Source: an optimization exercise on an open RTL-to-GDS flow (aim: small area). Production flows keep margins and buffers that such runs may drop. Where RTL was checked, it was by simulation tests only, not by an equivalence proof against the original. The series may have gaps, and a smaller design here may also do less where the tests do not look. For run 2, only the layout was checked, not whether the RTL still works.

==> design/flow/design.v <==
module full_adder(
	output	s,
	output	co,  
	input	a,
	input	b,
	input	ci	 
);
	wire x;
	wire y;
	wire z;
	assign x = a ^ b;
	assign s = x ^ ci;
	assign y = x & ci;
	assign z = a & b;
	assign co = y | z;
endmodule
module adder32b(
	output	[31:0]	s,
	output	co,  
	input	[31:0]	a,
	input	[31:0]	b,
	input	ci	 
);
	wire [31:0] carry;
	assign co = carry[31];
		full_adder g0(
			.a(a[0]),
			.b(b[0]),
			.s(s[0]),
			.ci(ci),
			.co(carry[0])
		);
		full_adder g1(
			.a(a[1]),
			.b(b[1]),
			.s(s[1]),
			.ci(carry[0]),
			.co(carry[1])
		);
		full_adder g2(
			.a(a[2]),
			.b(b[2]),
			.s(s[2]),
			.ci(carry[1]),
			.co(carry[2])
		);
		full_adder g3(
			.a(a[3]),
			.b(b[3]),
			.s(s[3]),
			.ci(carry[2]),
			.co(carry[3])
		);
		full_adder g4(
			.a(a[4]),
			.b(b[4]),
			.s(s[4]),
			.ci(carry[3]),
			.co(carry[4])
		);
		full_adder g5(
			.a(a[5]),
			.b(b[5]),
			.s(s[5]),
			.ci(carry[4]),
			.co(carry[5])
		);
		full_adder g6(
			.a(a[6]),
			.b(b[6]),
			.s(s[6]),
			.ci(carry[5]),
			.co(carry[6])
		);
		full_adder g7(
			.a(a[7]),
			.b(b[7]),
			.s(s[7]),
			.ci(carry[6]),
			.co(carry[7])
		);
		full_adder g8(
			.a(a[8]),
			.b(b[8]),
			.s(s[8]),
			.ci(carry[7]),
			.co(carry[8])
		);
		full_adder g9(
			.a(a[9]),
			.b(b[9]),
			.s(s[9]),
			.ci(carry[8]),
			.co(carry[9])
		);
		full_adder g10(
			.a(a[10]),
			.b(b[10]),
			.s(s[10]),
			.ci(carry[9]),
			.co(carry[10])
		);
		full_adder g11(
			.a(a[11]),
			.b(b[11]),
			.s(s[11]),
			.ci(carry[10]),
			.co(carry[11])
		);
		full_adder g12(
			.a(a[12]),
			.b(b[12]),
			.s(s[12]),
			.ci(carry[11]),
			.co(carry[12])
		);
		full_adder g13(
			.a(a[13]),
			.b(b[13]),
			.s(s[13]),
			.ci(carry[12]),
			.co(carry[13])
		);
		full_adder g14(
			.a(a[14]),
			.b(b[14]),
			.s(s[14]),
			.ci(carry[13]),
			.co(carry[14])
		);
		full_adder g15(
			.a(a[15]),
			.b(b[15]),
			.s(s[15]),
			.ci(carry[14]),
			.co(carry[15])
		);
		full_adder g16(
			.a(a[16]),
			.b(b[16]),
			.s(s[16]),
			.ci(carry[15]),
			.co(carry[16])
		);
		full_adder g17(
			.a(a[17]),
			.b(b[17]),
			.s(s[17]),
			.ci(carry[16]),
			.co(carry[17])
		);
		full_adder g18(
			.a(a[18]),
			.b(b[18]),
			.s(s[18]),
			.ci(carry[17]),
			.co(carry[18])
		);
		full_adder g19(
			.a(a[19]),
			.b(b[19]),
			.s(s[19]),
			.ci(carry[18]),
			.co(carry[19])
		);
		full_adder g20(
			.a(a[20]),
			.b(b[20]),
			.s(s[20]),
			.ci(carry[19]),
			.co(carry[20])
		);
		full_adder g21(
			.a(a[21]),
			.b(b[21]),
			.s(s[21]),
			.ci(carry[20]),
			.co(carry[21])
		);
		full_adder g22(
			.a(a[22]),
			.b(b[22]),
			.s(s[22]),
			.ci(carry[21]),
			.co(carry[22])
		);
		full_adder g23(
			.a(a[23]),
			.b(b[23]),
			.s(s[23]),
			.ci(carry[22]),
			.co(carry[23])
		);
		full_adder g24(
			.a(a[24]),
			.b(b[24]),
			.s(s[24]),
			.ci(carry[23]),
			.co(carry[24])
		);
		full_adder g25(
			.a(a[25]),
			.b(b[25]),
			.s(s[25]),
			.ci(carry[24]),
			.co(carry[25])
		);
		full_adder g26(
			.a(a[26]),
			.b(b[26]),
			.s(s[26]),
			.ci(carry[25]),
			.co(carry[26])
		);
		full_adder g27(
			.a(a[27]),
			.b(b[27]),
			.s(s[27]),
			.ci(carry[26]),
			.co(carry[27])
		);
		full_adder g28(
			.a(a[28]),
			.b(b[28]),
			.s(s[28]),
			.ci(carry[27]),
			.co(carry[28])
		);
		full_adder g29(
			.a(a[29]),
			.b(b[29]),
			.s(s[29]),
			.ci(carry[28]),
			.co(carry[29])
		);
		full_adder g30(
			.a(a[30]),
			.b(b[30]),
			.s(s[30]),
			.ci(carry[29]),
			.co(carry[30])
		);
		full_adder g31(
			.a(a[31]),
			.b(b[31]),
			.s(s[31]),
			.ci(carry[30]),
			.co(carry[31])
		);
endmodule
module smv16b(
	output	[15:0]	dout_inst,
	output	reg [15:0]	dout_avg,
	input 	[15:0]	din,
	input 	run,
	input	sysrst,		
	input	clk	
);
	reg[2:0] state;
	parameter s0	=3'b000;
	parameter s1	=3'b001;
	parameter s2	=3'b010;
	parameter s3	=3'b011;
	parameter s4	=3'b100;
	parameter s5	=3'b101;	
	reg [15:0] p,p0,p1,p2,p3,p4,p5,p6,p7,p8,p9,p10,p11,p12,p13,p14,p15;
	reg [3:0] cnt;
	reg [4:0] delay;
	reg  [31:0] r_sum_i, r_sum_r, r_sum_o;	
	wire [31:0] sum_i,sum_r, sum_o;
	wire [2:0] co;
	always@(posedge clk) begin
		if(~sysrst) begin
			state <=s0;
			cnt <=0;
			delay<=0;
		end else begin
			case (state) 
				s0 :	 
						begin
							cnt <=0;
							delay<=0;
							if(~sysrst) begin
								state <=s0;
							end else begin
								state <=s1;
							end
						end
				s1:		 
						begin
							if(run) begin
								state <=s2;  
							end else begin
								state <=s0;
							end						
						end
				s2:		 
						begin
							cnt <=0;
							state <= s3;
						end
				s3:		 
						begin
								state <= s4;
						end
				s4:		 
						begin
							if(cnt < 4'd15) begin
								cnt <= cnt +1;
								delay <=0;
								state <= s3;
							end else begin
								state <= s5;	
							end
						end
				s5:		 
						begin
								state <= s1;
						end
				default :	begin
							end
			endcase
		end
	end
	assign  dout_inst = p15;
	always@(posedge clk) begin
		if(~sysrst) begin
				p15	<=0;
				p14 <=0;
				p13 <=0;
				p12 <=0;
				p11 <=0;
				p10 <=0;
				p9 	<=0;
				p8 	<=0;
				p7 	<=0;
				p6 	<=0;
				p5  <=0;
				p4  <=0;
				p3  <=0;
				p2  <=0;
				p1  <=0;
				p0  <=0;	
				r_sum_i	<=0;	
				r_sum_r	<=0;	
				r_sum_o	<=0;				
		end else begin
			case (state) 
				s0:	begin
					end
				s1: begin
					end
				s2:	begin
						p0	<= din;
						p1	<=p0;
						p2	<=p1;			
						p3	<=p2;
						p4	<=p3;		
						p5	<=p4;
						p6	<=p5;		
						p7	<=p6;
						p8	<=p7;		
						p9	<=p8;
						p10	<=p9;		
						p11	<=p10;
						p12	<=p11;		
						p13	<=p12;
						p14	<=p13;		
						p15	<=p14;					
					end
				s3:	begin				
					end
				s4:	begin
						r_sum_i <= sum_i;
						r_sum_r <= sum_r;				
					end
				s5: begin
						r_sum_i <= 0;
						r_sum_r <= 0;
						dout_avg <= sum_o[15:0];
					end
				default:	begin
							end
			endcase
		end
	end
	always@(*) begin
		case (cnt)
			4'd0:	p =p0;
			4'd1:	p =p1;
			4'd2:	p =p2;
			4'd3:	p =p3;
			4'd4:	p =p4;
			4'd5:	p =p5;						
			4'd6:	p =p6;
			4'd7:	p =p7;
			4'd8:	p =p8;
			4'd9:	p =p9;
			4'd10:	p =p10;
			4'd11:	p =p11;
			4'd12:	p =p12;
			4'd13:	p =p13;
			4'd14:	p =p14;
			4'd15:	p =p15;		
		endcase
	end
	adder32b ADDER_I(
		.s(sum_i),
		.co(co[0]),
		.a( {20'b0000_0000_0000_0000_0000,p[15:4]} ),
		.b(r_sum_i),
		.ci(1'b0)
	);
	adder32b ADDER_R(
		.s(sum_r),
		.co(co[1]),
		.a( {28'b0000_0000_0000_0000_0000_0000_0000, p[3:0]} ),
		.b(r_sum_r),
		.ci(1'b0)						
	);	
	adder32b ADDER_O(
		.s(sum_o),
		.co(co[2]),
		.a(r_sum_i),
		.b( {4'b000,r_sum_r[31:4]} ),
		.ci(1'b0)						
	);		
endmodule
==> design/flow/run.sh <==
#!/bin/bash
# synth_recipe.tcl (not shown) runs the flow's synth.tcl, then flattens the netlist and writes it again
# the make line also repeats each setting of config.mk as NAME=value (left out here)
make -C /OpenROAD-flow-scripts/flow DESIGN_CONFIG=/design/flow/config.mk WORK_HOME=/design/flow/orfs CLKGATE_MAP_FILE= SYNTH_SCRIPT=/design/flow/synth_recipe.tcl finish
==> design/flow/config.mk <==
export PLATFORM = sky130hd
export DESIGN_NAME = smv16b
export DESIGN_NICKNAME = smv16b
export VERILOG_FILES = /design/flow/design.v
export SDC_FILE = /design/flow/constraint.sdc
export NUM_CORES = 4
export LEC_CHECK = 0
export CAP_MARGIN = 20
export CORE_MARGIN = 2
export CORE_UTILIZATION = 40
export SLEW_MARGIN = 20
==> design/flow/constraint.sdc <==
create_clock -name core_clock -period 10.0 [get_ports {clk}]
set_input_delay 2.0000 -clock core_clock [delete_from_list [all_inputs] [get_ports {clk}]]
set_output_delay 2.0000 -clock core_clock [all_outputs]
set_load 0.01 [all_outputs]
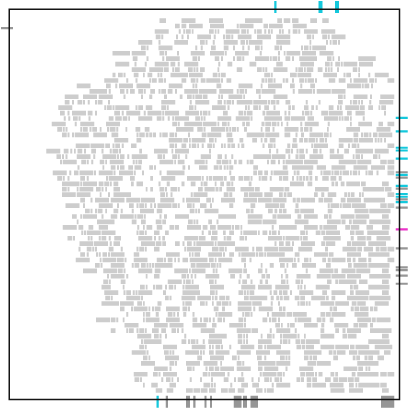
run_1/io_placement.png
Scale: 2 px per um. Pins as bars across the die edge, other pins in gray.
Magenta is sysrst, pins 1, direction input, edge east. Cyan is dout_inst, pins 16, direction output, edge 10 east, 5 north, 1 south.
All pins by edge: 24 south, 21 east, 5 north, 1 west.

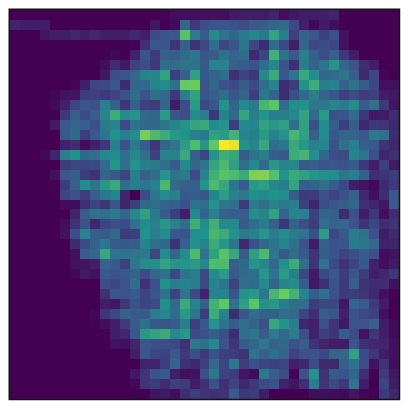
run_1/metal_density.png
Scale: 2 px per um. 39 x 39 tiles, from dark purple (low) to yellow (high), scaled to the fullest tile. Values are wire area over tile area, all layers added.
The densest ninth of the die: center. The mean over all tiles is 0.15. The fullest tile reaches 0.65. The emptiest ninth of the die: south-west. 23% of the tiles are nearly empty. 9.9% of the tiles are over half the peak.

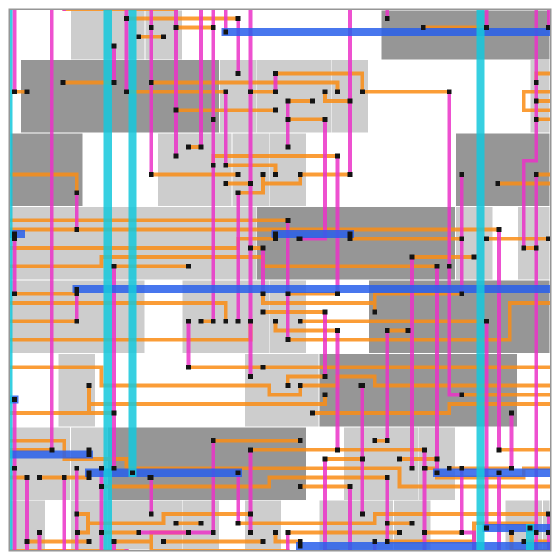
run_1/detail.png
Window x 87 to 107, y 126 to 146 um. Cells in gray, sequential cells in the stronger gray; small squares are vias.
Orange is metal 1. Blue is metal 3. Cyan is metal 4. Magenta is metal 2.
Most frequent: nand2_1 (13), a21boi_0 (6), dfxtp_1 (6). 32 logic cells have their middle in the window. Sequential cells in the window: 6. Netlist names of flops here include p3 (2).

==> run 1: routing by layer <==
metal  up-vias  GRT usage  part of all wire
li1       5710          -                 -
met1      5438      0.269              0.47
met2       257      0.308              0.46
met3        48     0.0265             0.047
met4         0     0.0530             0.023
met5         -          0                 0
==> run 1: registers in the layout (all words and copies together) (netlist names) <==
signal,cells
p2,16
p11,16
r_sum_r,20
p9,16
p8,16
r_sum_i,16
p7,16
cnt,4
dout_avg,16
p0,16
p3,16
p4,16
p13,16
p6,16
p15,16
p5,16
p14,16
p1,16
p10,16
state,3
p12,16
==> run 1: worst min-delay path, delay by kind of cell (launching register included) <==
family,cells,cell delay [ns]
AO/OA/AOI/OAI,1,0.05
flip-flops,1,0.32
AND/OR/NAND/NOR,1,0.06
==> run 1: metrics by stage <==
stage / util / std cells / worst slack (ns) / hold slack (ns)
after floorplan: - / 1692 / 2.61 / 0.440
after global placement: 0.423 / 2075 / 2.09 / 0.462
after detailed placement: 0.423 / 2075 / 2.06 / 0.465
after CTS: 0.454 / 2135 / 2.03 / 0.474
after global routing: 0.454 / 2135 / 1.60 / 0.498
final: 0.454 / 2135 / 2.09 / 0.474
==> metrics.log, run 1 <==
[metrics] setup repair after global routing missed its margin: no
[metrics] n_taps: 461
[metrics] Die X: a little under 200 um
[metrics] Top class by area: multi-input combinational cells
[metrics] largest cells by area after synthesis: sky130_fd_sc_hd__dfxtp_1 41%, sky130_fd_sc_hd__nand2_1 14%, sky130_fd_sc_hd__a21boi_0 13%, sky130_fd_sc_hd__fa_1 3.9%, sky130_fd_sc_hd__edfxtp_1 3.3%
[metrics] maximum fanout encountered on the critical timing path: 26
[metrics] number of failing setup endpoints in the final timing report: 0
[metrics] cell depth of the worst hold path: 2
[metrics] Crit path max-delay family: adder cells
[metrics] violation count after the first detailed-route iteration: 1132
[metrics] Crit Reg-Reg Endpoint: r_sum_i[14]
[metrics] post-synth top area cell: sky130_fd_sc_hd__dfxtp_1
[metrics] number of failing hold endpoints at the final stage: 0
[metrics] max-slew violation count: 0
[metrics] Fmax: 126 MHz
[metrics] mean area per synthesized cell: 8.57 um^2
[metrics] Clock buf/inv share: 0.0698
[metrics] Critical Path Start: cnt[0]
[metrics] WP buf/inv: 1
[metrics] post-synthesis sequential area ratio: 0.446
[metrics] Min-Delay Endpoint: p13[15]
[metrics] antenna cells: 0
[metrics] via count of the first global-routing pass: 10700
[metrics] number of hold buffers added after CTS: 0
[metrics] start point of the worst hold path: p13[15]
[metrics] share of layout cells above drive strength 1: 0.0484
[metrics] Multi-input gate area: 7350 um^2
[metrics] later-pin clock latency in the skew report: 0.51 ns
[metrics] reg2reg setup slack: roughly 2.1 ns
[metrics] worst-case reg-to-reg path depth: 24
[metrics] slowest stage delay, CP: 0.58 ns
[metrics] Period Utilization, post-route: 0.791
[metrics] shortest clock period the worst path allows after layout: slightly below 8 ns
[metrics] CTS max path bufs: 3
[metrics] Mapped Nets: between 1500 and 2000
[metrics] number of synthesized flops with an enable pin: 16
[metrics] Layout Skew: 0.00705 ns
[metrics] First-pass DRT Iterations: 23
[metrics] post-CTS setup buffers: 0
[metrics] total I/O pin count: 51
[metrics] reg-to-reg startpoint: cnt[0]
[metrics] count of multi-input combinational gates: 1222
[metrics] most used cells in the layout excluding fill and tap cells: 543 x sky130_fd_sc_hd__nand2_1, 297 x sky130_fd_sc_hd__dfxtp_1, 256 x sky130_fd_sc_hd__a21boi_0, 57 x sky130_fd_sc_hd__a21oi_1, 49 x sky130_fd_sc_hd__clkdlybuf4s50_1
[metrics] Crit path top cell by count: sky130_fd_sc_hd__fa_1
[metrics] top cells by count, synth: 544 x sky130_fd_sc_hd__nand2_1, 299 x sky130_fd_sc_hd__dfxtp_1, 256 x sky130_fd_sc_hd__a21boi_0
[metrics] Core Region: 35700 um^2
[metrics] H-tree depth reported by CTS: 2
[metrics] leading cell type in the layout, fill and taps excluded: sky130_fd_sc_hd__nand2_1
[metrics] max-cap violations: 0
[metrics] placement-stage cell area: approximately 15000 um^2
[metrics] GRT Total Usage: 0.191
[metrics] largest net degree at the start of global routing: 173
[metrics] DRT antenna net count: 0
[metrics] Clock Sink Count: 315
[metrics] CTS clock-pin slew for the worst setup and hold paths: 0.06 ns
[metrics] global-route wire length before repair: 59.1 mm
[metrics] most frequent cell after synthesis: sky130_fd_sc_hd__nand2_1
[metrics] mux contribution to synthesized area: 0.00587
[metrics] invs w/o clock: 9
[metrics] clock buf count: 53
[metrics] synthesis-stage register bit count: 315
[metrics] outcome: complete, no violations
[metrics] DR vias/cell: ~5.4
[metrics] buffering overhead: 0.0393
[metrics] summed instance area of the synthesized netlist: between 10000 and 15000 um^2
[metrics] row count: 69
[metrics] max-slew headroom at the worst pin: 0.284
[metrics] Remaining Overflow, GRT: 0
[metrics] buffers added on ports: 50
[metrics] HPWL Detailed: 23.0 mm
[metrics] Worst Path Arrival: roughly 8.3 ns
[metrics] count of unresolved DRC violations after routing: 0
[metrics] number of non-clock buffers in the layout: roughly 70
[metrics] flip-flop and latch count: 315
[metrics] capturing element of the worst setup path: r_sum_i[14]
[metrics] critical path startpoint category: register
[metrics] endpoint kind of the worst setup timing path: register
[metrics] total wirelength of the detailed-routed design: between 30 and 40 mm
run_1/ir_drop.png
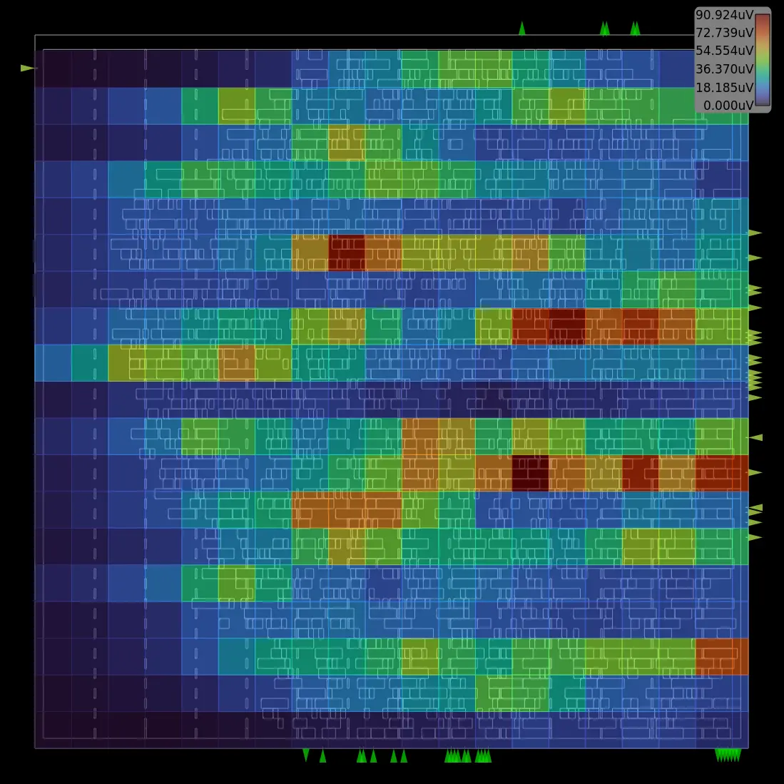

==> run 2: a larger rewrite; changed files in full <==
==> design/flow/design.v <==
module full_adder(
	output	s,
	output	co,  
	input	a,
	input	b,
	input	ci	 
);
	wire x;
	wire y;
	wire z;
	assign x = a ^ b;
	assign s = x ^ ci;
	assign y = x & ci;
	assign z = a & b;
	assign co = y | z;
endmodule
module adder32b(
	output	[31:0]	s,
	output	co,  
	input	[31:0]	a,
	input	[31:0]	b,
	input	ci	 
);
	wire [31:0] carry;
	assign co = carry[31];
		full_adder g0(
			.a(a[0]),
			.b(b[0]),
			.s(s[0]),
			.ci(ci),
			.co(carry[0])
		);
		full_adder g1(
			.a(a[1]),
			.b(b[1]),
			.s(s[1]),
			.ci(carry[0]),
			.co(carry[1])
		);
		full_adder g2(
			.a(a[2]),
			.b(b[2]),
			.s(s[2]),
			.ci(carry[1]),
			.co(carry[2])
		);
		full_adder g3(
			.a(a[3]),
			.b(b[3]),
			.s(s[3]),
			.ci(carry[2]),
			.co(carry[3])
		);
		full_adder g4(
			.a(a[4]),
			.b(b[4]),
			.s(s[4]),
			.ci(carry[3]),
			.co(carry[4])
		);
		full_adder g5(
			.a(a[5]),
			.b(b[5]),
			.s(s[5]),
			.ci(carry[4]),
			.co(carry[5])
		);
		full_adder g6(
			.a(a[6]),
			.b(b[6]),
			.s(s[6]),
			.ci(carry[5]),
			.co(carry[6])
		);
		full_adder g7(
			.a(a[7]),
			.b(b[7]),
			.s(s[7]),
			.ci(carry[6]),
			.co(carry[7])
		);
		full_adder g8(
			.a(a[8]),
			.b(b[8]),
			.s(s[8]),
			.ci(carry[7]),
			.co(carry[8])
		);
		full_adder g9(
			.a(a[9]),
			.b(b[9]),
			.s(s[9]),
			.ci(carry[8]),
			.co(carry[9])
		);
		full_adder g10(
			.a(a[10]),
			.b(b[10]),
			.s(s[10]),
			.ci(carry[9]),
			.co(carry[10])
		);
		full_adder g11(
			.a(a[11]),
			.b(b[11]),
			.s(s[11]),
			.ci(carry[10]),
			.co(carry[11])
		);
		full_adder g12(
			.a(a[12]),
			.b(b[12]),
			.s(s[12]),
			.ci(carry[11]),
			.co(carry[12])
		);
		full_adder g13(
			.a(a[13]),
			.b(b[13]),
			.s(s[13]),
			.ci(carry[12]),
			.co(carry[13])
		);
		full_adder g14(
			.a(a[14]),
			.b(b[14]),
			.s(s[14]),
			.ci(carry[13]),
			.co(carry[14])
		);
		full_adder g15(
			.a(a[15]),
			.b(b[15]),
			.s(s[15]),
			.ci(carry[14]),
			.co(carry[15])
		);
		full_adder g16(
			.a(a[16]),
			.b(b[16]),
			.s(s[16]),
			.ci(carry[15]),
			.co(carry[16])
		);
		full_adder g17(
			.a(a[17]),
			.b(b[17]),
			.s(s[17]),
			.ci(carry[16]),
			.co(carry[17])
		);
		full_adder g18(
			.a(a[18]),
			.b(b[18]),
			.s(s[18]),
			.ci(carry[17]),
			.co(carry[18])
		);
		full_adder g19(
			.a(a[19]),
			.b(b[19]),
			.s(s[19]),
			.ci(carry[18]),
			.co(carry[19])
		);
		full_adder g20(
			.a(a[20]),
			.b(b[20]),
			.s(s[20]),
			.ci(carry[19]),
			.co(carry[20])
		);
		full_adder g21(
			.a(a[21]),
			.b(b[21]),
			.s(s[21]),
			.ci(carry[20]),
			.co(carry[21])
		);
		full_adder g22(
			.a(a[22]),
			.b(b[22]),
			.s(s[22]),
			.ci(carry[21]),
			.co(carry[22])
		);
		full_adder g23(
			.a(a[23]),
			.b(b[23]),
			.s(s[23]),
			.ci(carry[22]),
			.co(carry[23])
		);
		full_adder g24(
			.a(a[24]),
			.b(b[24]),
			.s(s[24]),
			.ci(carry[23]),
			.co(carry[24])
		);
		full_adder g25(
			.a(a[25]),
			.b(b[25]),
			.s(s[25]),
			.ci(carry[24]),
			.co(carry[25])
		);
		full_adder g26(
			.a(a[26]),
			.b(b[26]),
			.s(s[26]),
			.ci(carry[25]),
			.co(carry[26])
		);
		full_adder g27(
			.a(a[27]),
			.b(b[27]),
			.s(s[27]),
			.ci(carry[26]),
			.co(carry[27])
		);
		full_adder g28(
			.a(a[28]),
			.b(b[28]),
			.s(s[28]),
			.ci(carry[27]),
			.co(carry[28])
		);
		full_adder g29(
			.a(a[29]),
			.b(b[29]),
			.s(s[29]),
			.ci(carry[28]),
			.co(carry[29])
		);
		full_adder g30(
			.a(a[30]),
			.b(b[30]),
			.s(s[30]),
			.ci(carry[29]),
			.co(carry[30])
		);
		full_adder g31(
			.a(a[31]),
			.b(b[31]),
			.s(s[31]),
			.ci(carry[30]),
			.co(carry[31])
		);
endmodule
module smv16b(
	output	[15:0]	dout_inst,
	output	reg [15:0]	dout_avg,
	input 	[15:0]	din,
	input 	run,
	input	sysrst,
	input	clk
);
	reg [5:0]  t;       
	reg [3:0]  c;       
	reg        clr;     
	reg        pend;    
	reg [15:0] ring [0:13];
	reg [15:0] n, d;
	reg [19:0] acc;
	wire rst   = ~sysrst;
	wire load  = (t == 6'd2);
	wire swap  = pend & (c == 4'd0);
	wire [15:0] tap = ring[13];
	wire [19:0] sum = acc + {4'b0, tap};
	assign dout_inst = d;
	integer i;
	always @(posedge clk) begin
		for (i = 13; i > 0; i = i - 1)
			ring[i] <= ring[i-1];
		ring[0] <= swap ? n : (clr ? 16'd0 : tap);
	end
	always @(posedge clk) begin
		if (rst) begin
			t    <= 6'd0;
			c    <= 4'd0;
			clr  <= 1'b1;
			pend <= 1'b0;
			n    <= 16'd0;
			d    <= 16'd0;
		end else begin
			if (t == 6'd35)
				t <= 6'd1;
			else if (t == 6'd1 && !run)
				t <= 6'd0;
			else
				t <= t + 6'd1;
			if (c == 4'd13 || swap)
				c <= 4'd0;
			else
				c <= c + 4'd1;
			if (c == 4'd13)
				clr <= 1'b0;
			if (load) begin
				pend <= 1'b1;
				n    <= din;
				d    <= n;
			end else if (swap) begin
				pend <= 1'b0;
				n    <= tap;
			end
		end
	end
	always @(posedge clk) begin
		if (t == 6'd21)
			acc <= {4'b0, d} + {4'b0, n};
		else
			acc <= sum;
		if (t == 6'd35 && sysrst)
			dout_avg <= sum[19:4];
	end
endmodule
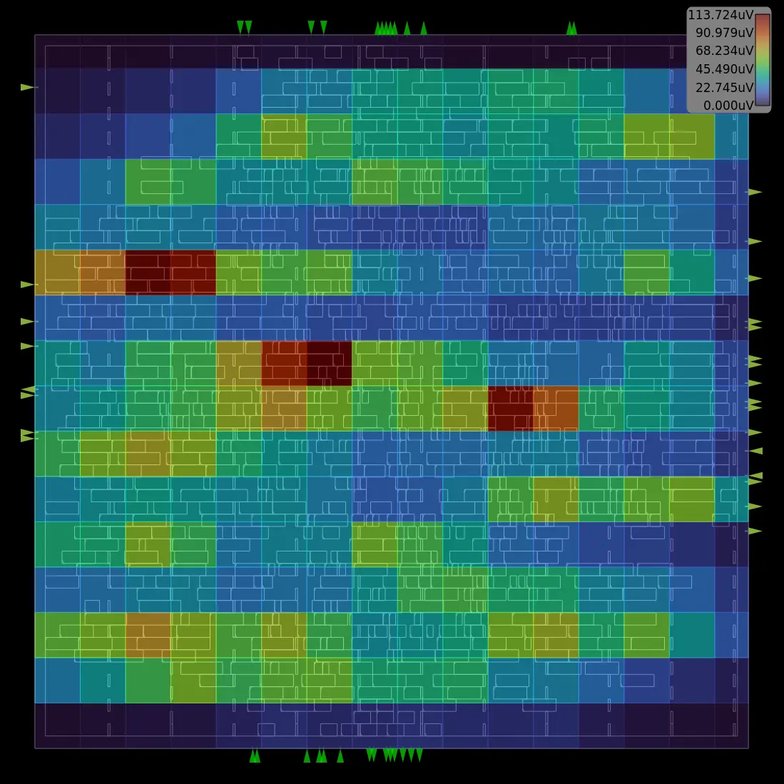
run_2/ir_drop.png

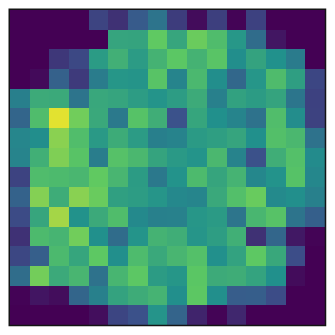
run_2/cell_density.png
Scale: 2 px per um. 16 x 16 tiles, from dark purple (low) to yellow (high), 0 to 100% covered.
5.5% of the tiles are over 75% full. The mean over all tiles is 44%. The fullest tile reaches 96%. 13% of the tiles are nearly empty.

==> run 2 against run 1 <==
Net effect: still clean; area after synthesis is 35% lower; global-route usage is 5.9 points lower; register-to-register slack better by 5.0 ns; largest cell class is now sequential cells; highest routed layer unchanged.
==> metrics.log, run 2 <==
[metrics] share of layout cells above drive strength 1: 0.0829 (+0.0346)
[metrics] worst-case reg-to-reg path depth: 8 (-67%)
[metrics] reg-to-reg startpoint: d[0]
[metrics] Largest register FFs: 224 (+1000%)
[metrics] highest layer used for signal routing: met4
[metrics] slowest stage delay, CP: 0.58 ns (about the same)
[metrics] Remaining Overflow, GRT: 0 (unchanged)
[metrics] largest net degree at the start of global routing: 51 (-71%)
[metrics] number of failing hold endpoints at the final stage: 0 (unchanged)
[metrics] Core Region: 23300 um^2 (-35%)
[metrics] H-tree depth reported by CTS: 1 (-1)
[metrics] Fmax: 281 MHz (+120%)
[metrics] count of unresolved DRC violations after routing: 0 (unchanged)
[metrics] later-pin clock latency in the skew report: 0.56 ns (+0.05 ns)
[metrics] max-slew violation count: 0 (unchanged)
[metrics] sum of met2 wire segment lengths after detailed routing: 6.60 mm (-60%)
[metrics] CTS max path bufs: 3 (unchanged)
[metrics] GRT Total Usage: 0.132 (-0.0592)
[metrics] DR vias/cell: 4.61 (-14%)
[metrics] placement-stage cell area: 10200 um^2 (-32%)
[metrics] DR WL met3: 667 um (-61%)
[metrics] number of failing setup endpoints in the final timing report: 0 (unchanged)
[metrics] share of async-settable or async-resettable flops after synthesis: 0
[metrics] First-pass DRT Iterations: 4 (-83%)
[metrics] CTS clock-pin slew for the worst setup and hold paths: 0.06 ns (about the same)
[metrics] summed instance area of the synthesized netlist: 9410 um^2 (-35%)
[metrics] antenna cells: 0 (unchanged)
[metrics] reg2reg setup slack: 7.04 ns (+4.95 ns)
[metrics] total I/O pin count: 51 (unchanged)
[metrics] met1 track demand over resource in global routing: 0.192 (-0.0771)
[metrics] post-CTS setup buffers: 0 (unchanged)
[metrics] cell depth of the worst hold path: 0 (-2)
[metrics] prevailing post-synth register cell: sky130_fd_sc_hd__dfxtp_1
[metrics] biggest regs: ring x224, acc x20
[metrics] Period Utilization, post-route: 0.356 (-0.435)
[metrics] Crit path max-delay family: buffers and inverters
[metrics] number of hold buffers added after CTS: 0 (unchanged)
[metrics] largest cells by area after synthesis: sky130_fd_sc_hd__dfxtp_1 61%, sky130_fd_sc_hd__edfxtp_1 5.1%, sky130_fd_sc_hd__ha_1 5.1%, sky130_fd_sc_hd__nand2_1 4.1%, sky130_fd_sc_hd__mux2i_1 2.0%
[metrics] shortest clock period the worst path allows after layout: 3.56 ns (-4.35 ns)
[metrics] leading cell type in the layout, fill and taps excluded: sky130_fd_sc_hd__dfxtp_1
[metrics] total wirelength of the detailed-routed design: 16.0 mm (-56%)
[metrics] global-route wire length before repair: 25.9 mm (-56%)
[metrics] outcome: complete, no violations
[metrics] Crit Reg-Reg Endpoint: acc[16]
[metrics] Final Non-Filler Cells: 1187 (-44%)
[metrics] synthesis-stage register bit count: 304 (-3.5%)
[metrics] max-cap violations: 0 (unchanged)
[metrics] post-synthesis sequential area ratio: 0.663 (+0.217)
[metrics] cells along the critical path: clkdlybuf4s50_1
[metrics] row count: 56 (-19%)
[metrics] final worst hold slack: 0.323 ns (-0.151 ns)
[metrics] Worst Path Arrival: 1.56 ns (-6.75 ns)
[metrics] Mapped Nets: 848 (-52%)
[metrics] post-synth top area cell: sky130_fd_sc_hd__dfxtp_1
[metrics] Die ar.: roughly 25000 um^2
[metrics] Clock Sink Count: 304 (-3.5%)
[metrics] Worst Setup Slack, final: 6.44 ns (+4.35 ns)
[metrics] most used routing layer: met2
[metrics] Non-Filler Cell Area, Final: 11300 um^2
[metrics] wire length the detailed router placed on met1: 8.34 mm (-52%)
[metrics] Layout Skew: 0.0328 ns (+0.0258 ns)
[metrics] Multi-input gate area: 3040 um^2 (-59%)
[metrics] number of synthesized flops with an enable pin: 16 (unchanged)
[metrics] WP buf/inv: 1 (unchanged)
[metrics] top cells by count, synth: 288 x sky130_fd_sc_hd__dfxtp_1, 103 x sky130_fd_sc_hd__nand2_1, 38 x sky130_fd_sc_hd__ha_1
[metrics] most used cells in the layout excluding fill and tap cells: 288 x sky130_fd_sc_hd__dfxtp_1, 103 x sky130_fd_sc_hd__nand2_1, 50 x sky130_fd_sc_hd__clkdlybuf4s50_1, 38 x sky130_fd_sc_hd__ha_1, 32 x sky130_fd_sc_hd__a21oi_1
[metrics] start point of the worst hold path: ring[5][2]
[metrics] number of placed instances, taps included: 1132 (-45%)
[metrics] max-slew headroom at the worst pin: 0.439 (+0.155)
[metrics] critical path startpoint category: register
[metrics] met2 global-route usage: 0.197 (-0.111)
[metrics] share of the core filled with cells: 0.485 (+0.0311)
[metrics] violation count after the first detailed-route iteration: 220 (-81%)
[metrics] DRT antenna net count: 0 (unchanged)
[metrics] Min-Delay Endpoint: ring[6][2]
[metrics] buffers added on ports: 50 (unchanged)
[metrics] via count of the first global-routing pass: 5162 (-52%)
[metrics] Die X: 157 um (-19%)
[metrics] setup repair after global routing missed its margin: no
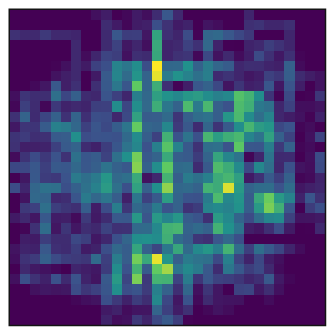
run_2/metal_density.png
Scale: 2 px per um. 31 x 31 tiles, from dark purple (low) to yellow (high), scaled to the fullest tile. Values are wire area over tile area, all layers added.
The emptiest ninth of the die: north-west. The mean over all tiles is 0.10. The densest ninth of the die: center. 20% of the tiles are nearly empty.

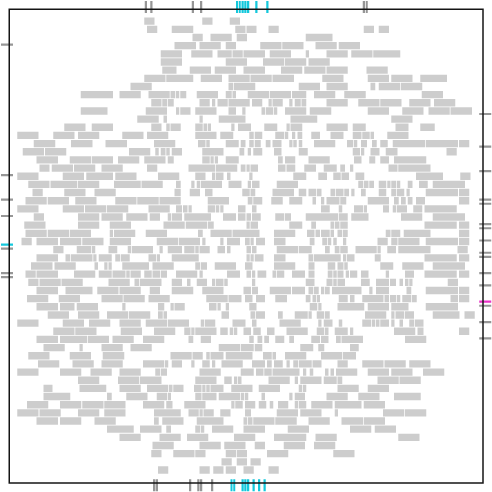
run_2/io_placement.png
Scale: 3 px per um. Pins as bars across the die edge, other pins in gray.
Cyan is dout_inst, pins 16, direction output, edge 8 south, 7 north, 1 west. Magenta is sysrst, pins 1, direction input, edge east.

-- run 2: cell families after synthesis --
logic type,count (synthesis),synth area share
XOR/XNOR,32,0.0298
flip-flops,304,0.663
adder cells (fa/ha/maj),40,0.0548
multiplexers,26,0.0286
AND/OR/NAND/NOR,196,0.0937
buffers and inverters,39,0.0158
AO/OA/AOI/OAI,152,0.114
-- run 2: final cells by class --
cell class              count  share of cell area
clock inverters            12              0.0132
well taps                 319              0.0354
clock buffers              43              0.0798
inverters                  10             0.00332
multi-input cells         446               0.269
flip-flops and latches    304               0.553
repair buffers             53              0.0463
-- run 2: worst max-delay path by stage --
stage / from / endpoint / slack, ns / cells after the start
3_3_place_gp: sysrst / dout_avg[8] / 6.08 / 3
6_report: d[8] / dout_inst[8] / 6.44 / 1
5_1_grt: d[8] / dout_inst[8] / 6.39 / 1
4_1_cts: d[8] / dout_inst[8] / 6.41 / 1
3_5_place_dp: sysrst / dout_avg[10] / 6.07 / 3
2_1_floorplan: sysrst / dout_avg[0] / 7.10 / 1
run_2/detail.png
Window x 69 to 89, y 100 to 120 um. Cells in gray, sequential cells in the stronger gray; small squares are vias.
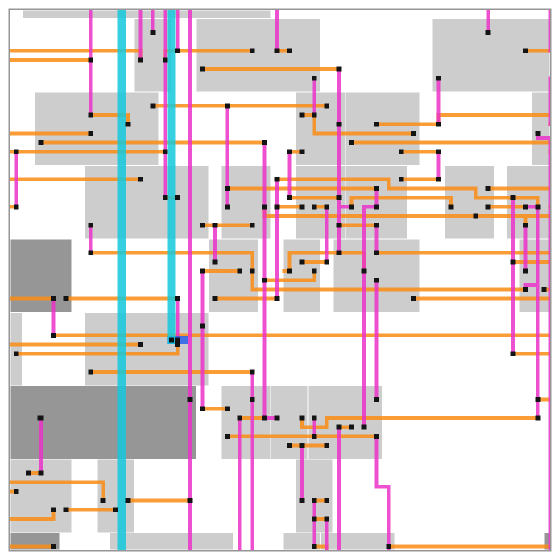

==> run 2 -> run 3 <==
--- a/design/flow/design.v
+++ b/design/flow/design.v
@@ -268,5 +268,18 @@
 	wire swap  = pend & (c == 4'd0);
 	wire [15:0] tap = ring[13];
-	wire [19:0] sum = acc + {4'b0, tap};
+	wire        init = (t == 6'd21);
+	wire [19:0] opa  = init ? {4'b0, d} : acc;
+	wire [15:0] opb  = init ? n : tap;
+	wire [19:0] sum;
+	wire [20:0] cy;
+	assign cy[0] = 1'b0;
+	genvar k;
+	generate
+		for (k = 0; k < 20; k = k + 1) begin : g_add
+			wire b = (k < 16) ? opb[k] : 1'b0;
+			assign sum[k]  = opa[k] ^ b ^ cy[k];
+			assign cy[k+1] = (opa[k] & b) | (opa[k] & cy[k]) | (b & cy[k]);
+		end
+	endgenerate
 	assign dout_inst = d;
 	integer i;
@@ -308,8 +321,5 @@
 	end
 	always @(posedge clk) begin
-		if (t == 6'd21)
-			acc <= {4'b0, d} + {4'b0, n};
-		else
-			acc <= sum;
+		acc <= sum;
 		if (t == 6'd35 && sysrst)
 			dout_avg <= sum[19:4];
--- a/design/flow/config.mk
+++ b/design/flow/config.mk
@@ -9,3 +9,6 @@
 export CORE_MARGIN = 2
 export CORE_UTILIZATION = 40
+export CTS_BUF_LIST = sky130_fd_sc_hd__clkbuf_16
+export CTS_CLUSTER_DIAMETER = 100
+export CTS_CLUSTER_SIZE = 24
 export SLEW_MARGIN = 20
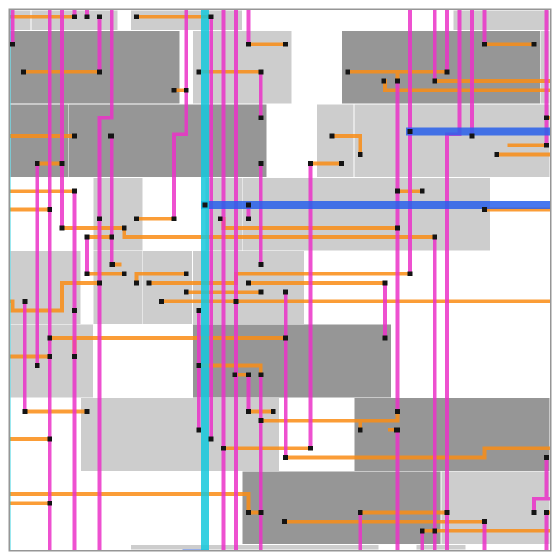
run_3/detail.png
Window x 65 to 85, y 95 to 115 um. Cells in gray, sequential cells in the stronger gray; small squares are vias.
Orange is metal 1. Blue is metal 3. Cyan is metal 4. Magenta is metal 2.
Netlist names of flops here include acc (2), t (2). 17 logic cells have their middle in the window. Sequential cells in the window: 6. Most frequent: dfxtp_1 (6).

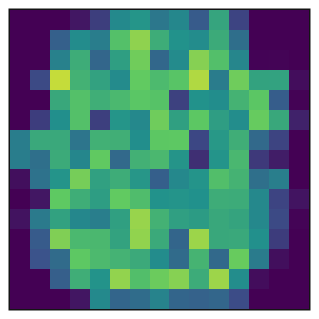
run_3/cell_density.png
Scale: 2 px per um. 15 x 15 tiles, from dark purple (low) to yellow (high), 0 to 100% covered.
The mean over all tiles is 42%. The fullest tile reaches 91%. 9.3% of the tiles are over 75% full. 18% of the tiles are nearly empty.

==> run 3 against run 2 <==
Net effect: largest cell class unchanged; cell area decreased by 14%; clock-buffer cell count decreased by 26; maximum frequency decreased by 57%; area after synthesis decreased by 10%; register-to-register slack got worse by 5.3 ns; die area decreased by 9.8%; setup slack got worse by 4.7 ns; hold slack got worse by 0.011 ns.
==> metrics.log, run 3 <==
[metrics] outcome: complete, no violations
[metrics] Worst Setup Slack, final: 1.69 ns (-4.75 ns)
[metrics] global routing met3 resource utilization: 0.0284
[metrics] class of the tightest hold or removal check: register to register
[metrics] start point of the worst hold path: ring[8][8]
[metrics] number of failing setup endpoints in the final timing report: 0 (unchanged)
[metrics] mean area per synthesized cell: 14.0 um^2
[metrics] Non-Filler Cell Area, Final: 9660 um^2 (-14%)
[metrics] critical-path cell with the highest stage delay: sky130_fd_sc_hd__fa_1
[metrics] Initial Util: 0.405
[metrics] most used cells in the layout excluding fill and tap cells: 288 x sky130_fd_sc_hd__dfxtp_1, 69 x sky130_fd_sc_hd__nand2_1, 50 x sky130_fd_sc_hd__clkdlybuf4s50_1, 22 x sky130_fd_sc_hd__nand3_1, 20 x sky130_fd_sc_hd__mux2_1
[metrics] CTS max path bufs: 3 (unchanged)
[metrics] max-slew violation count: 0 (unchanged)
[metrics] Fmax: 120 MHz (-57%)
[metrics] number of warnings issued by yosys: 2
[metrics] via count of the first global-routing pass: 4390 (-15%)
[metrics] wire length the detailed router placed on met1: 6.84 mm (-18%)
[metrics] post-synthesis sequential area ratio: 0.738 (+0.0744)
[metrics] Crit Path Category: register to register
[metrics] most used routing layer: met2
[metrics] prevailing post-synth register cell: sky130_fd_sc_hd__dfxtp_1
[metrics] area overhead of the layout relative to synthesis: 14.1%
[metrics] highest layer used for signal routing: met4
[metrics] top cells by count, synth: 288 x sky130_fd_sc_hd__dfxtp_1, 69 x sky130_fd_sc_hd__nand2_1, 22 x sky130_fd_sc_hd__nand3_1
[metrics] Top reg by flops: ring
[metrics] largest cells by area after synthesis: sky130_fd_sc_hd__dfxtp_1 68%, sky130_fd_sc_hd__edfxtp_1 5.7%, sky130_fd_sc_hd__fa_1 3.5%, sky130_fd_sc_hd__nand2_1 3.1%, sky130_fd_sc_hd__mux2_1 2.7%
[metrics] Period Utilization, post-route: 0.831 (+0.475)
[metrics] placement-stage cell area: 9200 um^2 (-10%)
[metrics] number of failing hold endpoints at the final stage: 0 (unchanged)
[metrics] post-synth top area cell: sky130_fd_sc_hd__dfxtp_1
[metrics] max-slew headroom at the worst pin: 0.299 (-0.140)
[metrics] critical path startpoint category: register
[metrics] WP buf/inv: 2 (+1)
[metrics] shortest clock period the worst path allows after layout: 8.31 ns (+4.75 ns)
[metrics] required arrival time at the worst endpoint: 10.23 ns
[metrics] Mapped Nets: 649 (-23%)
[metrics] max-cap violations: 0 (unchanged)
[metrics] violation count after the first detailed-route iteration: 274 (+25%)
[metrics] final worst hold slack: 0.312 ns (-0.0105 ns)
[metrics] most frequent cell after synthesis: sky130_fd_sc_hd__dfxtp_1
[metrics] number of placed instances, taps included: 909 (-20%)
[metrics] biggest regs: ring x224, acc x20
[metrics] HPWL Detailed: 9.19 mm
[metrics] Die ar.: 22300 um^2 (-9.8%)
[metrics] share of the core filled with cells: 0.462 (-0.0230)
[metrics] worst slew pin tran: approximately 1.1 ns
[metrics] pre-CTS worst setup slack: 1.73 ns
[metrics] buffers added on ports: 50 (unchanged)
[metrics] Layout Skew: 0.0165 ns (-0.0164 ns)
[metrics] later-pin clock latency in the skew report: 0.49 ns (-0.07 ns)
[metrics] row count: 53 (-5.4%)
[metrics] number of synthesized flops with an enable pin: 16 (unchanged)
[metrics] post-CTS setup buffers: 0 (unchanged)
[metrics] total I/O pin count: 51 (unchanged)
[metrics] reg-to-reg startpoint: t[0]
[metrics] GRT Total Usage: 0.135 (+0.00300)
[metrics] post-CTS resize count: 0
[metrics] Worst Path Arrival: 8.54 ns (+6.98 ns)
[metrics] H-tree depth reported by CTS: 1 (unchanged)
[metrics] total CTS buffers: 16
[metrics] total wirelength of the detailed-routed design: 14.7 mm (-8.4%)
[metrics] First-pass DRT Iterations: 4 (unchanged)
[metrics] DR vias/cell: 4.62 (+0.25%)
[metrics] Clock Sink Count: 304 (unchanged)
[metrics] vias post-DR: 4318
[metrics] endpoint kind of the worst setup timing path: register
[metrics] DR WL met3: 760 um (+14%)
[metrics] met2 global-route usage: 0.216 (+0.0196)
[metrics] Critical Path Start: t[0]
[metrics] setup repair after global routing missed its margin: no
[metrics] maximum fanout encountered on the critical timing path: 7
[metrics] slowest stage delay, CP: 0.42 ns (-0.16 ns)
[metrics] y dimension of the die: 149 um
[metrics] wire length per cell after detailed routing: 15.7 um
[metrics] CTS clock-pin slew for the worst setup and hold paths: 0.10 ns (+0.04 ns)
[metrics] Final Non-Filler Cells: 935 (-21%)
[metrics] antenna violations before repair: 0
[metrics] Largest register FFs: 224 (unchanged)
[metrics] Remaining Overflow, GRT: 0 (unchanged)
[metrics] sum of met2 wire segment lengths after detailed routing: 6.83 mm (+3.5%)
[metrics] post-route setup TNS: 0 ns
[metrics] CTS tree: done
[metrics] Clock Tree Root: sky130_fd_sc_hd__clkbuf_16
[metrics] top cell type's share of synthesized area: 0.681
[metrics] largest net degree at the start of global routing: 41 (-20%)
[metrics] count of unresolved DRC violations after routing: 0 (unchanged)
[metrics] share of async-settable or async-resettable flops after synthesis: 0 (unchanged)
[metrics] Die X: 149 um (-5.0%)
[metrics] final layout net count: 696
[metrics] leading cell type in the layout, fill and taps excluded: sky130_fd_sc_hd__dfxtp_1
[metrics] share of layout cells above drive strength 1: 0.0864 (+0.00341)
[metrics] Crit path top cell by count: sky130_fd_sc_hd__fa_1
[metrics] met1 track demand over resource in global routing: 0.187 (-0.00520)
[metrics] Core Region: 20900 um^2 (-10%)
[metrics] antenna cells: 0 (unchanged)
[metrics] RePlAce Congestion: 0.796
[metrics] number of hold buffers added after CTS: 0 (unchanged)
[metrics] library cells used by synthesis: 37
[metrics] DRT antenna net count: 0 (unchanged)
[metrics] synthesis-stage register bit count: 304 (unchanged)
[metrics] Crit path max-delay family: adder cells
[metrics] instance count of the mapped netlist: a little over 600
[metrics] global-route wire length before repair: 23.6 mm (-9.0%)
[metrics] summed instance area of the synthesized netlist: 8460 um^2 (-10%)
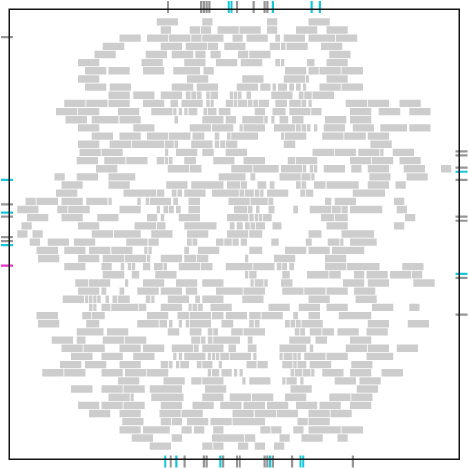
run_3/io_placement.png
Scale: 3 px per um. Pins as bars across the die edge, other pins in gray.
Cyan is dout_inst, pins 16, direction output, edge 6 south, 5 north, 3 west, 2 east. Magenta is sysrst, pins 1, direction input, edge west.
All pins by edge: 18 south, 14 north, 10 east, 9 west.

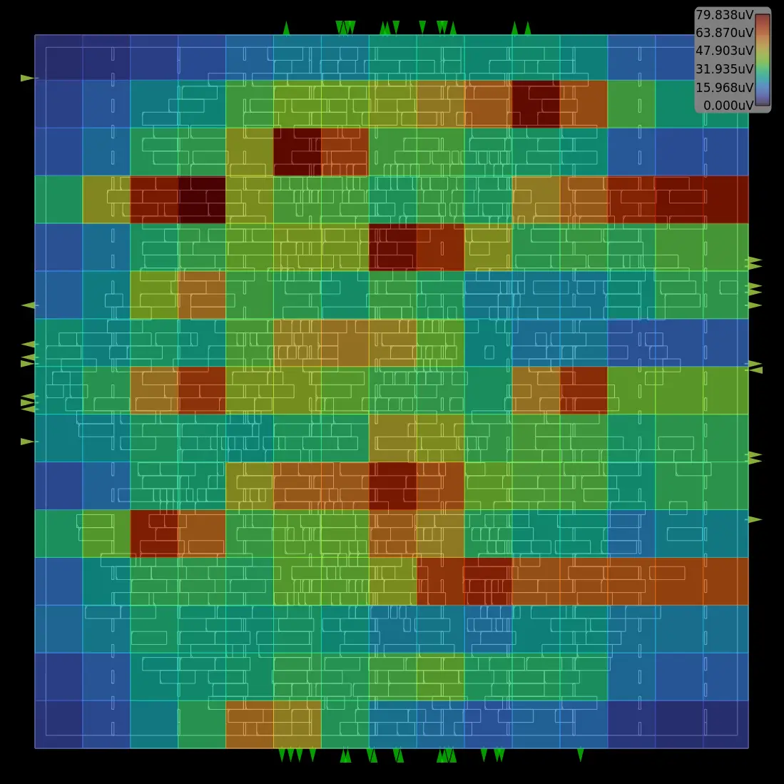
run_3/ir_drop.png

run 3: cell types whose count changed after synthesis, sizes merged, moves of 16 or more:
| cell | before | now |
|---|---|---|
| nor2 | 32 | 6 |
| nand2b | 20 | 1 |
| nand2 | 103 | 70 |
| o211a | 16 | 0 |
| clkbuf | 27 | 8 |
| mux2 | 7 | 30 |
| mux2i | 19 | 2 |
| ha | 38 | 10 |
| a21boi | 17 | 0 |
| buf | 2 | 20 |
run 3: cell type report:
class                      count  area [um^2]
clock inverter                 9         38.8
clock buffer                  17          425
tap                          275          344
timing repair buffer          57          553
fill                        1796        11200
sequential                   304         6250
multi-input combinational    264         2020
inverter                       9         33.8
run 3: worst paths after layout:
| kind | endpoint | slack [ns] | depth (start not counted) |
|---|---|---|---|
| min reg2reg | ring[9][8] | 0.31 | 0 |
| max | dout_avg[15] | 1.69 | 26 |
| max reg2reg | dout_avg[15] | 1.69 | 26 |
| min | ring[9][8] | 0.31 | 0 |
run 3: cell families after synthesis:
kind of cell | share of synthesized area
flops | 0.738
simple gates | 0.0967
compound gates | 0.0409
buf+inv | 0.0257
mux | 0.0423
fa+ha+maj | 0.0503
xor+xnor | 0.00621
run_3/metal_density.png
Scale: 2 px per um. 30 x 30 tiles, from dark purple (low) to yellow (high), scaled to the fullest tile. Values are wire area over tile area, all layers added.
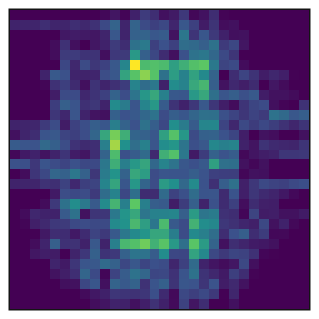

==> run 3 -> run 4 <==
--- a/design/flow/config.mk
+++ b/design/flow/config.mk
@@ -9,6 +9,6 @@
 export CORE_MARGIN = 2
 export CORE_UTILIZATION = 40
-export CTS_BUF_LIST = sky130_fd_sc_hd__clkbuf_16
-export CTS_CLUSTER_DIAMETER = 100
-export CTS_CLUSTER_SIZE = 24
+export CTS_BUF_LIST = sky130_fd_sc_hd__clkbuf_8
+export CTS_CLUSTER_DIAMETER = 60
+export CTS_CLUSTER_SIZE = 14
 export SLEW_MARGIN = 20
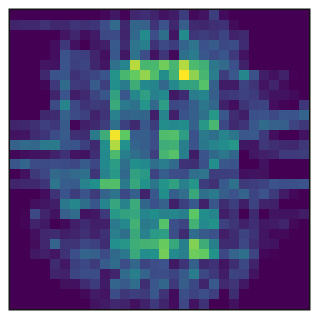
run_4/metal_density.png
Scale: 2 px per um. 30 x 30 tiles, from dark purple (low) to yellow (high), scaled to the fullest tile. Values are wire area over tile area, all layers added.
The mean over all tiles is 0.11. The fullest tile reaches 0.50. 9.0% of the tiles are over half the peak. 22% of the tiles are nearly empty.

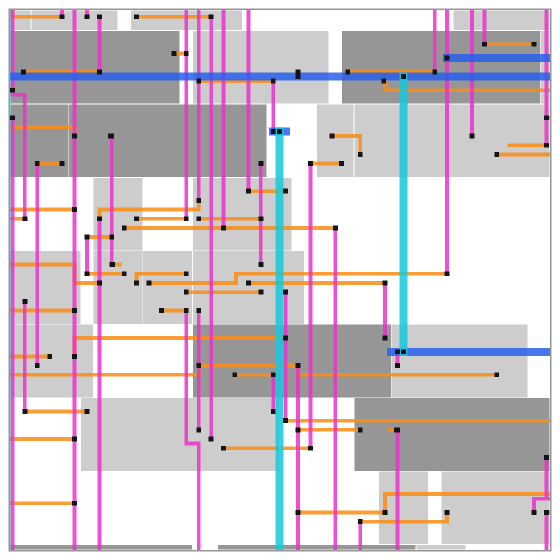
run_4/detail.png
Window x 65 to 85, y 95 to 115 um. Cells in gray, sequential cells in the stronger gray; small squares are vias.

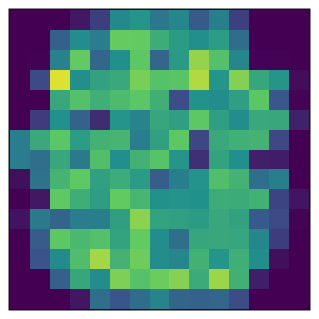
run_4/cell_density.png
Scale: 2 px per um. 15 x 15 tiles, from dark purple (low) to yellow (high), 0 to 100% covered.
The fullest tile reaches 95%. 7.6% of the tiles are over 75% full. 18% of the tiles are nearly empty. The mean over all tiles is 41%.

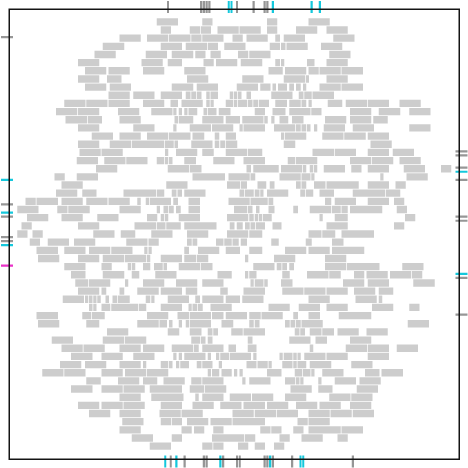
run_4/io_placement.png
Scale: 3 px per um. Pins as bars across the die edge, other pins in gray.
Cyan is dout_inst, pins 16, direction output, edge 6 south, 5 north, 3 west, 2 east. Magenta is sysrst, pins 1, direction input, edge west.
All pins by edge: 18 south, 14 north, 10 east, 9 west.

==> run 4 against run 3 <==
Net effect: cell count up 1.1%; global-route usage up 0.27 points; via count up 0.12%; non-clock buffer count unchanged; register-to-register slack about the same; sequential cell count unchanged; wire length up 0.95%; die area unchanged.
==> metrics.log, run 4 <==
[metrics] Crit path top cell by count: sky130_fd_sc_hd__fa_1
[metrics] Clock Tree Root: sky130_fd_sc_hd__clkbuf_8
[metrics] number of warnings issued by yosys: 2 (unchanged)
[metrics] DRT antenna net count: 0 (unchanged)
[metrics] Final Non-Filler Cells: 945 (+1.1%)
[metrics] number of hold buffers added after CTS: 0 (unchanged)
[metrics] final worst hold slack: 0.319 ns (+0.00623 ns)
[metrics] instance count of the mapped netlist: 605 (unchanged)
[metrics] Critical Path Start: t[1]
[metrics] share of async-settable or async-resettable flops after synthesis: 0 (unchanged)
[metrics] Die ar.: 22300 um^2 (unchanged)
[metrics] CTS max path bufs: 3 (unchanged)
[metrics] post-synthesis sequential area ratio: 0.738 (unchanged)
[metrics] Initial Util: 0.405 (unchanged)
[metrics] outcome: complete, no violations
[metrics] Worst Path Arrival: 8.61 ns (+0.07 ns)
[metrics] capturing element of the worst setup path: dout_avg[15]
[metrics] total I/O pin count: 51 (unchanged)
[metrics] total CTS buffers: 25 (+9)
[metrics] leading cell type in the layout, fill and taps excluded: sky130_fd_sc_hd__dfxtp_1
[metrics] DR vias/cell: 4.57 (-0.94%)
[metrics] reg-to-reg startpoint: t[1]
[metrics] required arrival time at the worst endpoint: 10.29 ns (+0.06 ns)
[metrics] Crit Reg-Reg Endpoint: dout_avg[15]
[metrics] Worst Setup Slack, final: 1.69 ns (-0.00256 ns)
[metrics] Top reg by flops: ring
[metrics] max-slew violation count: 0 (unchanged)
[metrics] most used cells in the layout excluding fill and tap cells: 288 x sky130_fd_sc_hd__dfxtp_1, 69 x sky130_fd_sc_hd__nand2_1, 50 x sky130_fd_sc_hd__clkdlybuf4s50_1, 25 x sky130_fd_sc_hd__clkbuf_8, 22 x sky130_fd_sc_hd__nand3_1
[metrics] row count: 53 (unchanged)
[metrics] wire length per cell after detailed routing: 15.7 um (-0.12%)
[metrics] GRT Total Usage: 0.138 (+0.00270)
[metrics] later-pin clock latency in the skew report: 0.55 ns (+0.06 ns)
[metrics] Remaining Overflow, GRT: 0 (unchanged)
[metrics] CTS clock-pin slew for the worst setup and hold paths: 0.10 ns (about the same)
[metrics] CTS tree: done
[metrics] Multi-input gate area: 2020 um^2 (unchanged)
[metrics] vias post-DR: 4323 (+0.12%)
[metrics] worst-case reg-to-reg path depth: 27 (+3.8%)
[metrics] global-route wire length before repair: 24.0 mm (+1.8%)
[metrics] largest net degree at the start of global routing: 41 (unchanged)
[metrics] setup repair after global routing missed its margin: no
[metrics] mean area per synthesized cell: 14.0 um^2 (unchanged)
[metrics] via count of the first global-routing pass: 4473 (+1.9%)
[metrics] reg2reg setup slack: 1.69 ns (about the same)
[metrics] First-pass DRT Iterations: 4 (unchanged)
[metrics] Clock Sink Count: 304 (unchanged)
[metrics] number of failing hold endpoints at the final stage: 0 (unchanged)
[metrics] post-CTS setup buffers: 0 (unchanged)
[metrics] buffers added on ports: 50 (unchanged)
[metrics] prevailing post-synth register cell: sky130_fd_sc_hd__dfxtp_1
[metrics] Layout Skew: 0.0183 ns (+0.00179 ns)
[metrics] slowest stage delay, CP: 0.42 ns (about the same)
[metrics] top cells by count, synth: 288 x sky130_fd_sc_hd__dfxtp_1, 69 x sky130_fd_sc_hd__nand2_1, 22 x sky130_fd_sc_hd__nand3_1
[metrics] max-cap violations: 0 (unchanged)
[metrics] max-slew headroom at the worst pin: 0.311 (+0.0118)
[metrics] pre-CTS worst setup slack: 1.73 ns (unchanged)
[metrics] HPWL Detailed: 9.19 mm (unchanged)
[metrics] final layout net count: 705 (+1.3%)
-- run 4: per-layer routing --
layer | part of all wire | track usage | vias up
li1 | - | - | 2122
met4 | 0.020 | 0.0462 | 0
met5 | 0 | 0 | -
met2 | 0.46 | 0.220 | 87
met3 | 0.055 | 0.0290 | 23
met1 | 0.46 | 0.187 | 2091
-- run 4: layout make-up --
type,count,share of cell area
inverter,9,0.00352
sequential,304,0.652
clock buffer,25,0.0359
tap,275,0.0359
clock inverter,11,0.00483
multi-input combinational,264,0.211
timing repair buffer,57,0.0577
-- run 4: cells by family after synthesis --
kind of cell	share of synthesized area
adder cells (fa/ha/maj)	0.0503
AO/OA/AOI/OAI	0.0409
XOR/XNOR	0.00621
flip-flops	0.738
buffers and inverters	0.0257
multiplexers	0.0423
AND/OR/NAND/NOR	0.0967
run_4/ir_drop.png
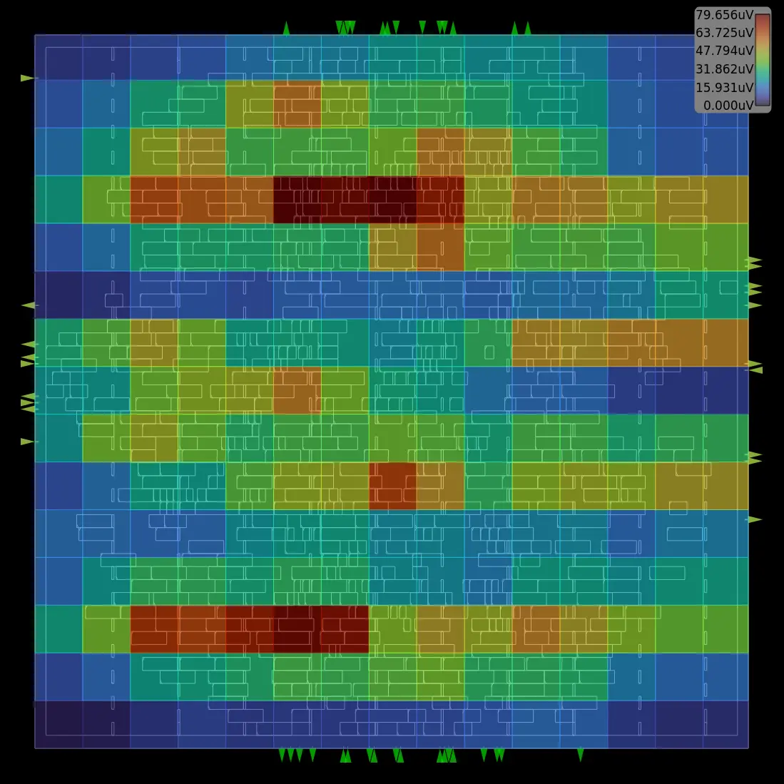

==> run 4 -> run 5 <==
==> design/flow/flow/run.sh (new file) <==
#!/bin/bash
# Standard ORFS layout (standard.sh), with the port buffers inserted
# by buffer_ports made from the smallest buffer cell instead of the default.
set -euo pipefail
export BUFFER_PORTS_ARGS="-buffer_cell sky130_fd_sc_hd__buf_1"
bash standard.sh > flow_orfs.log 2>&1
==> design/flow/standard.sh (new file) <==
#!/bin/bash
# synth_recipe.tcl (not shown) runs the flow's synth.tcl, then flattens the netlist and writes it again
# the make line also repeats each setting of config.mk as NAME=value (left out here)
make -C /OpenROAD-flow-scripts/flow DESIGN_CONFIG=/design/flow/config.mk WORK_HOME=/design/flow/orfs CLKGATE_MAP_FILE= SYNTH_SCRIPT=/design/flow/synth_recipe.tcl "${@:-finish}"
removed: design/flow/run.sh
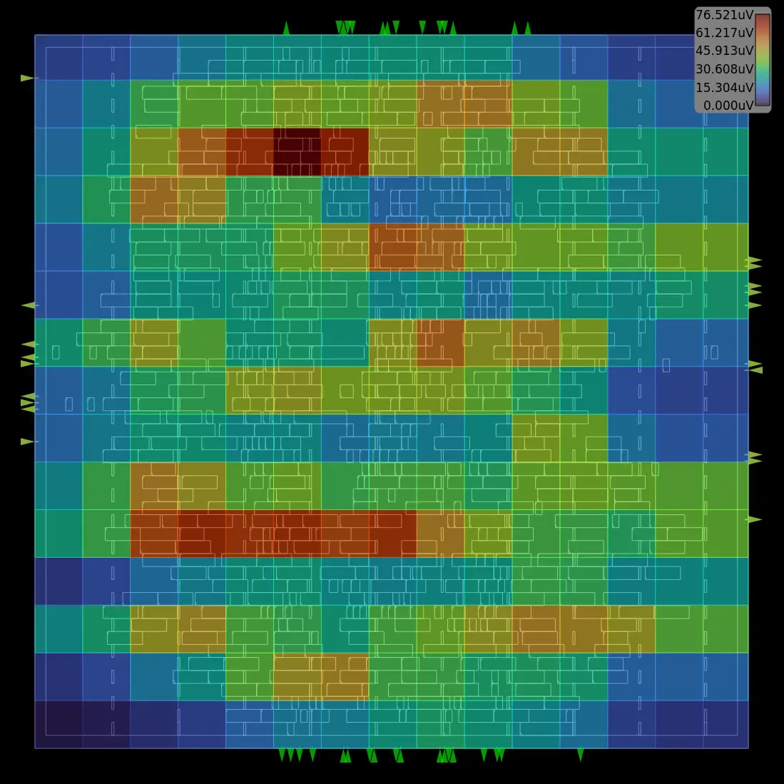
run_5/ir_drop.png

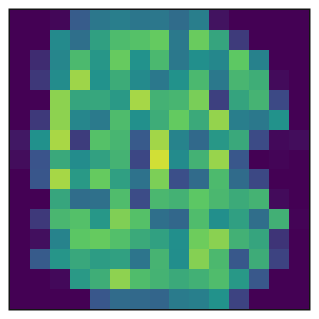
run_5/cell_density.png
Scale: 2 px per um. 15 x 15 tiles, from dark purple (low) to yellow (high), 0 to 100% covered.
The emptiest ninth of the die: north-east. 21% of the tiles are nearly empty. 10% of the tiles are over 75% full. The fullest tile reaches 93%. The mean over all tiles is 40%.

==> run 5 against run 4 <==
Net effect: still clean; cell area down 3.5%; maximum frequency up 0.35%; critical path depth down 1; hold slack better by 0.0019 ns; clock-buffer cell count unchanged; critical path type unchanged.
==> metrics.log, run 5 <==
[metrics] Worst Path Arrival: 8.57 ns (-0.04 ns)
[metrics] H-tree depth reported by CTS: 1
[metrics] largest cells by area after synthesis: sky130_fd_sc_hd__dfxtp_1 68%, sky130_fd_sc_hd__edfxtp_1 5.7%, sky130_fd_sc_hd__fa_1 3.5%, sky130_fd_sc_hd__nand2_1 3.1%, sky130_fd_sc_hd__mux2_1 2.7%
[metrics] Core Region: 20900 um^2
[metrics] outcome: complete, no violations
[metrics] buffers added on ports: 50 (unchanged)
[metrics] most frequent cell after synthesis: sky130_fd_sc_hd__dfxtp_1
[metrics] post-CTS setup buffers: 0 (unchanged)
[metrics] number of synthesized flops with an enable pin: 16
[metrics] max-cap violations: 0 (unchanged)
[metrics] Largest register FFs: 224
[metrics] area overhead of the layout relative to synthesis: 9.31%
[metrics] total I/O pin count: 51 (unchanged)
[metrics] critical path startpoint category: register
[metrics] required arrival time at the worst endpoint: 10.29 ns (about the same)
[metrics] Multi-input gate area: 2020 um^2 (+0.12%)
[metrics] area taken by flip-flops and latches: 6250 um^2
[metrics] post-route setup TNS: 0 ns
[metrics] met2 global-route usage: 0.225 (+0.00482)
[metrics] number of failing hold endpoints at the final stage: 0 (unchanged)
[metrics] GRT Total Usage: 0.137 (-0.000960)
[metrics] instance count of the mapped netlist: 605 (unchanged)
[metrics] Layout Skew: 0.0185 ns (+0.000232 ns)
[metrics] Die ar.: 22300 um^2 (unchanged)
[metrics] Crit path max-delay family: adder cells
[metrics] mean area per synthesized cell: 14.0 um^2 (unchanged)
[metrics] Top reg by flops: ring
[metrics] Clock Tree Root: sky130_fd_sc_hd__clkbuf_8
[metrics] Fmax: between 100 and 150 MHz
[metrics] most used routing layer: met2
[metrics] CTS tree: done
[metrics] antenna violations before repair: 0
[metrics] largest net degree at the start of global routing: 41 (unchanged)
[metrics] clock buf count: 25 (unchanged)
[metrics] y dimension of the die: 149 um
[metrics] DR WL met3: 801 um (-2.4%)
[metrics] Remaining Overflow, GRT: 0 (unchanged)
[metrics] most used cells in the layout excluding fill and tap cells: 288 x sky130_fd_sc_hd__dfxtp_1, 69 x sky130_fd_sc_hd__nand2_1, 50 x sky130_fd_sc_hd__buf_1, 25 x sky130_fd_sc_hd__clkbuf_8, 22 x sky130_fd_sc_hd__nand3_1
[metrics] Period Utilization, post-route: 0.828
[metrics] max-slew headroom at the worst pin: 0.312 (+0.000956)
[metrics] number of placed instances, taps included: 908
[metrics] highest layer used for signal routing: met4
[metrics] final layout net count: 704 (-0.14%)
[metrics] WP buf/inv: 2
[metrics] row count: 53 (unchanged)
[metrics] count of multi-input combinational gates: 264 (unchanged)
[metrics] top cell type's share of synthesized area: 0.681
[metrics] violation count after the first detailed-route iteration: 352
[metrics] wire length per cell after detailed routing: 15.9 um (+1.6%)
[metrics] shortest clock period the worst path allows after layout: about 8.3 ns
[metrics] CTS max path bufs: 3 (unchanged)
[metrics] sum of met2 wire segment lengths after detailed routing: 6.98 mm (+2.1%)
[metrics] synthesis-stage register bit count: 304
[metrics] Top class by area: sequential cells
[metrics] flip-flop and latch count: 304 (unchanged)
[metrics] DR vias/cell: 4.62 (+0.91%)
[metrics] share of async-settable or async-resettable flops after synthesis: 0 (unchanged)
[metrics] count of unresolved DRC violations after routing: 0
[metrics] maximum fanout encountered on the critical timing path: 5
[metrics] number of failing setup endpoints in the final timing report: 0
[metrics] reg-to-reg startpoint: t[0]
[metrics] global-route wire length before repair: 24.0 mm (about the same)
[metrics] DRT antenna net count: 0 (unchanged)
[metrics] invs w/o clock: 9 (unchanged)
[metrics] worst slew pin tran: 1.03 ns
[metrics] top cells by count, synth: 288 x sky130_fd_sc_hd__dfxtp_1, 69 x sky130_fd_sc_hd__nand2_1, 22 x sky130_fd_sc_hd__nand3_1
[metrics] class of the tightest hold or removal check: register to register
[metrics] later-pin clock latency in the skew report: 0.54 ns (about the same)
[metrics] wire length the detailed router placed on met1: 6.75 mm (-1.8%)
[metrics] Clock Sink Count: 304 (unchanged)
[metrics] vias post-DR: 4344 (+0.49%)
[metrics] number of hold buffers added after CTS: 0 (unchanged)
[metrics] met1 track demand over resource in global routing: 0.173 (-0.0144)
[metrics] buffering overhead: 0.0252 (-0.0325)
[metrics] Mapped Nets: 649
[metrics] share of layout cells above drive strength 1: 0.0976
[metrics] library cells used by synthesis: 37
[metrics] post-CTS resize count: 0
[metrics] total CTS buffers: 25 (unchanged)
[metrics] max-slew violation count: 0 (unchanged)
[metrics] antenna cells: 0
[metrics] total wirelength of the detailed-routed design: 15.0 mm
[metrics] share of the final layout cell area in multi-input gates: 0.218 (+0.00784)
[metrics] setup repair after global routing missed its margin: no
[metrics] RePlAce Congestion: approximately 0.74
[metrics] biggest regs: ring x224, acc x20
[metrics] CTS clock-pin slew for the worst setup and hold paths: 0.10 ns (about the same)
[metrics] final-layout fill cell count: 1883
[metrics] Non-Filler Cell Area, Final: about 9000 um^2
[metrics] via count of the first global-routing pass: 4568 (+2.1%)
[metrics] First-pass DRT Iterations: 4 (unchanged)
[metrics] leading cell type in the layout, fill and taps excluded: sky130_fd_sc_hd__dfxtp_1
[metrics] number of non-clock buffers in the layout: 56 (-1.8%)
[metrics] n_taps: 275 (unchanged)
[metrics] Final Non-Filler Cells: 941 (-0.42%)
[metrics] Crit path top cell by count: sky130_fd_sc_hd__fa_1
[metrics] endpoint kind of the worst setup timing path: register
[metrics] post-synth top area cell: sky130_fd_sc_hd__dfxtp_1
[metrics] slowest stage delay, CP: 0.43 ns (about the same)
[metrics] start point of the worst hold path: ring[7][10]
[metrics] HPWL Detailed: 9.31 mm (+1.4%)
[metrics] share of the core filled with cells: 0.443
[metrics] Initial Util: 0.405 (unchanged)
[metrics] Critical Path Start: t[0]
[metrics] Crit Path Category: register to register
[metrics] prevailing post-synth register cell: sky130_fd_sc_hd__dfxtp_1
[metrics] register share of the cell area: 0.675 (+0.0234)
[metrics] number of warnings issued by yosys: 2 (unchanged)
[metrics] post-synthesis sequential area ratio: 0.738 (unchanged)
[metrics] Clock buf/inv share: 0.0406 (-0.000158)
[metrics] critical-path cell with the highest stage delay: sky130_fd_sc_hd__fa_1
[metrics] placement-stage cell area: 8880 um^2
[metrics] global routing met3 resource utilization: 0.0296 (+0.000610)
[metrics] Die X: between 100 and 150 um
[metrics] summed instance area of the synthesized netlist: 8460 um^2
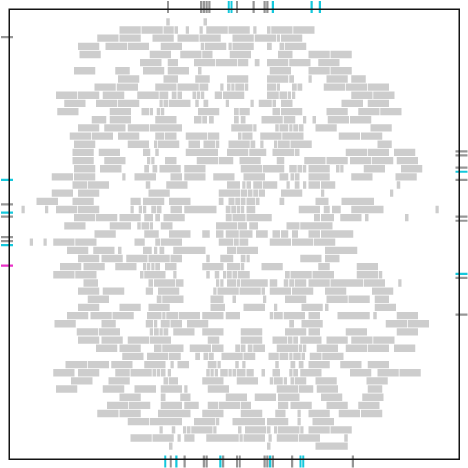
run_5/io_placement.png
Scale: 3 px per um. Pins as bars across the die edge, other pins in gray.
Cyan is dout_inst, pins 16, direction output, edge 6 south, 5 north, 3 west, 2 east. Magenta is sysrst, pins 1, direction input, edge west.

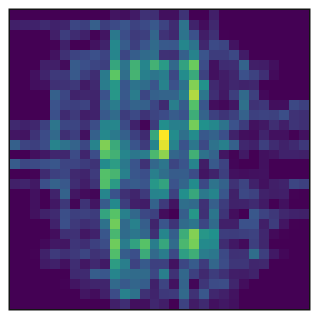
run_5/metal_density.png
Scale: 2 px per um. 30 x 30 tiles, from dark purple (low) to yellow (high), scaled to the fullest tile. Values are wire area over tile area, all layers added.
The mean over all tiles is 0.11. 25% of the tiles are nearly empty. The densest ninth of the die: center.

-- run 5: through the flow --
step,hold slack [ns],worst slack [ns]
after detailed placement,0.312,1.73
after floorplan,0.310,2.03
final,0.321,1.72
after CTS,0.320,1.68
after global routing,0.326,1.36
after global placement,0.310,1.78
-- run 5: cell families (layout without fill, tap and decap cells) --
family                   count (synthesis)  in the layout  synth area share
buffers and inverters                   37             98            0.0257
flip-flops                             304            304             0.738
AND/OR/NAND/NOR                        146            146            0.0967
adder cells (fa/ha/maj)                 25             25            0.0503
XOR/XNOR                                 6              6           0.00621
AO/OA/AOI/OAI                           55             55            0.0409
multiplexers                            32             32            0.0423
-- run 5: final timing paths --
| check | endpoint | slack [ns] | cells past startpoint |
|---|---|---|---|
| worst max-delay path | dout_avg[15] | 1.72 | 26 |
| worst min-delay path | ring[8][10] | 0.32 | 0 |
| worst max register to register | dout_avg[15] | 1.72 | 26 |
| worst min register to register | ring[8][10] | 0.32 | 0 |
run_5/detail.png
Window x 65 to 85, y 95 to 115 um. Cells in gray, sequential cells in the stronger gray; small squares are vias.
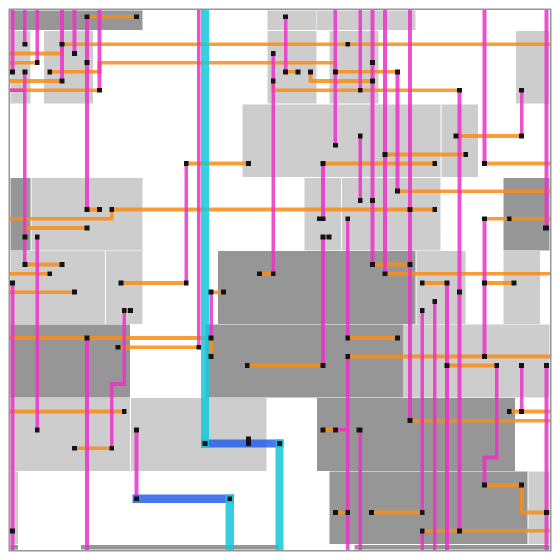

==> run 5 -> run 6 <==
--- a/design/flow/design.v
+++ b/design/flow/design.v
@@ -257,6 +257,13 @@
 	input	clk
 );
-	reg [5:0]  t;       
-	reg [3:0]  c;       
+	localparam [5:0] S_IDLE = 6'd0;
+	localparam [5:0] S_POLL = 6'd1;
+	localparam [5:0] S_F1   = 6'd3;    
+	localparam [5:0] S_F20  = 6'd22;   
+	localparam [5:0] S_F34  = 6'd6;    
+	localparam [3:0] C_0    = 4'd0;
+	localparam [3:0] C_13   = 4'd4;
+	reg [5:0]  t;
+	reg [3:0]  c;
 	reg        clr;     
 	reg        pend;    
@@ -265,10 +272,19 @@
 	reg [19:0] acc;
 	wire rst   = ~sysrst;
-	wire load  = (t == 6'd2);
-	wire swap  = pend & (c == 4'd0);
+	wire load  = (t == S_F1);
+	wire swap  = pend & (c == C_0);
+	wire cwrap = (c == C_13);
 	wire [15:0] tap = ring[13];
-	wire        init = (t == 6'd21);
-	wire [19:0] opa  = init ? {4'b0, d} : acc;
-	wire [15:0] opb  = init ? n : tap;
+	wire keep  = ~swap & ~clr;
+	wire n_din = sysrst & load;
+	wire n_tap = sysrst & swap;
+	wire n_hld = sysrst & ~load & ~swap;
+	wire d_new = sysrst & load;
+	wire d_hld = sysrst & ~load;
+	wire [5:0] t_lfsr = {t[4:0], ~(t[5] ^ t[4])};
+	wire [3:0] c_lfsr = {c[2:0], ~(c[3] ^ c[2])};
+	wire        init = (t == S_F20);
+	wire [19:0] opa  = ({20{init}} & {4'b0, d}) | ({20{~init}} & acc);
+	wire [19:0] opb  = {4'b0, ({16{init}} & n) | ({16{~init}} & tap)};
 	wire [19:0] sum;
 	wire [20:0] cy;
@@ -277,7 +293,6 @@
 	generate
 		for (k = 0; k < 20; k = k + 1) begin : g_add
-			wire b = (k < 16) ? opb[k] : 1'b0;
-			assign sum[k]  = opa[k] ^ b ^ cy[k];
-			assign cy[k+1] = (opa[k] & b) | (opa[k] & cy[k]) | (b & cy[k]);
+			assign sum[k]  = opa[k] ^ opb[k] ^ cy[k];
+			assign cy[k+1] = (opa[k] & opb[k]) | (opa[k] & cy[k]) | (opb[k] & cy[k]);
 		end
 	endgenerate
@@ -287,40 +302,38 @@
 		for (i = 13; i > 0; i = i - 1)
 			ring[i] <= ring[i-1];
-		ring[0] <= swap ? n : (clr ? 16'd0 : tap);
+		ring[0] <= ({16{swap}} & n) | ({16{keep}} & tap);
 	end
 	always @(posedge clk) begin
 		if (rst) begin
-			t    <= 6'd0;
-			c    <= 4'd0;
+			t    <= S_IDLE;
+			c    <= C_0;
 			clr  <= 1'b1;
 			pend <= 1'b0;
-			n    <= 16'd0;
-			d    <= 16'd0;
 		end else begin
-			if (t == 6'd35)
-				t <= 6'd1;
-			else if (t == 6'd1 && !run)
-				t <= 6'd0;
+			if (t == S_F34)
+				t <= S_POLL;
+			else if (t == S_POLL && !run)
+				t <= S_IDLE;
 			else
-				t <= t + 6'd1;
-			if (c == 4'd13 || swap)
-				c <= 4'd0;
+				t <= t_lfsr;
+			if (cwrap || swap)
+				c <= C_0;
 			else
-				c <= c + 4'd1;
-			if (c == 4'd13)
+				c <= c_lfsr;
+			if (cwrap)
 				clr <= 1'b0;
-			if (load) begin
+			if (load)
 				pend <= 1'b1;
-				n    <= din;
-				d    <= n;
-			end else if (swap) begin
+			else if (swap)
 				pend <= 1'b0;
-				n    <= tap;
-			end
 		end
 	end
 	always @(posedge clk) begin
+		n <= ({16{n_din}} & din) | ({16{n_tap}} & tap) | ({16{n_hld}} & n);
+		d <= ({16{d_new}} & n) | ({16{d_hld}} & d);
+	end
+	always @(posedge clk) begin
 		acc <= sum;
-		if (t == 6'd35 && sysrst)
+		if (t == S_F34 && sysrst)
 			dout_avg <= sum[19:4];
 	end
--- a/design/flow/config.mk
+++ b/design/flow/config.mk
@@ -8,7 +8,8 @@
 export CAP_MARGIN = 20
 export CORE_MARGIN = 2
-export CORE_UTILIZATION = 40
+export CORE_UTILIZATION = 70
 export CTS_BUF_LIST = sky130_fd_sc_hd__clkbuf_8
 export CTS_CLUSTER_DIAMETER = 60
-export CTS_CLUSTER_SIZE = 14
+export CTS_CLUSTER_SIZE = 16
+export PLACE_DENSITY = 0.8
 export SLEW_MARGIN = 20
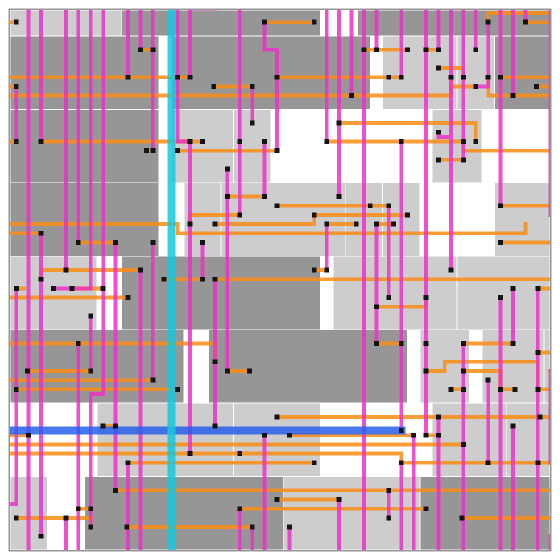
run_6/detail.png
Window x 46 to 66, y 68 to 88 um. Cells in gray, sequential cells in the stronger gray; small squares are vias.

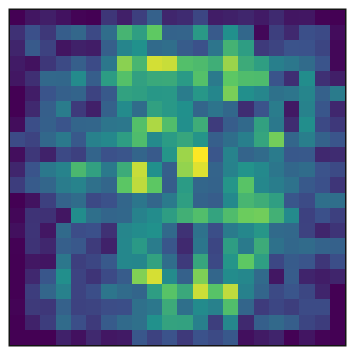
run_6/metal_density.png
Scale: 3 px per um. 22 x 22 tiles, from dark purple (low) to yellow (high), scaled to the fullest tile. Values are wire area over tile area, all layers added.
5.2% of the tiles are nearly empty. The emptiest ninth of the die: south-west. The fullest tile reaches 0.48.

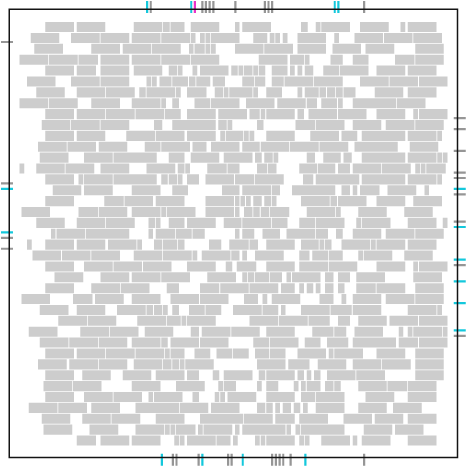
run_6/io_placement.png
Scale: 4 px per um. Pins as bars across the die edge, other pins in gray.
Magenta is sysrst, pins 1, direction input, edge north. Cyan is dout_inst, pins 16, direction output, edge 6 east, 4 north, 4 south, 2 west.

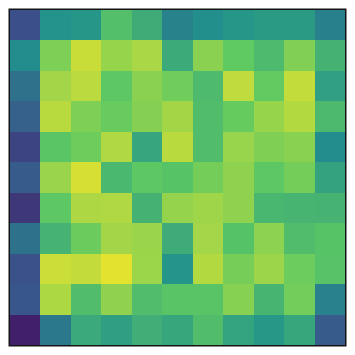
run_6/cell_density.png
Scale: 3 px per um. 11 x 11 tiles, from dark purple (low) to yellow (high), 0 to 100% covered.
share of the core filled with cells: 0.771
Initial Util: 0.714
Core Region: 11400 um^2

==> run 6 against run 5 <==
Net effect: sequential cell count unchanged; sequential share of layout area up 3.8 points; area after synthesis fell by 4.1%; non-clock buffer count decreased by 1; via count shrank 9.4%; highest routed layer unchanged.
==> metrics.log, run 6 <==
[metrics] Crit path top cell by count: sky130_fd_sc_hd__fa_1
[metrics] most frequent cell after synthesis: sky130_fd_sc_hd__dfxtp_1
[metrics] met2 global-route usage: 0.333 (+0.108)
[metrics] share of the final layout cell area in multi-input gates: 0.197 (-0.0217)
[metrics] Worst Setup Slack, final: 0.673 ns (-1.04 ns)
[metrics] met1 track demand over resource in global routing: 0.304 (+0.131)
[metrics] number of failing setup endpoints in the final timing report: 0 (unchanged)
[metrics] post-synth top area cell: sky130_fd_sc_hd__dfxtp_1
[metrics] DRT antenna net count: 0 (unchanged)
[metrics] area overhead of the layout relative to synthesis: 7.89%
[metrics] wire length the detailed router placed on met1: 5.86 mm (-13%)
[metrics] prevailing post-synth register cell: sky130_fd_sc_hd__dfxtp_1
[metrics] post-synthesis sequential area ratio: 0.769 (+0.0313)
[metrics] global routing met3 resource utilization: 0.0474 (+0.0178)
[metrics] worst slew pin tran: 0.957 ns (-0.0740 ns)
[metrics] Largest register FFs: 224 (unchanged)
[metrics] Worst Path Arrival: 9.59 ns (+1.02 ns)
[metrics] max-slew violation count: 0 (unchanged)
[metrics] DR WL met3: 623 um (-22%)
[metrics] buffers added on ports: 50 (unchanged)
[metrics] max-slew headroom at the worst pin: 0.360 (+0.0480)
[metrics] Top reg by flops: ring
[metrics] share of layout cells above drive strength 1: 0.0762 (-0.0214)
[metrics] vias post-DR: 3935 (-9.4%)
[metrics] endpoint kind of the worst setup timing path: register
[metrics] library cells used by synthesis: 37 (unchanged)
[metrics] setup repair after global routing missed its margin: no
[metrics] antenna cells: 0 (unchanged)
[metrics] via count of the first global-routing pass: 4016 (-12%)
[metrics] most used routing layer: met2
[metrics] Non-Filler Cell Area, Final: 8760 um^2 (-5.3%)
[metrics] CTS clock-pin slew for the worst setup and hold paths: 0.10 ns (about the same)
[metrics] outcome: complete, no violations
[metrics] maximum fanout encountered on the critical timing path: 16 (+11)
[metrics] final worst hold slack: 0.321 ns (+0.000515 ns)
[metrics] post-route setup TNS: 0 ns (unchanged)
[metrics] top cells by count, synth: 288 x sky130_fd_sc_hd__dfxtp_1, 22 x sky130_fd_sc_hd__nor2_1, 20 x sky130_fd_sc_hd__mux2_1
[metrics] Clock buf/inv share: 0.0404 (-0.000151)
[metrics] biggest regs: ring x224, acc x20
[metrics] number of hold buffers added after CTS: 0 (unchanged)
[metrics] largest cells by area after synthesis: sky130_fd_sc_hd__dfxtp_1 71%, sky130_fd_sc_hd__edfxtp_1 5.9%, sky130_fd_sc_hd__fa_1 3.7%, sky130_fd_sc_hd__mux2_1 2.8%, sky130_fd_sc_hd__a221o_1 2.0%
[metrics] post-CTS setup buffers: 0 (unchanged)
[metrics] instance count of the mapped netlist: 536 (-11%)
[metrics] Multi-input gate area: 1720 um^2 (-15%)
[metrics] area taken by flip-flops and latches: 6250 um^2 (unchanged)
[metrics] Final Non-Filler Cells: 747 (-21%)
[metrics] required arrival time at the worst endpoint: 10.26 ns (-0.03 ns)
[metrics] CTS max path bufs: 3 (unchanged)
[metrics] largest net degree at the start of global routing: 34 (-17%)
[metrics] most used cells in the layout excluding fill and tap cells: 288 x sky130_fd_sc_hd__dfxtp_1, 50 x sky130_fd_sc_hd__buf_1, 23 x sky130_fd_sc_hd__clkbuf_8, 21 x sky130_fd_sc_hd__nor2_1, 20 x sky130_fd_sc_hd__mux2_1
[metrics] global-route wire length before repair: 21.1 mm (-12%)
[metrics] invs w/o clock: 9 (unchanged)
[metrics] highest layer used for signal routing: met4
[metrics] HPWL Detailed: 8.06 mm (-13%)
[metrics] GRT Total Usage: 0.213 (+0.0758)
[metrics] Clock Tree Root: sky130_fd_sc_hd__clkbuf_8
[metrics] Clock Sink Count: 304 (unchanged)
[metrics] post-synthesis share of cell area spent on full adders, half adders and majority gates: 0.0493 (-0.000952)
[metrics] count of unresolved DRC violations after routing: 0 (unchanged)
[metrics] total I/O pin count: 51 (unchanged)
[metrics] Crit Path Category: register to register
[metrics] H-tree depth reported by CTS: 1 (unchanged)
[metrics] clock buf count: 23 (-8.0%)
[metrics] total CTS buffers: 22 (-12%)
[metrics] Fmax: 107 MHz (-11%)
[metrics] max-cap violations: 0 (unchanged)
[metrics] critical-path cell with the highest stage delay: sky130_fd_sc_hd__fa_1
[metrics] row count: 39 (-26%)
[metrics] mean area per synthesized cell: 15.1 um^2 (+8.3%)
[metrics] Top class by area: sequential cells
[metrics] Period Utilization, post-route: 0.933 (+0.104)
[metrics] number of placed instances, taps included: 714 (-21%)
[metrics] number of synthesized flops with an enable pin: 16 (unchanged)
[metrics] critical path startpoint category: register
[metrics] slowest stage delay, CP: 0.49 ns (+0.06 ns)
[metrics] WP buf/inv: 3 (+1)
[metrics] final layout net count: 637 (-9.5%)
[metrics] post-CTS resize count: 0 (unchanged)
[metrics] Mapped Nets: 578 (-11%)
==> run 6: cell count changes after synthesis, moves of 13 or more <==
cell / before / now
sky130_fd_sc_hd__a221o_1: 0 / 16
sky130_fd_sc_hd__a21oi_1: 18 / 2
sky130_fd_sc_hd__nand3b_1: 16 / 0
sky130_fd_sc_hd__nor3_2: 13 / 0
sky130_fd_sc_hd__nand2_1: 69 / 18
sky130_fd_sc_hd__a22o_1: 0 / 16
sky130_fd_sc_hd__nand2b_1: 1 / 16
sky130_fd_sc_hd__a311oi_1: 16 / 0
sky130_fd_sc_hd__o21ai_1: 17 / 4
sky130_fd_sc_hd__nor2_1: 5 / 22
==> run 6: path summary, 6_finish.rpt <==
| check | from | end | slack (ns) | cells after the start |
|---|---|---|---|---|
| setup / recovery | t[2] | dout_avg[14] | 0.67 | 24 |
| hold / removal | ring[8][2] | ring[9][2] | 0.32 | 0 |
| setup reg to reg | t[2] | dout_avg[14] | 0.67 | 24 |
| hold reg to reg | ring[8][2] | ring[9][2] | 0.32 | 0 |
run_6/ir_drop.png
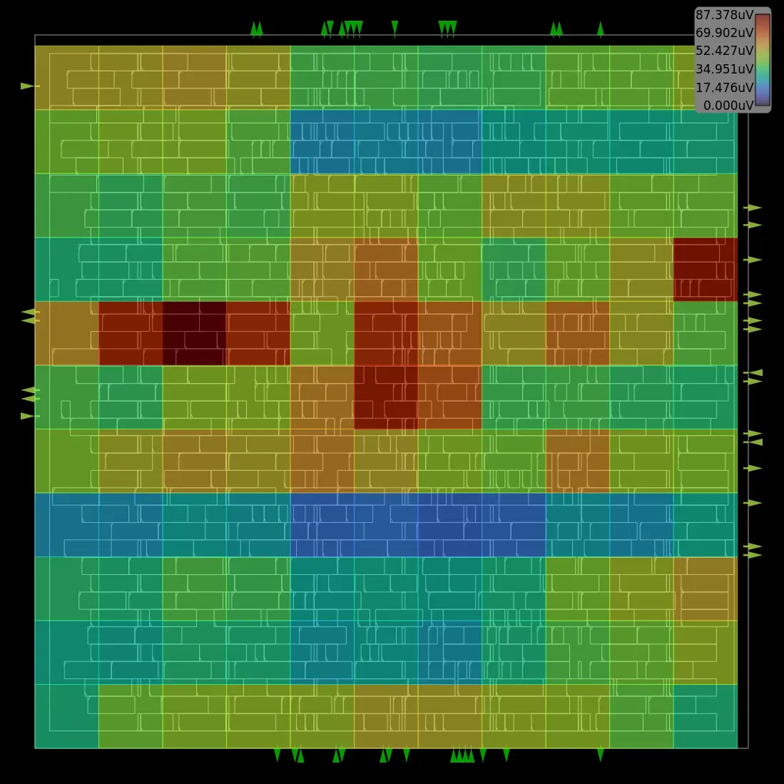

==> run 6 -> run 7 <==
--- a/design/flow/flow/run.sh
+++ b/design/flow/flow/run.sh
@@ -4,3 +4,4 @@
 set -euo pipefail
 export BUFFER_PORTS_ARGS="-buffer_cell sky130_fd_sc_hd__buf_1"
+export RECOVER_POWER=100
 bash standard.sh > flow_orfs.log 2>&1
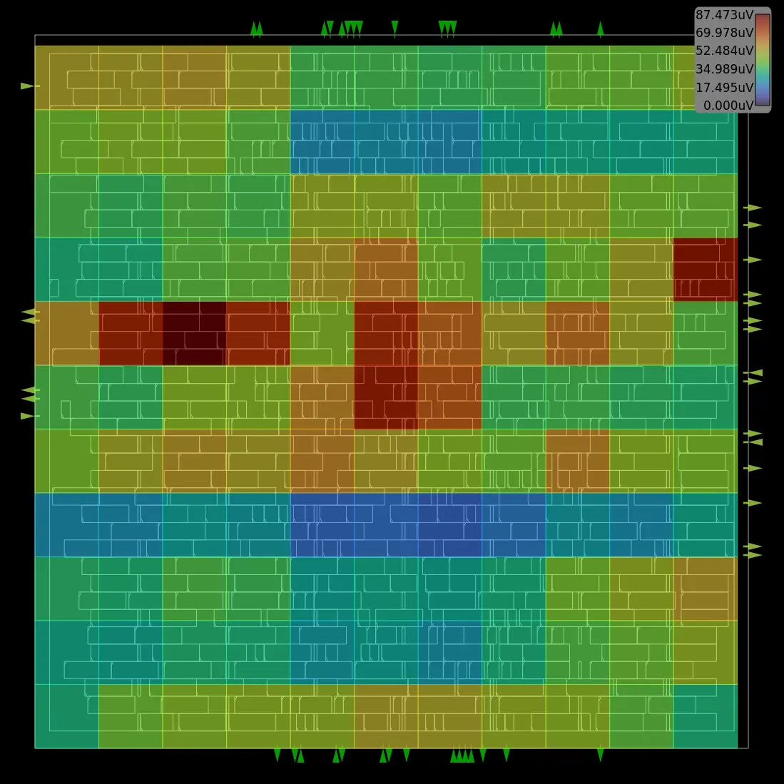
run_7/ir_drop.png

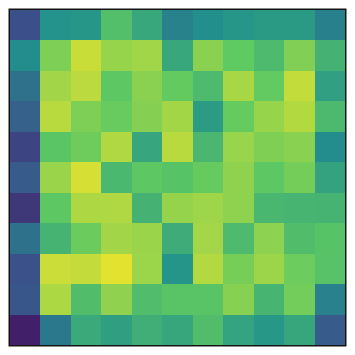
run_7/cell_density.png
Scale: 3 px per um. 11 x 11 tiles, from dark purple (low) to yellow (high), 0 to 100% covered.
The fullest tile reaches 96%. The mean over all tiles is 69%. 46% of the tiles are over 75% full.

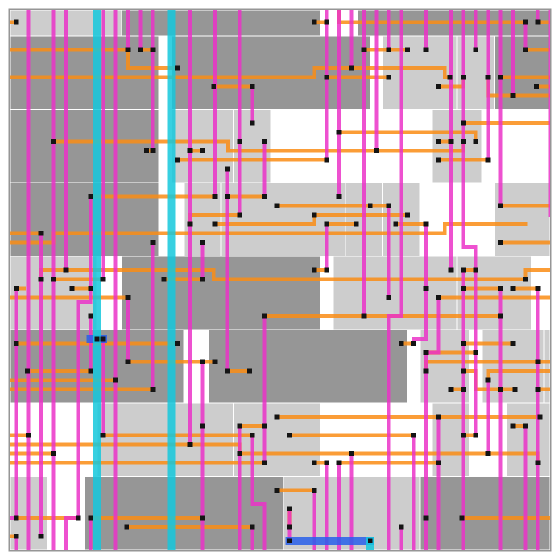
run_7/detail.png
Window x 46 to 66, y 68 to 88 um. Cells in gray, sequential cells in the stronger gray; small squares are vias.
Blue is metal 3. Orange is metal 1. Cyan is metal 4. Magenta is metal 2.
28 logic cells have their middle in the window. Netlist names of flops here include c (3), t (2). Sequential cells in the window: 9. Most frequent: dfxtp_1 (8).

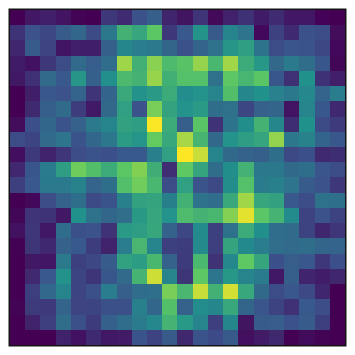
run_7/metal_density.png
Scale: 3 px per um. 22 x 22 tiles, from dark purple (low) to yellow (high), scaled to the fullest tile. Values are wire area over tile area, all layers added.
The mean over all tiles is 0.16. 5.2% of the tiles are nearly empty. The densest ninth of the die: center. The emptiest ninth of the die: south-west. 24% of the tiles are over half the peak. The fullest tile reaches 0.47.

==> run 7 against run 6 <==
Net effect: now fails the layout checks on capacitance limit, slew limit; non-clock buffer count unchanged; cell area down 0.41%; synthesized cell count unchanged; critical path depth unchanged; sequential cell count unchanged; highest routed layer unchanged; die area unchanged.
==> metrics.log, run 7 <==
[metrics] Period Utilization, post-route: 0.941 (+0.00806)
[metrics] number of synthesized flops with an enable pin: 16 (unchanged)
[metrics] Crit path max-delay family: adder cells
[metrics] share of the core filled with cells: 0.767 (-0.00319)
[metrics] share of the synthesized area in compound gates (AO/OA/AOI/OAI): 0.0552
[metrics] number of warnings issued by yosys: 2
[metrics] post-synthesis share of cell area spent on full adders, half adders and majority gates: 0.0493 (unchanged)
[metrics] critical path startpoint category: register
[metrics] Clock Tree Root: sky130_fd_sc_hd__clkbuf_8
[metrics] biggest regs: ring x224, acc x20
[metrics] final layout net count: 637 (unchanged)
[metrics] max-slew headroom at the worst pin: -0.793 (-1.15)
[metrics] worst slew pin tran: 2.67 ns (+1.72 ns)
[metrics] CTS tree: done
[metrics] antenna violations before repair: 0
[metrics] share of layout cells above drive strength 1: 0.0629 (-0.0132)
[metrics] area overhead of the layout relative to synthesis: 7.44%
[metrics] number of failing hold endpoints at the final stage: 0
[metrics] CTS clock-pin slew for the worst setup and hold paths: 0.10 ns (about the same)
[metrics] largest cells by area after synthesis: sky130_fd_sc_hd__dfxtp_1 71%, sky130_fd_sc_hd__edfxtp_1 5.9%, sky130_fd_sc_hd__fa_1 3.7%, sky130_fd_sc_hd__mux2_1 2.8%, sky130_fd_sc_hd__a221o_1 2.0%
[metrics] H-tree depth reported by CTS: 1 (unchanged)
[metrics] WP buf/inv: 3 (unchanged)
[metrics] required arrival time at the worst endpoint: 10.26 ns (about the same)
[metrics] setup repair after global routing missed its margin: no
[metrics] most frequent cell after synthesis: sky130_fd_sc_hd__dfxtp_1
[metrics] global routing met3 resource utilization: 0.0474 (unchanged)
[metrics] maximum fanout encountered on the critical timing path: 16 (unchanged)
[metrics] HPWL Detailed: 8.06 mm (unchanged)
[metrics] global-route wire length before repair: 21.1 mm (unchanged)
[metrics] class of the tightest hold or removal check: register to register
[metrics] critical-path cell with the highest stage delay: sky130_fd_sc_hd__fa_1
[metrics] Largest register FFs: 224 (unchanged)
[metrics] main combinational cell family by area after synthesis: simple AND/OR/NAND/NOR gates
[metrics] highest layer used for signal routing: met4
[metrics] max-slew violation count: 34 (+34)
[metrics] leading cell type in the layout, fill and taps excluded: sky130_fd_sc_hd__dfxtp_1
[metrics] Mapped Nets: 578 (unchanged)
[metrics] endpoint kind of the worst setup timing path: register
[metrics] post-route setup TNS: 0 ns (unchanged)
[metrics] Crit path top cell by count: sky130_fd_sc_hd__fa_1
[metrics] synthesis-stage register bit count: 304
[metrics] Die X: 112 um
[metrics] Crit Path Category: register to register
[metrics] wire length per cell after detailed routing: 17.2 um
[metrics] Initial Util: 0.714 (unchanged)
[metrics] Layout Skew: between 0.015 and 0.02 ns
[metrics] number of failing setup endpoints in the final timing report: 0 (unchanged)
[metrics] number of hold buffers added after CTS: 0 (unchanged)
[metrics] post-synth top area cell: sky130_fd_sc_hd__dfxtp_1
[metrics] Clock Sink Count: 304 (unchanged)
[metrics] mean area per synthesized cell: 15.1 um^2 (unchanged)
[metrics] met2 global-route usage: 0.333 (unchanged)
[metrics] RePlAce Congestion: 0.785
[metrics] outcome: finished with violations
[metrics] cells along the critical path: or3b_1 > nor2_8 > buf_4 > mux2_1 > fa_1 > inv_1 > fa_1 > inv_1 > fa_1 > fa_1 > fa_1 > fa_1 > fa_1 > fa_1 > fa_1 > fa_1 > fa_1 > fa_1 > fa_1 > fa_1 > fa_1 > ha_1 > ha_1 > ha_1
[metrics] total I/O pin count: 51 (unchanged)
[metrics] max-cap violations: 2 (+2)
[metrics] wire length the detailed router placed on met1: 5.94 mm (+1.3%)
[metrics] Remaining Overflow, GRT: 0
[metrics] antenna cells: 0 (unchanged)
[metrics] XOR/XNOR share of the synthesized area: 0.00108
[metrics] number of placed instances, taps included: 714 (unchanged)
[metrics] CTS max path bufs: 3 (unchanged)
[metrics] Final Non-Filler Cells: 747 (unchanged)
[metrics] largest net degree at the start of global routing: 34 (unchanged)
[metrics] most used cells in the layout excluding fill and tap cells: 288 x sky130_fd_sc_hd__dfxtp_1, 50 x sky130_fd_sc_hd__buf_1, 23 x sky130_fd_sc_hd__clkbuf_8, 22 x sky130_fd_sc_hd__nor2_1, 21 x sky130_fd_sc_hd__mux2_1
[metrics] total CTS buffers: 22 (unchanged)
[metrics] Die ar.: 12500 um^2
[metrics] SO Viols: capacitance limit, slew limit
[metrics] slowest stage delay, CP: 0.49 ns (about the same)
[metrics] post-CTS setup buffers: 0 (unchanged)
[metrics] Core Region: 11400 um^2 (unchanged)
[metrics] met1 track demand over resource in global routing: 0.304 (unchanged)
[metrics] top cell type's share of synthesized area: 0.710
[metrics] vias post-DR: 3906 (-0.74%)
[metrics] library cells used by synthesis: 37 (unchanged)
[metrics] DRT antenna net count: 0 (unchanged)
[metrics] prevailing post-synth register cell: sky130_fd_sc_hd__dfxtp_1
[metrics] First-pass DRT Iterations: 4
[metrics] later-pin clock latency in the skew report: approximately 0.52 ns
[metrics] sum of met2 wire segment lengths after detailed routing: 5.99 mm
[metrics] total wirelength of the detailed-routed design: 12.8 mm
[metrics] instance count of the mapped netlist: 536 (unchanged)
[metrics] share of async-settable or async-resettable flops after synthesis: 0
[metrics] via count of the first global-routing pass: 4016 (unchanged)
[metrics] y dimension of the die: 112 um
[metrics] most used routing layer: met2
[metrics] post-CTS resize count: 0 (unchanged)
[metrics] DR vias/cell: approximately 5.2
[metrics] post-synthesis sequential area ratio: 0.769 (unchanged)
[metrics] DR WL met3: 642 um (+3.0%)
[metrics] mux contribution to synthesized area: 0.0464
[metrics] count of unresolved DRC violations after routing: 0 (unchanged)
[metrics] Top reg by flops: ring
[metrics] GRT Total Usage: 0.213 (unchanged)
[metrics] Worst Path Arrival: 9.67 ns (+0.08 ns)
[metrics] violation count after the first detailed-route iteration: 253
[metrics] Fmax: 106 MHz (-0.86%)
[metrics] buffers added on ports: 50 (unchanged)
[metrics] row count: 39 (unchanged)
[metrics] top cells by count, synth: 288 x sky130_fd_sc_hd__dfxtp_1, 22 x sky130_fd_sc_hd__nor2_1, 20 x sky130_fd_sc_hd__mux2_1
## run 7: cell counts after synthesis
No cell type changed its count.
## run 7: stage by stage
stage          hold slack, ns  area (um^2)  setup WS [ns]
3_5_place_dp            0.312         8410          0.636
5_1_grt                 0.330         8720          0.229
4_1_cts                 0.327         8760          0.611
6_report                0.322         8720          0.592
3_3_place_gp            0.309         8410          0.772
2_1_floorplan           0.310         8120          0.852
## run 7: layout make-up
| type | instances | area, um^2 |
|---|---|---|
| Inverter | 9 | 33.8 |
| Tap cell | 143 | 179 |
| Sequential cell | 304 | 6250 |
| Multi-Input combinational cell | 203 | 1700 |
| Fill cell | 693 | 2650 |
| Timing Repair Buffer | 55 | 214 |
| Clock buffer | 23 | 317 |
| Clock inverter | 10 | 37.5 |
## run 7: worst paths after layout
check | from | to | slack (ns) | depth (start not counted)
worst max-delay path | t[2] | dout_avg[14] | 0.59 | 24
worst min-delay path | ring[2][2] | ring[3][2] | 0.32 | 0
worst max register to register | t[2] | dout_avg[14] | 0.59 | 24
worst min register to register | ring[2][2] | ring[3][2] | 0.32 | 0
run_7/io_placement.png
Scale: 4 px per um. Pins as bars across the die edge, other pins in gray.
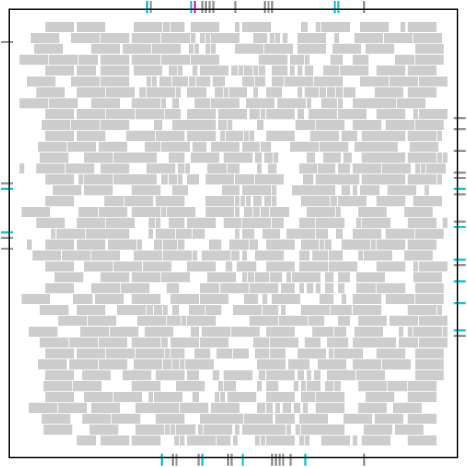

==> run 7 -> run 8 <==
--- a/design/flow/flow/run.sh
+++ b/design/flow/flow/run.sh
@@ -4,4 +4,3 @@
 set -euo pipefail
 export BUFFER_PORTS_ARGS="-buffer_cell sky130_fd_sc_hd__buf_1"
-export RECOVER_POWER=100
 bash standard.sh > flow_orfs.log 2>&1
--- a/design/flow/config.mk
+++ b/design/flow/config.mk
@@ -8,8 +8,7 @@
 export CAP_MARGIN = 20
 export CORE_MARGIN = 2
-export CORE_UTILIZATION = 70
+export CORE_UTILIZATION = 40
 export CTS_BUF_LIST = sky130_fd_sc_hd__clkbuf_8
 export CTS_CLUSTER_DIAMETER = 60
-export CTS_CLUSTER_SIZE = 16
-export PLACE_DENSITY = 0.8
+export CTS_CLUSTER_SIZE = 14
 export SLEW_MARGIN = 20
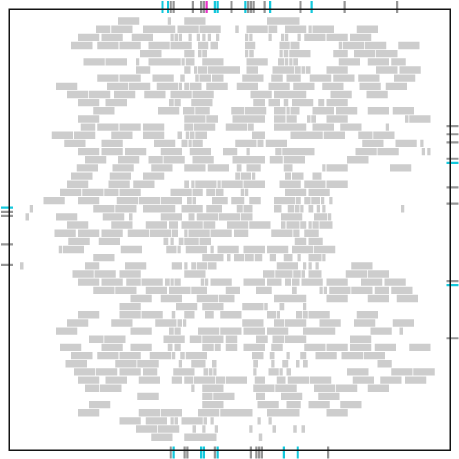
run_8/io_placement.png
Scale: 3 px per um. Pins as bars across the die edge, other pins in gray.
Cyan is dout_inst, pins 16, direction output, edge 7 north, 6 south, 2 east, 1 west. Magenta is sysrst, pins 1, direction input, edge north.

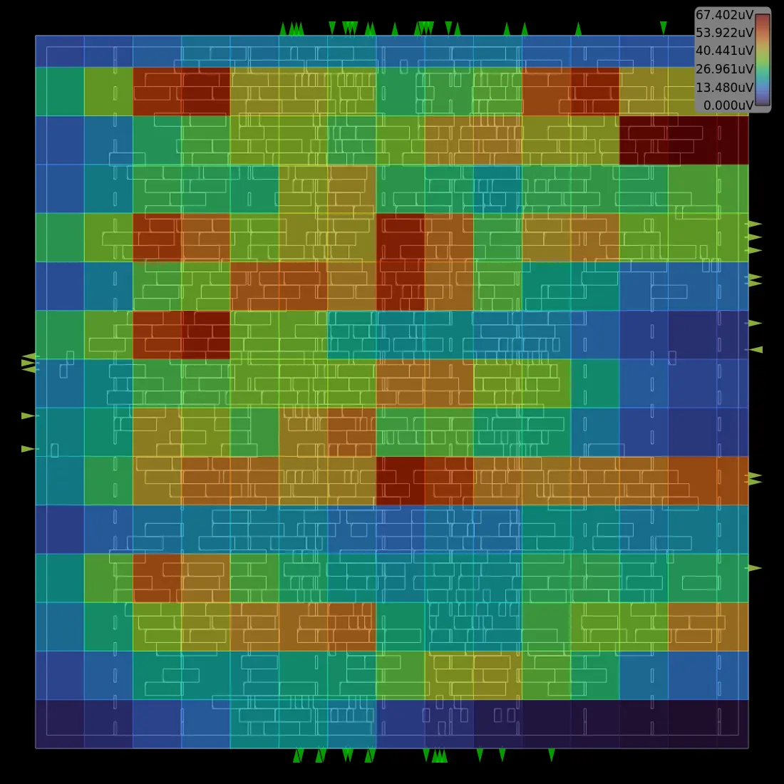
run_8/ir_drop.png

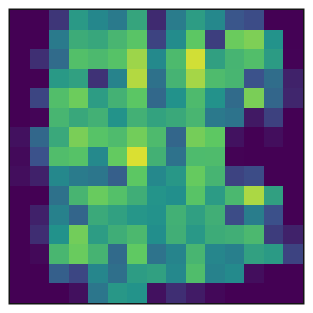
run_8/cell_density.png
Scale: 2 px per um. 15 x 15 tiles, from dark purple (low) to yellow (high), 0 to 100% covered.
8.4% of the tiles are over 75% full. The mean over all tiles is 40%. 18% of the tiles are nearly empty. The fullest tile reaches 95%.

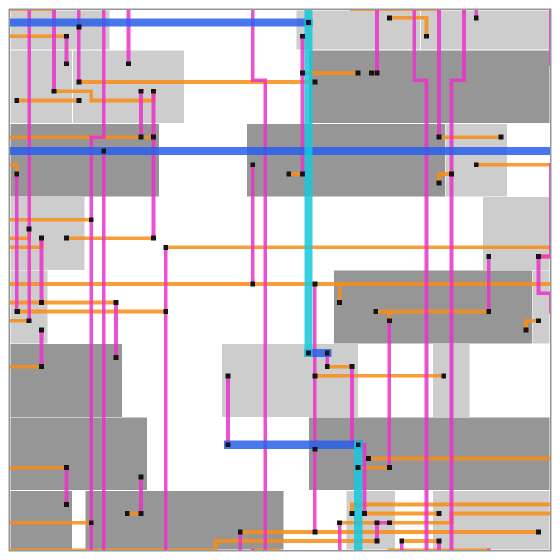
run_8/detail.png
Window x 63 to 83, y 93 to 113 um. Cells in gray, sequential cells in the stronger gray; small squares are vias.
Blue is metal 3. Cyan is metal 4. Magenta is metal 2. Orange is metal 1.
Most frequent: dfxtp_1 (6), clkbuf_8 (3). Sequential cells in the window: 8. 19 logic cells have their middle in the window. Netlist names of flops here include acc (2), dout_avg (2), ring (2).

==> run 8 against run 7 <==
Net effect: the run now finishes clean; cell count is 17% higher; core utilization is 32 points lower; cell area is 2.8% higher; die area is 72% higher; synthesized cell count stayed put; largest cell class unchanged.
==> metrics.log, run 8 <==
[metrics] outcome: complete, no violations
[metrics] max-cap violations: 0 (-2)
[metrics] later-pin clock latency in the skew report: 0.54 ns (+0.02 ns)
[metrics] buffers added on ports: 50 (unchanged)
[metrics] library cells used by synthesis: 37 (unchanged)
[metrics] Clock Tree Root: sky130_fd_sc_hd__clkbuf_8
[metrics] Remaining Overflow, GRT: 0 (unchanged)
[metrics] cell depth of the worst hold path: 0 (unchanged)
[metrics] Top reg by flops: ring
[metrics] vias post-DR: 3960 (+1.4%)
[metrics] capturing element of the worst setup path: dout_avg[15]
[metrics] reg-to-reg startpoint: t[2]
[metrics] reg2reg setup slack: 0.61 ns (+0.02 ns)
[metrics] count of unresolved DRC violations after routing: 0 (unchanged)
[metrics] most frequent cell after synthesis: sky130_fd_sc_hd__dfxtp_1
[metrics] maximum fanout encountered on the critical timing path: 7 (-9)
[metrics] class of the tightest hold or removal check: register to register
[metrics] antenna violations before repair: 0 (unchanged)
[metrics] worst slew pin tran: 0.986 ns (-1.69 ns)
[metrics] Critical Path Start: t[2]
[metrics] top cells by count, synth: 288 x sky130_fd_sc_hd__dfxtp_1, 22 x sky130_fd_sc_hd__nor2_1, 20 x sky130_fd_sc_hd__mux2_1
[metrics] most used routing layer: met2
[metrics] total I/O pin count: 51 (unchanged)
[metrics] total wirelength of the detailed-routed design: 13.5 mm (+5.1%)
[metrics] violation count after the first detailed-route iteration: 263 (+4.0%)
[metrics] top cell type's share of synthesized area: 0.710 (unchanged)
[metrics] Layout Skew: 0.0246 ns (+0.00582 ns)
[metrics] Core Region: 20100 um^2 (+77%)
[metrics] Clock Sink Count: 304 (unchanged)
[metrics] number of synthesized flops with an enable pin: 16 (unchanged)
[metrics] CTS tree: done
[metrics] First-pass DRT Iterations: 4 (unchanged)
[metrics] GRT Total Usage: 0.129 (-0.0833)
[metrics] critical-path cell with the highest stage delay: sky130_fd_sc_hd__fa_1
[metrics] slowest stage delay, CP: 0.50 ns (about the same)
[metrics] most used cells in the layout excluding fill and tap cells: 288 x sky130_fd_sc_hd__dfxtp_1, 50 x sky130_fd_sc_hd__buf_1, 27 x sky130_fd_sc_hd__clkbuf_8, 21 x sky130_fd_sc_hd__nor2_1, 20 x sky130_fd_sc_hd__mux2_1
[metrics] biggest regs: ring x224, acc x20
[metrics] post-synthesis sequential area ratio: 0.769 (unchanged)
[metrics] start point of the worst hold path: ring[12][9]
[metrics] DRT antenna net count: 0 (unchanged)
[metrics] prevailing post-synth register cell: sky130_fd_sc_hd__dfxtp_1
[metrics] Period Utilization, post-route: 0.939 (-0.00191)
[metrics] wire length per cell after detailed routing: 15.4 um (-10%)
[metrics] post-synth top area cell: sky130_fd_sc_hd__dfxtp_1
[metrics] row count: 52 (+33%)
[metrics] leading cell type in the layout, fill and taps excluded: sky130_fd_sc_hd__dfxtp_1
[metrics] post-CTS resize count: 0 (unchanged)
[metrics] Mapped Nets: 578 (unchanged)
[metrics] sum of met2 wire segment lengths after detailed routing: 5.99 mm (-0.13%)
[metrics] number of warnings issued by yosys: 2 (unchanged)
[metrics] Largest register FFs: 224 (unchanged)
[metrics] max-slew headroom at the worst pin: 0.340 (+1.13)
[metrics] Crit Path Category: register to register
[metrics] H-tree depth reported by CTS: 1 (unchanged)
[metrics] DR vias/cell: 4.53 (-13%)
[metrics] global-route wire length before repair: 22.0 mm (+4.4%)
[metrics] Crit path top cell by count: sky130_fd_sc_hd__fa_1
[metrics] area overhead of the layout relative to synthesis: 10.4%
[metrics] setup repair after global routing missed its margin: no
[metrics] largest net degree at the start of global routing: 34 (unchanged)
[metrics] max-slew violation count: 0 (-100%)
[metrics] number of hold buffers added after CTS: 0 (unchanged)
[metrics] via count of the first global-routing pass: 4161 (+3.6%)
[metrics] Fmax: 107 MHz (+0.20%)
[metrics] Crit Reg-Reg Endpoint: dout_avg[15]
[metrics] Worst Setup Slack, final: 0.611 ns (+0.0191 ns)
[metrics] met1 track demand over resource in global routing: 0.173 (-0.130)
[metrics] antenna cells: 0 (unchanged)
[metrics] total CTS buffers: 25 (+14%)
[metrics] Worst Path Arrival: 9.67 ns (about the same)
[metrics] Min-Delay Endpoint: ring[13][9]
[metrics] DR WL met3: 536 um (-17%)
[metrics] number of failing setup endpoints in the final timing report: 0 (unchanged)
-- run 8: stage by stage --
step                      instance area (um^2)  hold slack [ns]  cells  utilization
after CTS                                 8960            0.321    875        0.446
after floorplan                           8120            0.310    536            -
after global routing                      8960            0.324    875        0.446
after detailed placement                  8560            0.312    840        0.426
final                                     8960            0.308    875        0.446
after global placement                    8560            0.310    840        0.426
-- run 8: cell type report --
class | instances | area, um^2
fillers | 1785 | 11100
flip-flops and latches | 304 | 6250
multi-input cells | 203 | 1730
clock buffers | 27 | 372
well taps | 270 | 338
repair buffers | 54 | 218
inverters | 9 | 33.8
clock inverters | 8 | 30.0
-- run 8: cells by family (layout without fill, tap and decap cells) --
| kind of cell | count (synthesis) | in the layout | synth area share |
|---|---|---|---|
| buffers and inverters | 29 | 98 | 0.0190 |
| AND/OR/NAND/NOR | 91 | 91 | 0.0599 |
| AO/OA/AOI/OAI | 56 | 56 | 0.0552 |
| adder cells (fa/ha/maj) | 23 | 23 | 0.0493 |
| multiplexers | 32 | 32 | 0.0464 |
| flip-flops | 304 | 304 | 0.769 |
| XOR/XNOR | 1 | 1 | 0.00108 |
run_8/metal_density.png
Scale: 2 px per um. 29 x 29 tiles, from dark purple (low) to yellow (high), scaled to the fullest tile. Values are wire area over tile area, all layers added.
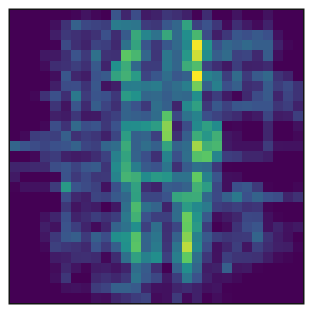

==> run 8 -> run 9 <==
--- a/design/flow/config.mk
+++ b/design/flow/config.mk
@@ -9,6 +9,6 @@
 export CORE_MARGIN = 2
 export CORE_UTILIZATION = 40
-export CTS_BUF_LIST = sky130_fd_sc_hd__clkbuf_8
-export CTS_CLUSTER_DIAMETER = 60
-export CTS_CLUSTER_SIZE = 14
+export CTS_BUF_LIST = sky130_fd_sc_hd__clkbuf_4
+export CTS_CLUSTER_DIAMETER = 40
+export CTS_CLUSTER_SIZE = 8
 export SLEW_MARGIN = 20
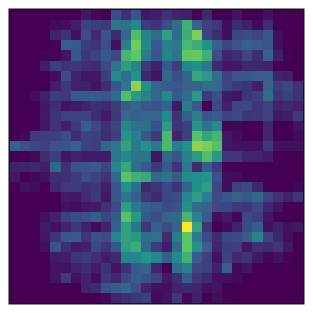
run_9/metal_density.png
Scale: 2 px per um. 29 x 29 tiles, from dark purple (low) to yellow (high), scaled to the fullest tile. Values are wire area over tile area, all layers added.
total wirelength of the detailed-routed design: 13.6 mm
wire length per cell after detailed routing: 15.0 um

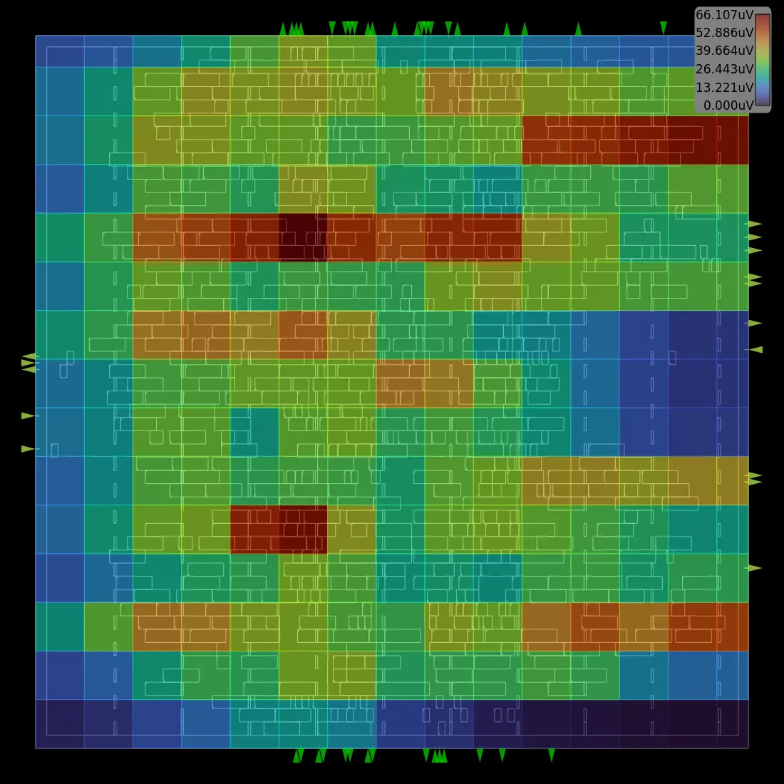
run_9/ir_drop.png

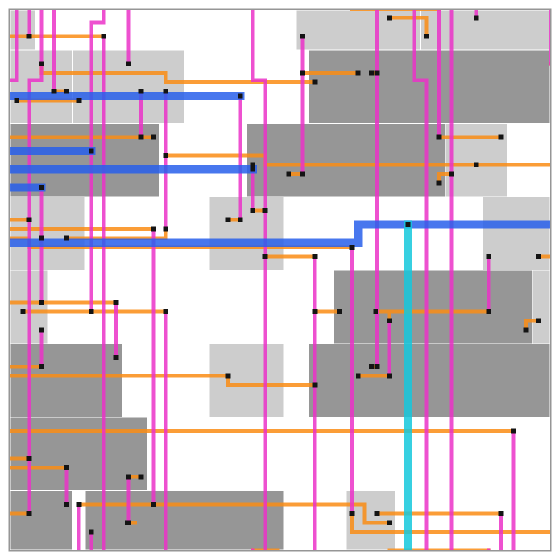
run_9/detail.png
Window x 63 to 83, y 93 to 113 um. Cells in gray, sequential cells in the stronger gray; small squares are vias.
Orange is metal 1. Blue is metal 3. Magenta is metal 2. Cyan is metal 4.
Netlist names of flops here include acc (2), dout_avg (2), ring (2). 17 logic cells have their middle in the window. Sequential cells in the window: 8. Most frequent: dfxtp_1 (6).

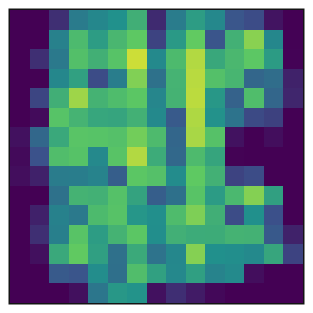
run_9/cell_density.png
Scale: 2 px per um. 15 x 15 tiles, from dark purple (low) to yellow (high), 0 to 100% covered.
The mean over all tiles is 41%. The fullest tile reaches 92%. 7.6% of the tiles are over 75% full. 17% of the tiles are nearly empty.

==> run 9 against run 8 <==
Net effect: critical path depth unchanged; highest routed layer unchanged; global-route usage up 0.44 points; register-to-register slack about the same; cell area up 1.2%; hold slack better by 0.0024 ns; sequential cell count unchanged; cell count up 3.7%; core utilization up 0.54 points; clock-buffer cell count up 33.
==> metrics.log, run 9 <==
[metrics] Core Region: 20100 um^2 (unchanged)
[metrics] Multi-input gate area: 1730 um^2 (unchanged)
[metrics] class of the tightest hold or removal check: register to register
[metrics] later-pin clock latency in the skew report: 0.63 ns (+0.09 ns)
[metrics] H-tree depth reported by CTS: 2 (+1)
[metrics] total I/O pin count: 51 (unchanged)
[metrics] Largest register FFs: 224 (unchanged)
[metrics] top cell type's share of synthesized area: 0.710 (unchanged)
[metrics] Top class by area: sequential cells
[metrics] register share of the cell area: 0.688 (-0.00826)
[metrics] post-synth top area cell: sky130_fd_sc_hd__dfxtp_1
[metrics] CTS tree: done
[metrics] reg-to-reg startpoint: t[2]
[metrics] fraction of the mapped netlist area in simple logic gates: 0.0599 (unchanged)
[metrics] max-cap violations: 0 (unchanged)
[metrics] slowest stage delay, CP: 0.50 ns (about the same)
[metrics] main combinational cell family by area after synthesis: simple AND/OR/NAND/NOR gates
[metrics] most frequent cell after synthesis: sky130_fd_sc_hd__dfxtp_1
[metrics] leading cell type in the layout, fill and taps excluded: sky130_fd_sc_hd__dfxtp_1
[metrics] Remaining Overflow, GRT: 0 (unchanged)
[metrics] maximum fanout encountered on the critical timing path: 7 (unchanged)
[metrics] count of multi-input combinational gates: 203 (unchanged)
[metrics] Fmax: 107 MHz (about the same)
[metrics] buffers added on ports: 50 (unchanged)
[metrics] Period Utilization, post-route: 0.938 (about the same)
[metrics] number of failing setup endpoints in the final timing report: 0 (unchanged)
[metrics] share of the final layout cell area in multi-input gates: 0.190 (-0.00229)
[metrics] area overhead of the layout relative to synthesis: 11.7%
[metrics] Clock Tree Root: sky130_fd_sc_hd__clkbuf_4
[metrics] outcome: complete, no violations
[metrics] via count of the first global-routing pass: 4321 (+3.8%)
[metrics] row count: 52 (unchanged)
[metrics] total CTS buffers: 45 (+80%)
[metrics] n_taps: 270 (unchanged)
[metrics] number of non-clock buffers in the layout: 54 (unchanged)
[metrics] max-slew violation count: 0 (unchanged)
[metrics] critical-path cell with the highest stage delay: sky130_fd_sc_hd__fa_1
[run 9: routing by layer]
layer  routed length, um  up-vias  GRT usage
met4                 364        0     0.0733
met2                6170       91      0.202
met5                   0        -          0
li1                    -     1976          -
met3                 659       30     0.0369
met1                6410     1946      0.175
[run 9: through the flow]
stage | area [um^2] | worst slack [ns] | cells | util
2_1_floorplan | 8120 | 0.852 | 536 | -
3_3_place_gp | 8560 | 0.623 | 840 | 0.426
3_5_place_dp | 8560 | 0.589 | 840 | 0.426
4_1_cts | 9060 | 0.560 | 906 | 0.451
5_1_grt | 9070 | 0.270 | 907 | 0.451
6_report | 9070 | 0.621 | 907 | 0.451
[run 9: worst paths after layout]
kind / to / slack (ns) / depth (start not counted)
max: dout_avg[15] / 0.62 / 25
min: ring[10][0] / 0.31 / 0
max reg2reg: dout_avg[15] / 0.62 / 25
min reg2reg: ring[10][0] / 0.31 / 0

## separate check: timing with driven ports
The results above use ideal ports. As a check the final layouts listed here were re-extracted and re-timed, cells and wires unchanged.
Step 1 sets driving cells, clkbuf_16 on the clock port and buf_2 on the other inputs (assumed; they add their load-dependent delay and slew).
Step 2 times the ports against the registers' clock, not the clock port: input delays grow and output delays shrink by t, the midpoint of the rising clock arrivals with the driver on.
a / b / c = ideal / step 1 / step 2; a / b = the first two.
run	t, ns	setup slack, ns	worst setup path after step 2
run 1	0.558	2.089 / 2.089 / 2.089	register to register
run 2	0.589	6.436 / 6.392 / 6.068	input to register
run 3	0.529	1.690 / 1.690 / 1.690	register to register
run 4	0.583	1.688 / 1.688 / 1.688	register to register
run 5	0.575	1.717 / 1.717 / 1.717	register to register
run 6	0.550	0.673 / 0.673 / 0.673	register to register
run 7	0.550	0.592 / 0.592 / 0.592	register to register
run 8	0.566	0.611 / 0.611 / 0.611	register to register
run 9	0.654	0.621 / 0.621 / 0.621	register to register
For run 2, which loses most, drivers alone change the setup slack by -0.044 ns; drivers and shift together by -0.368 ns.
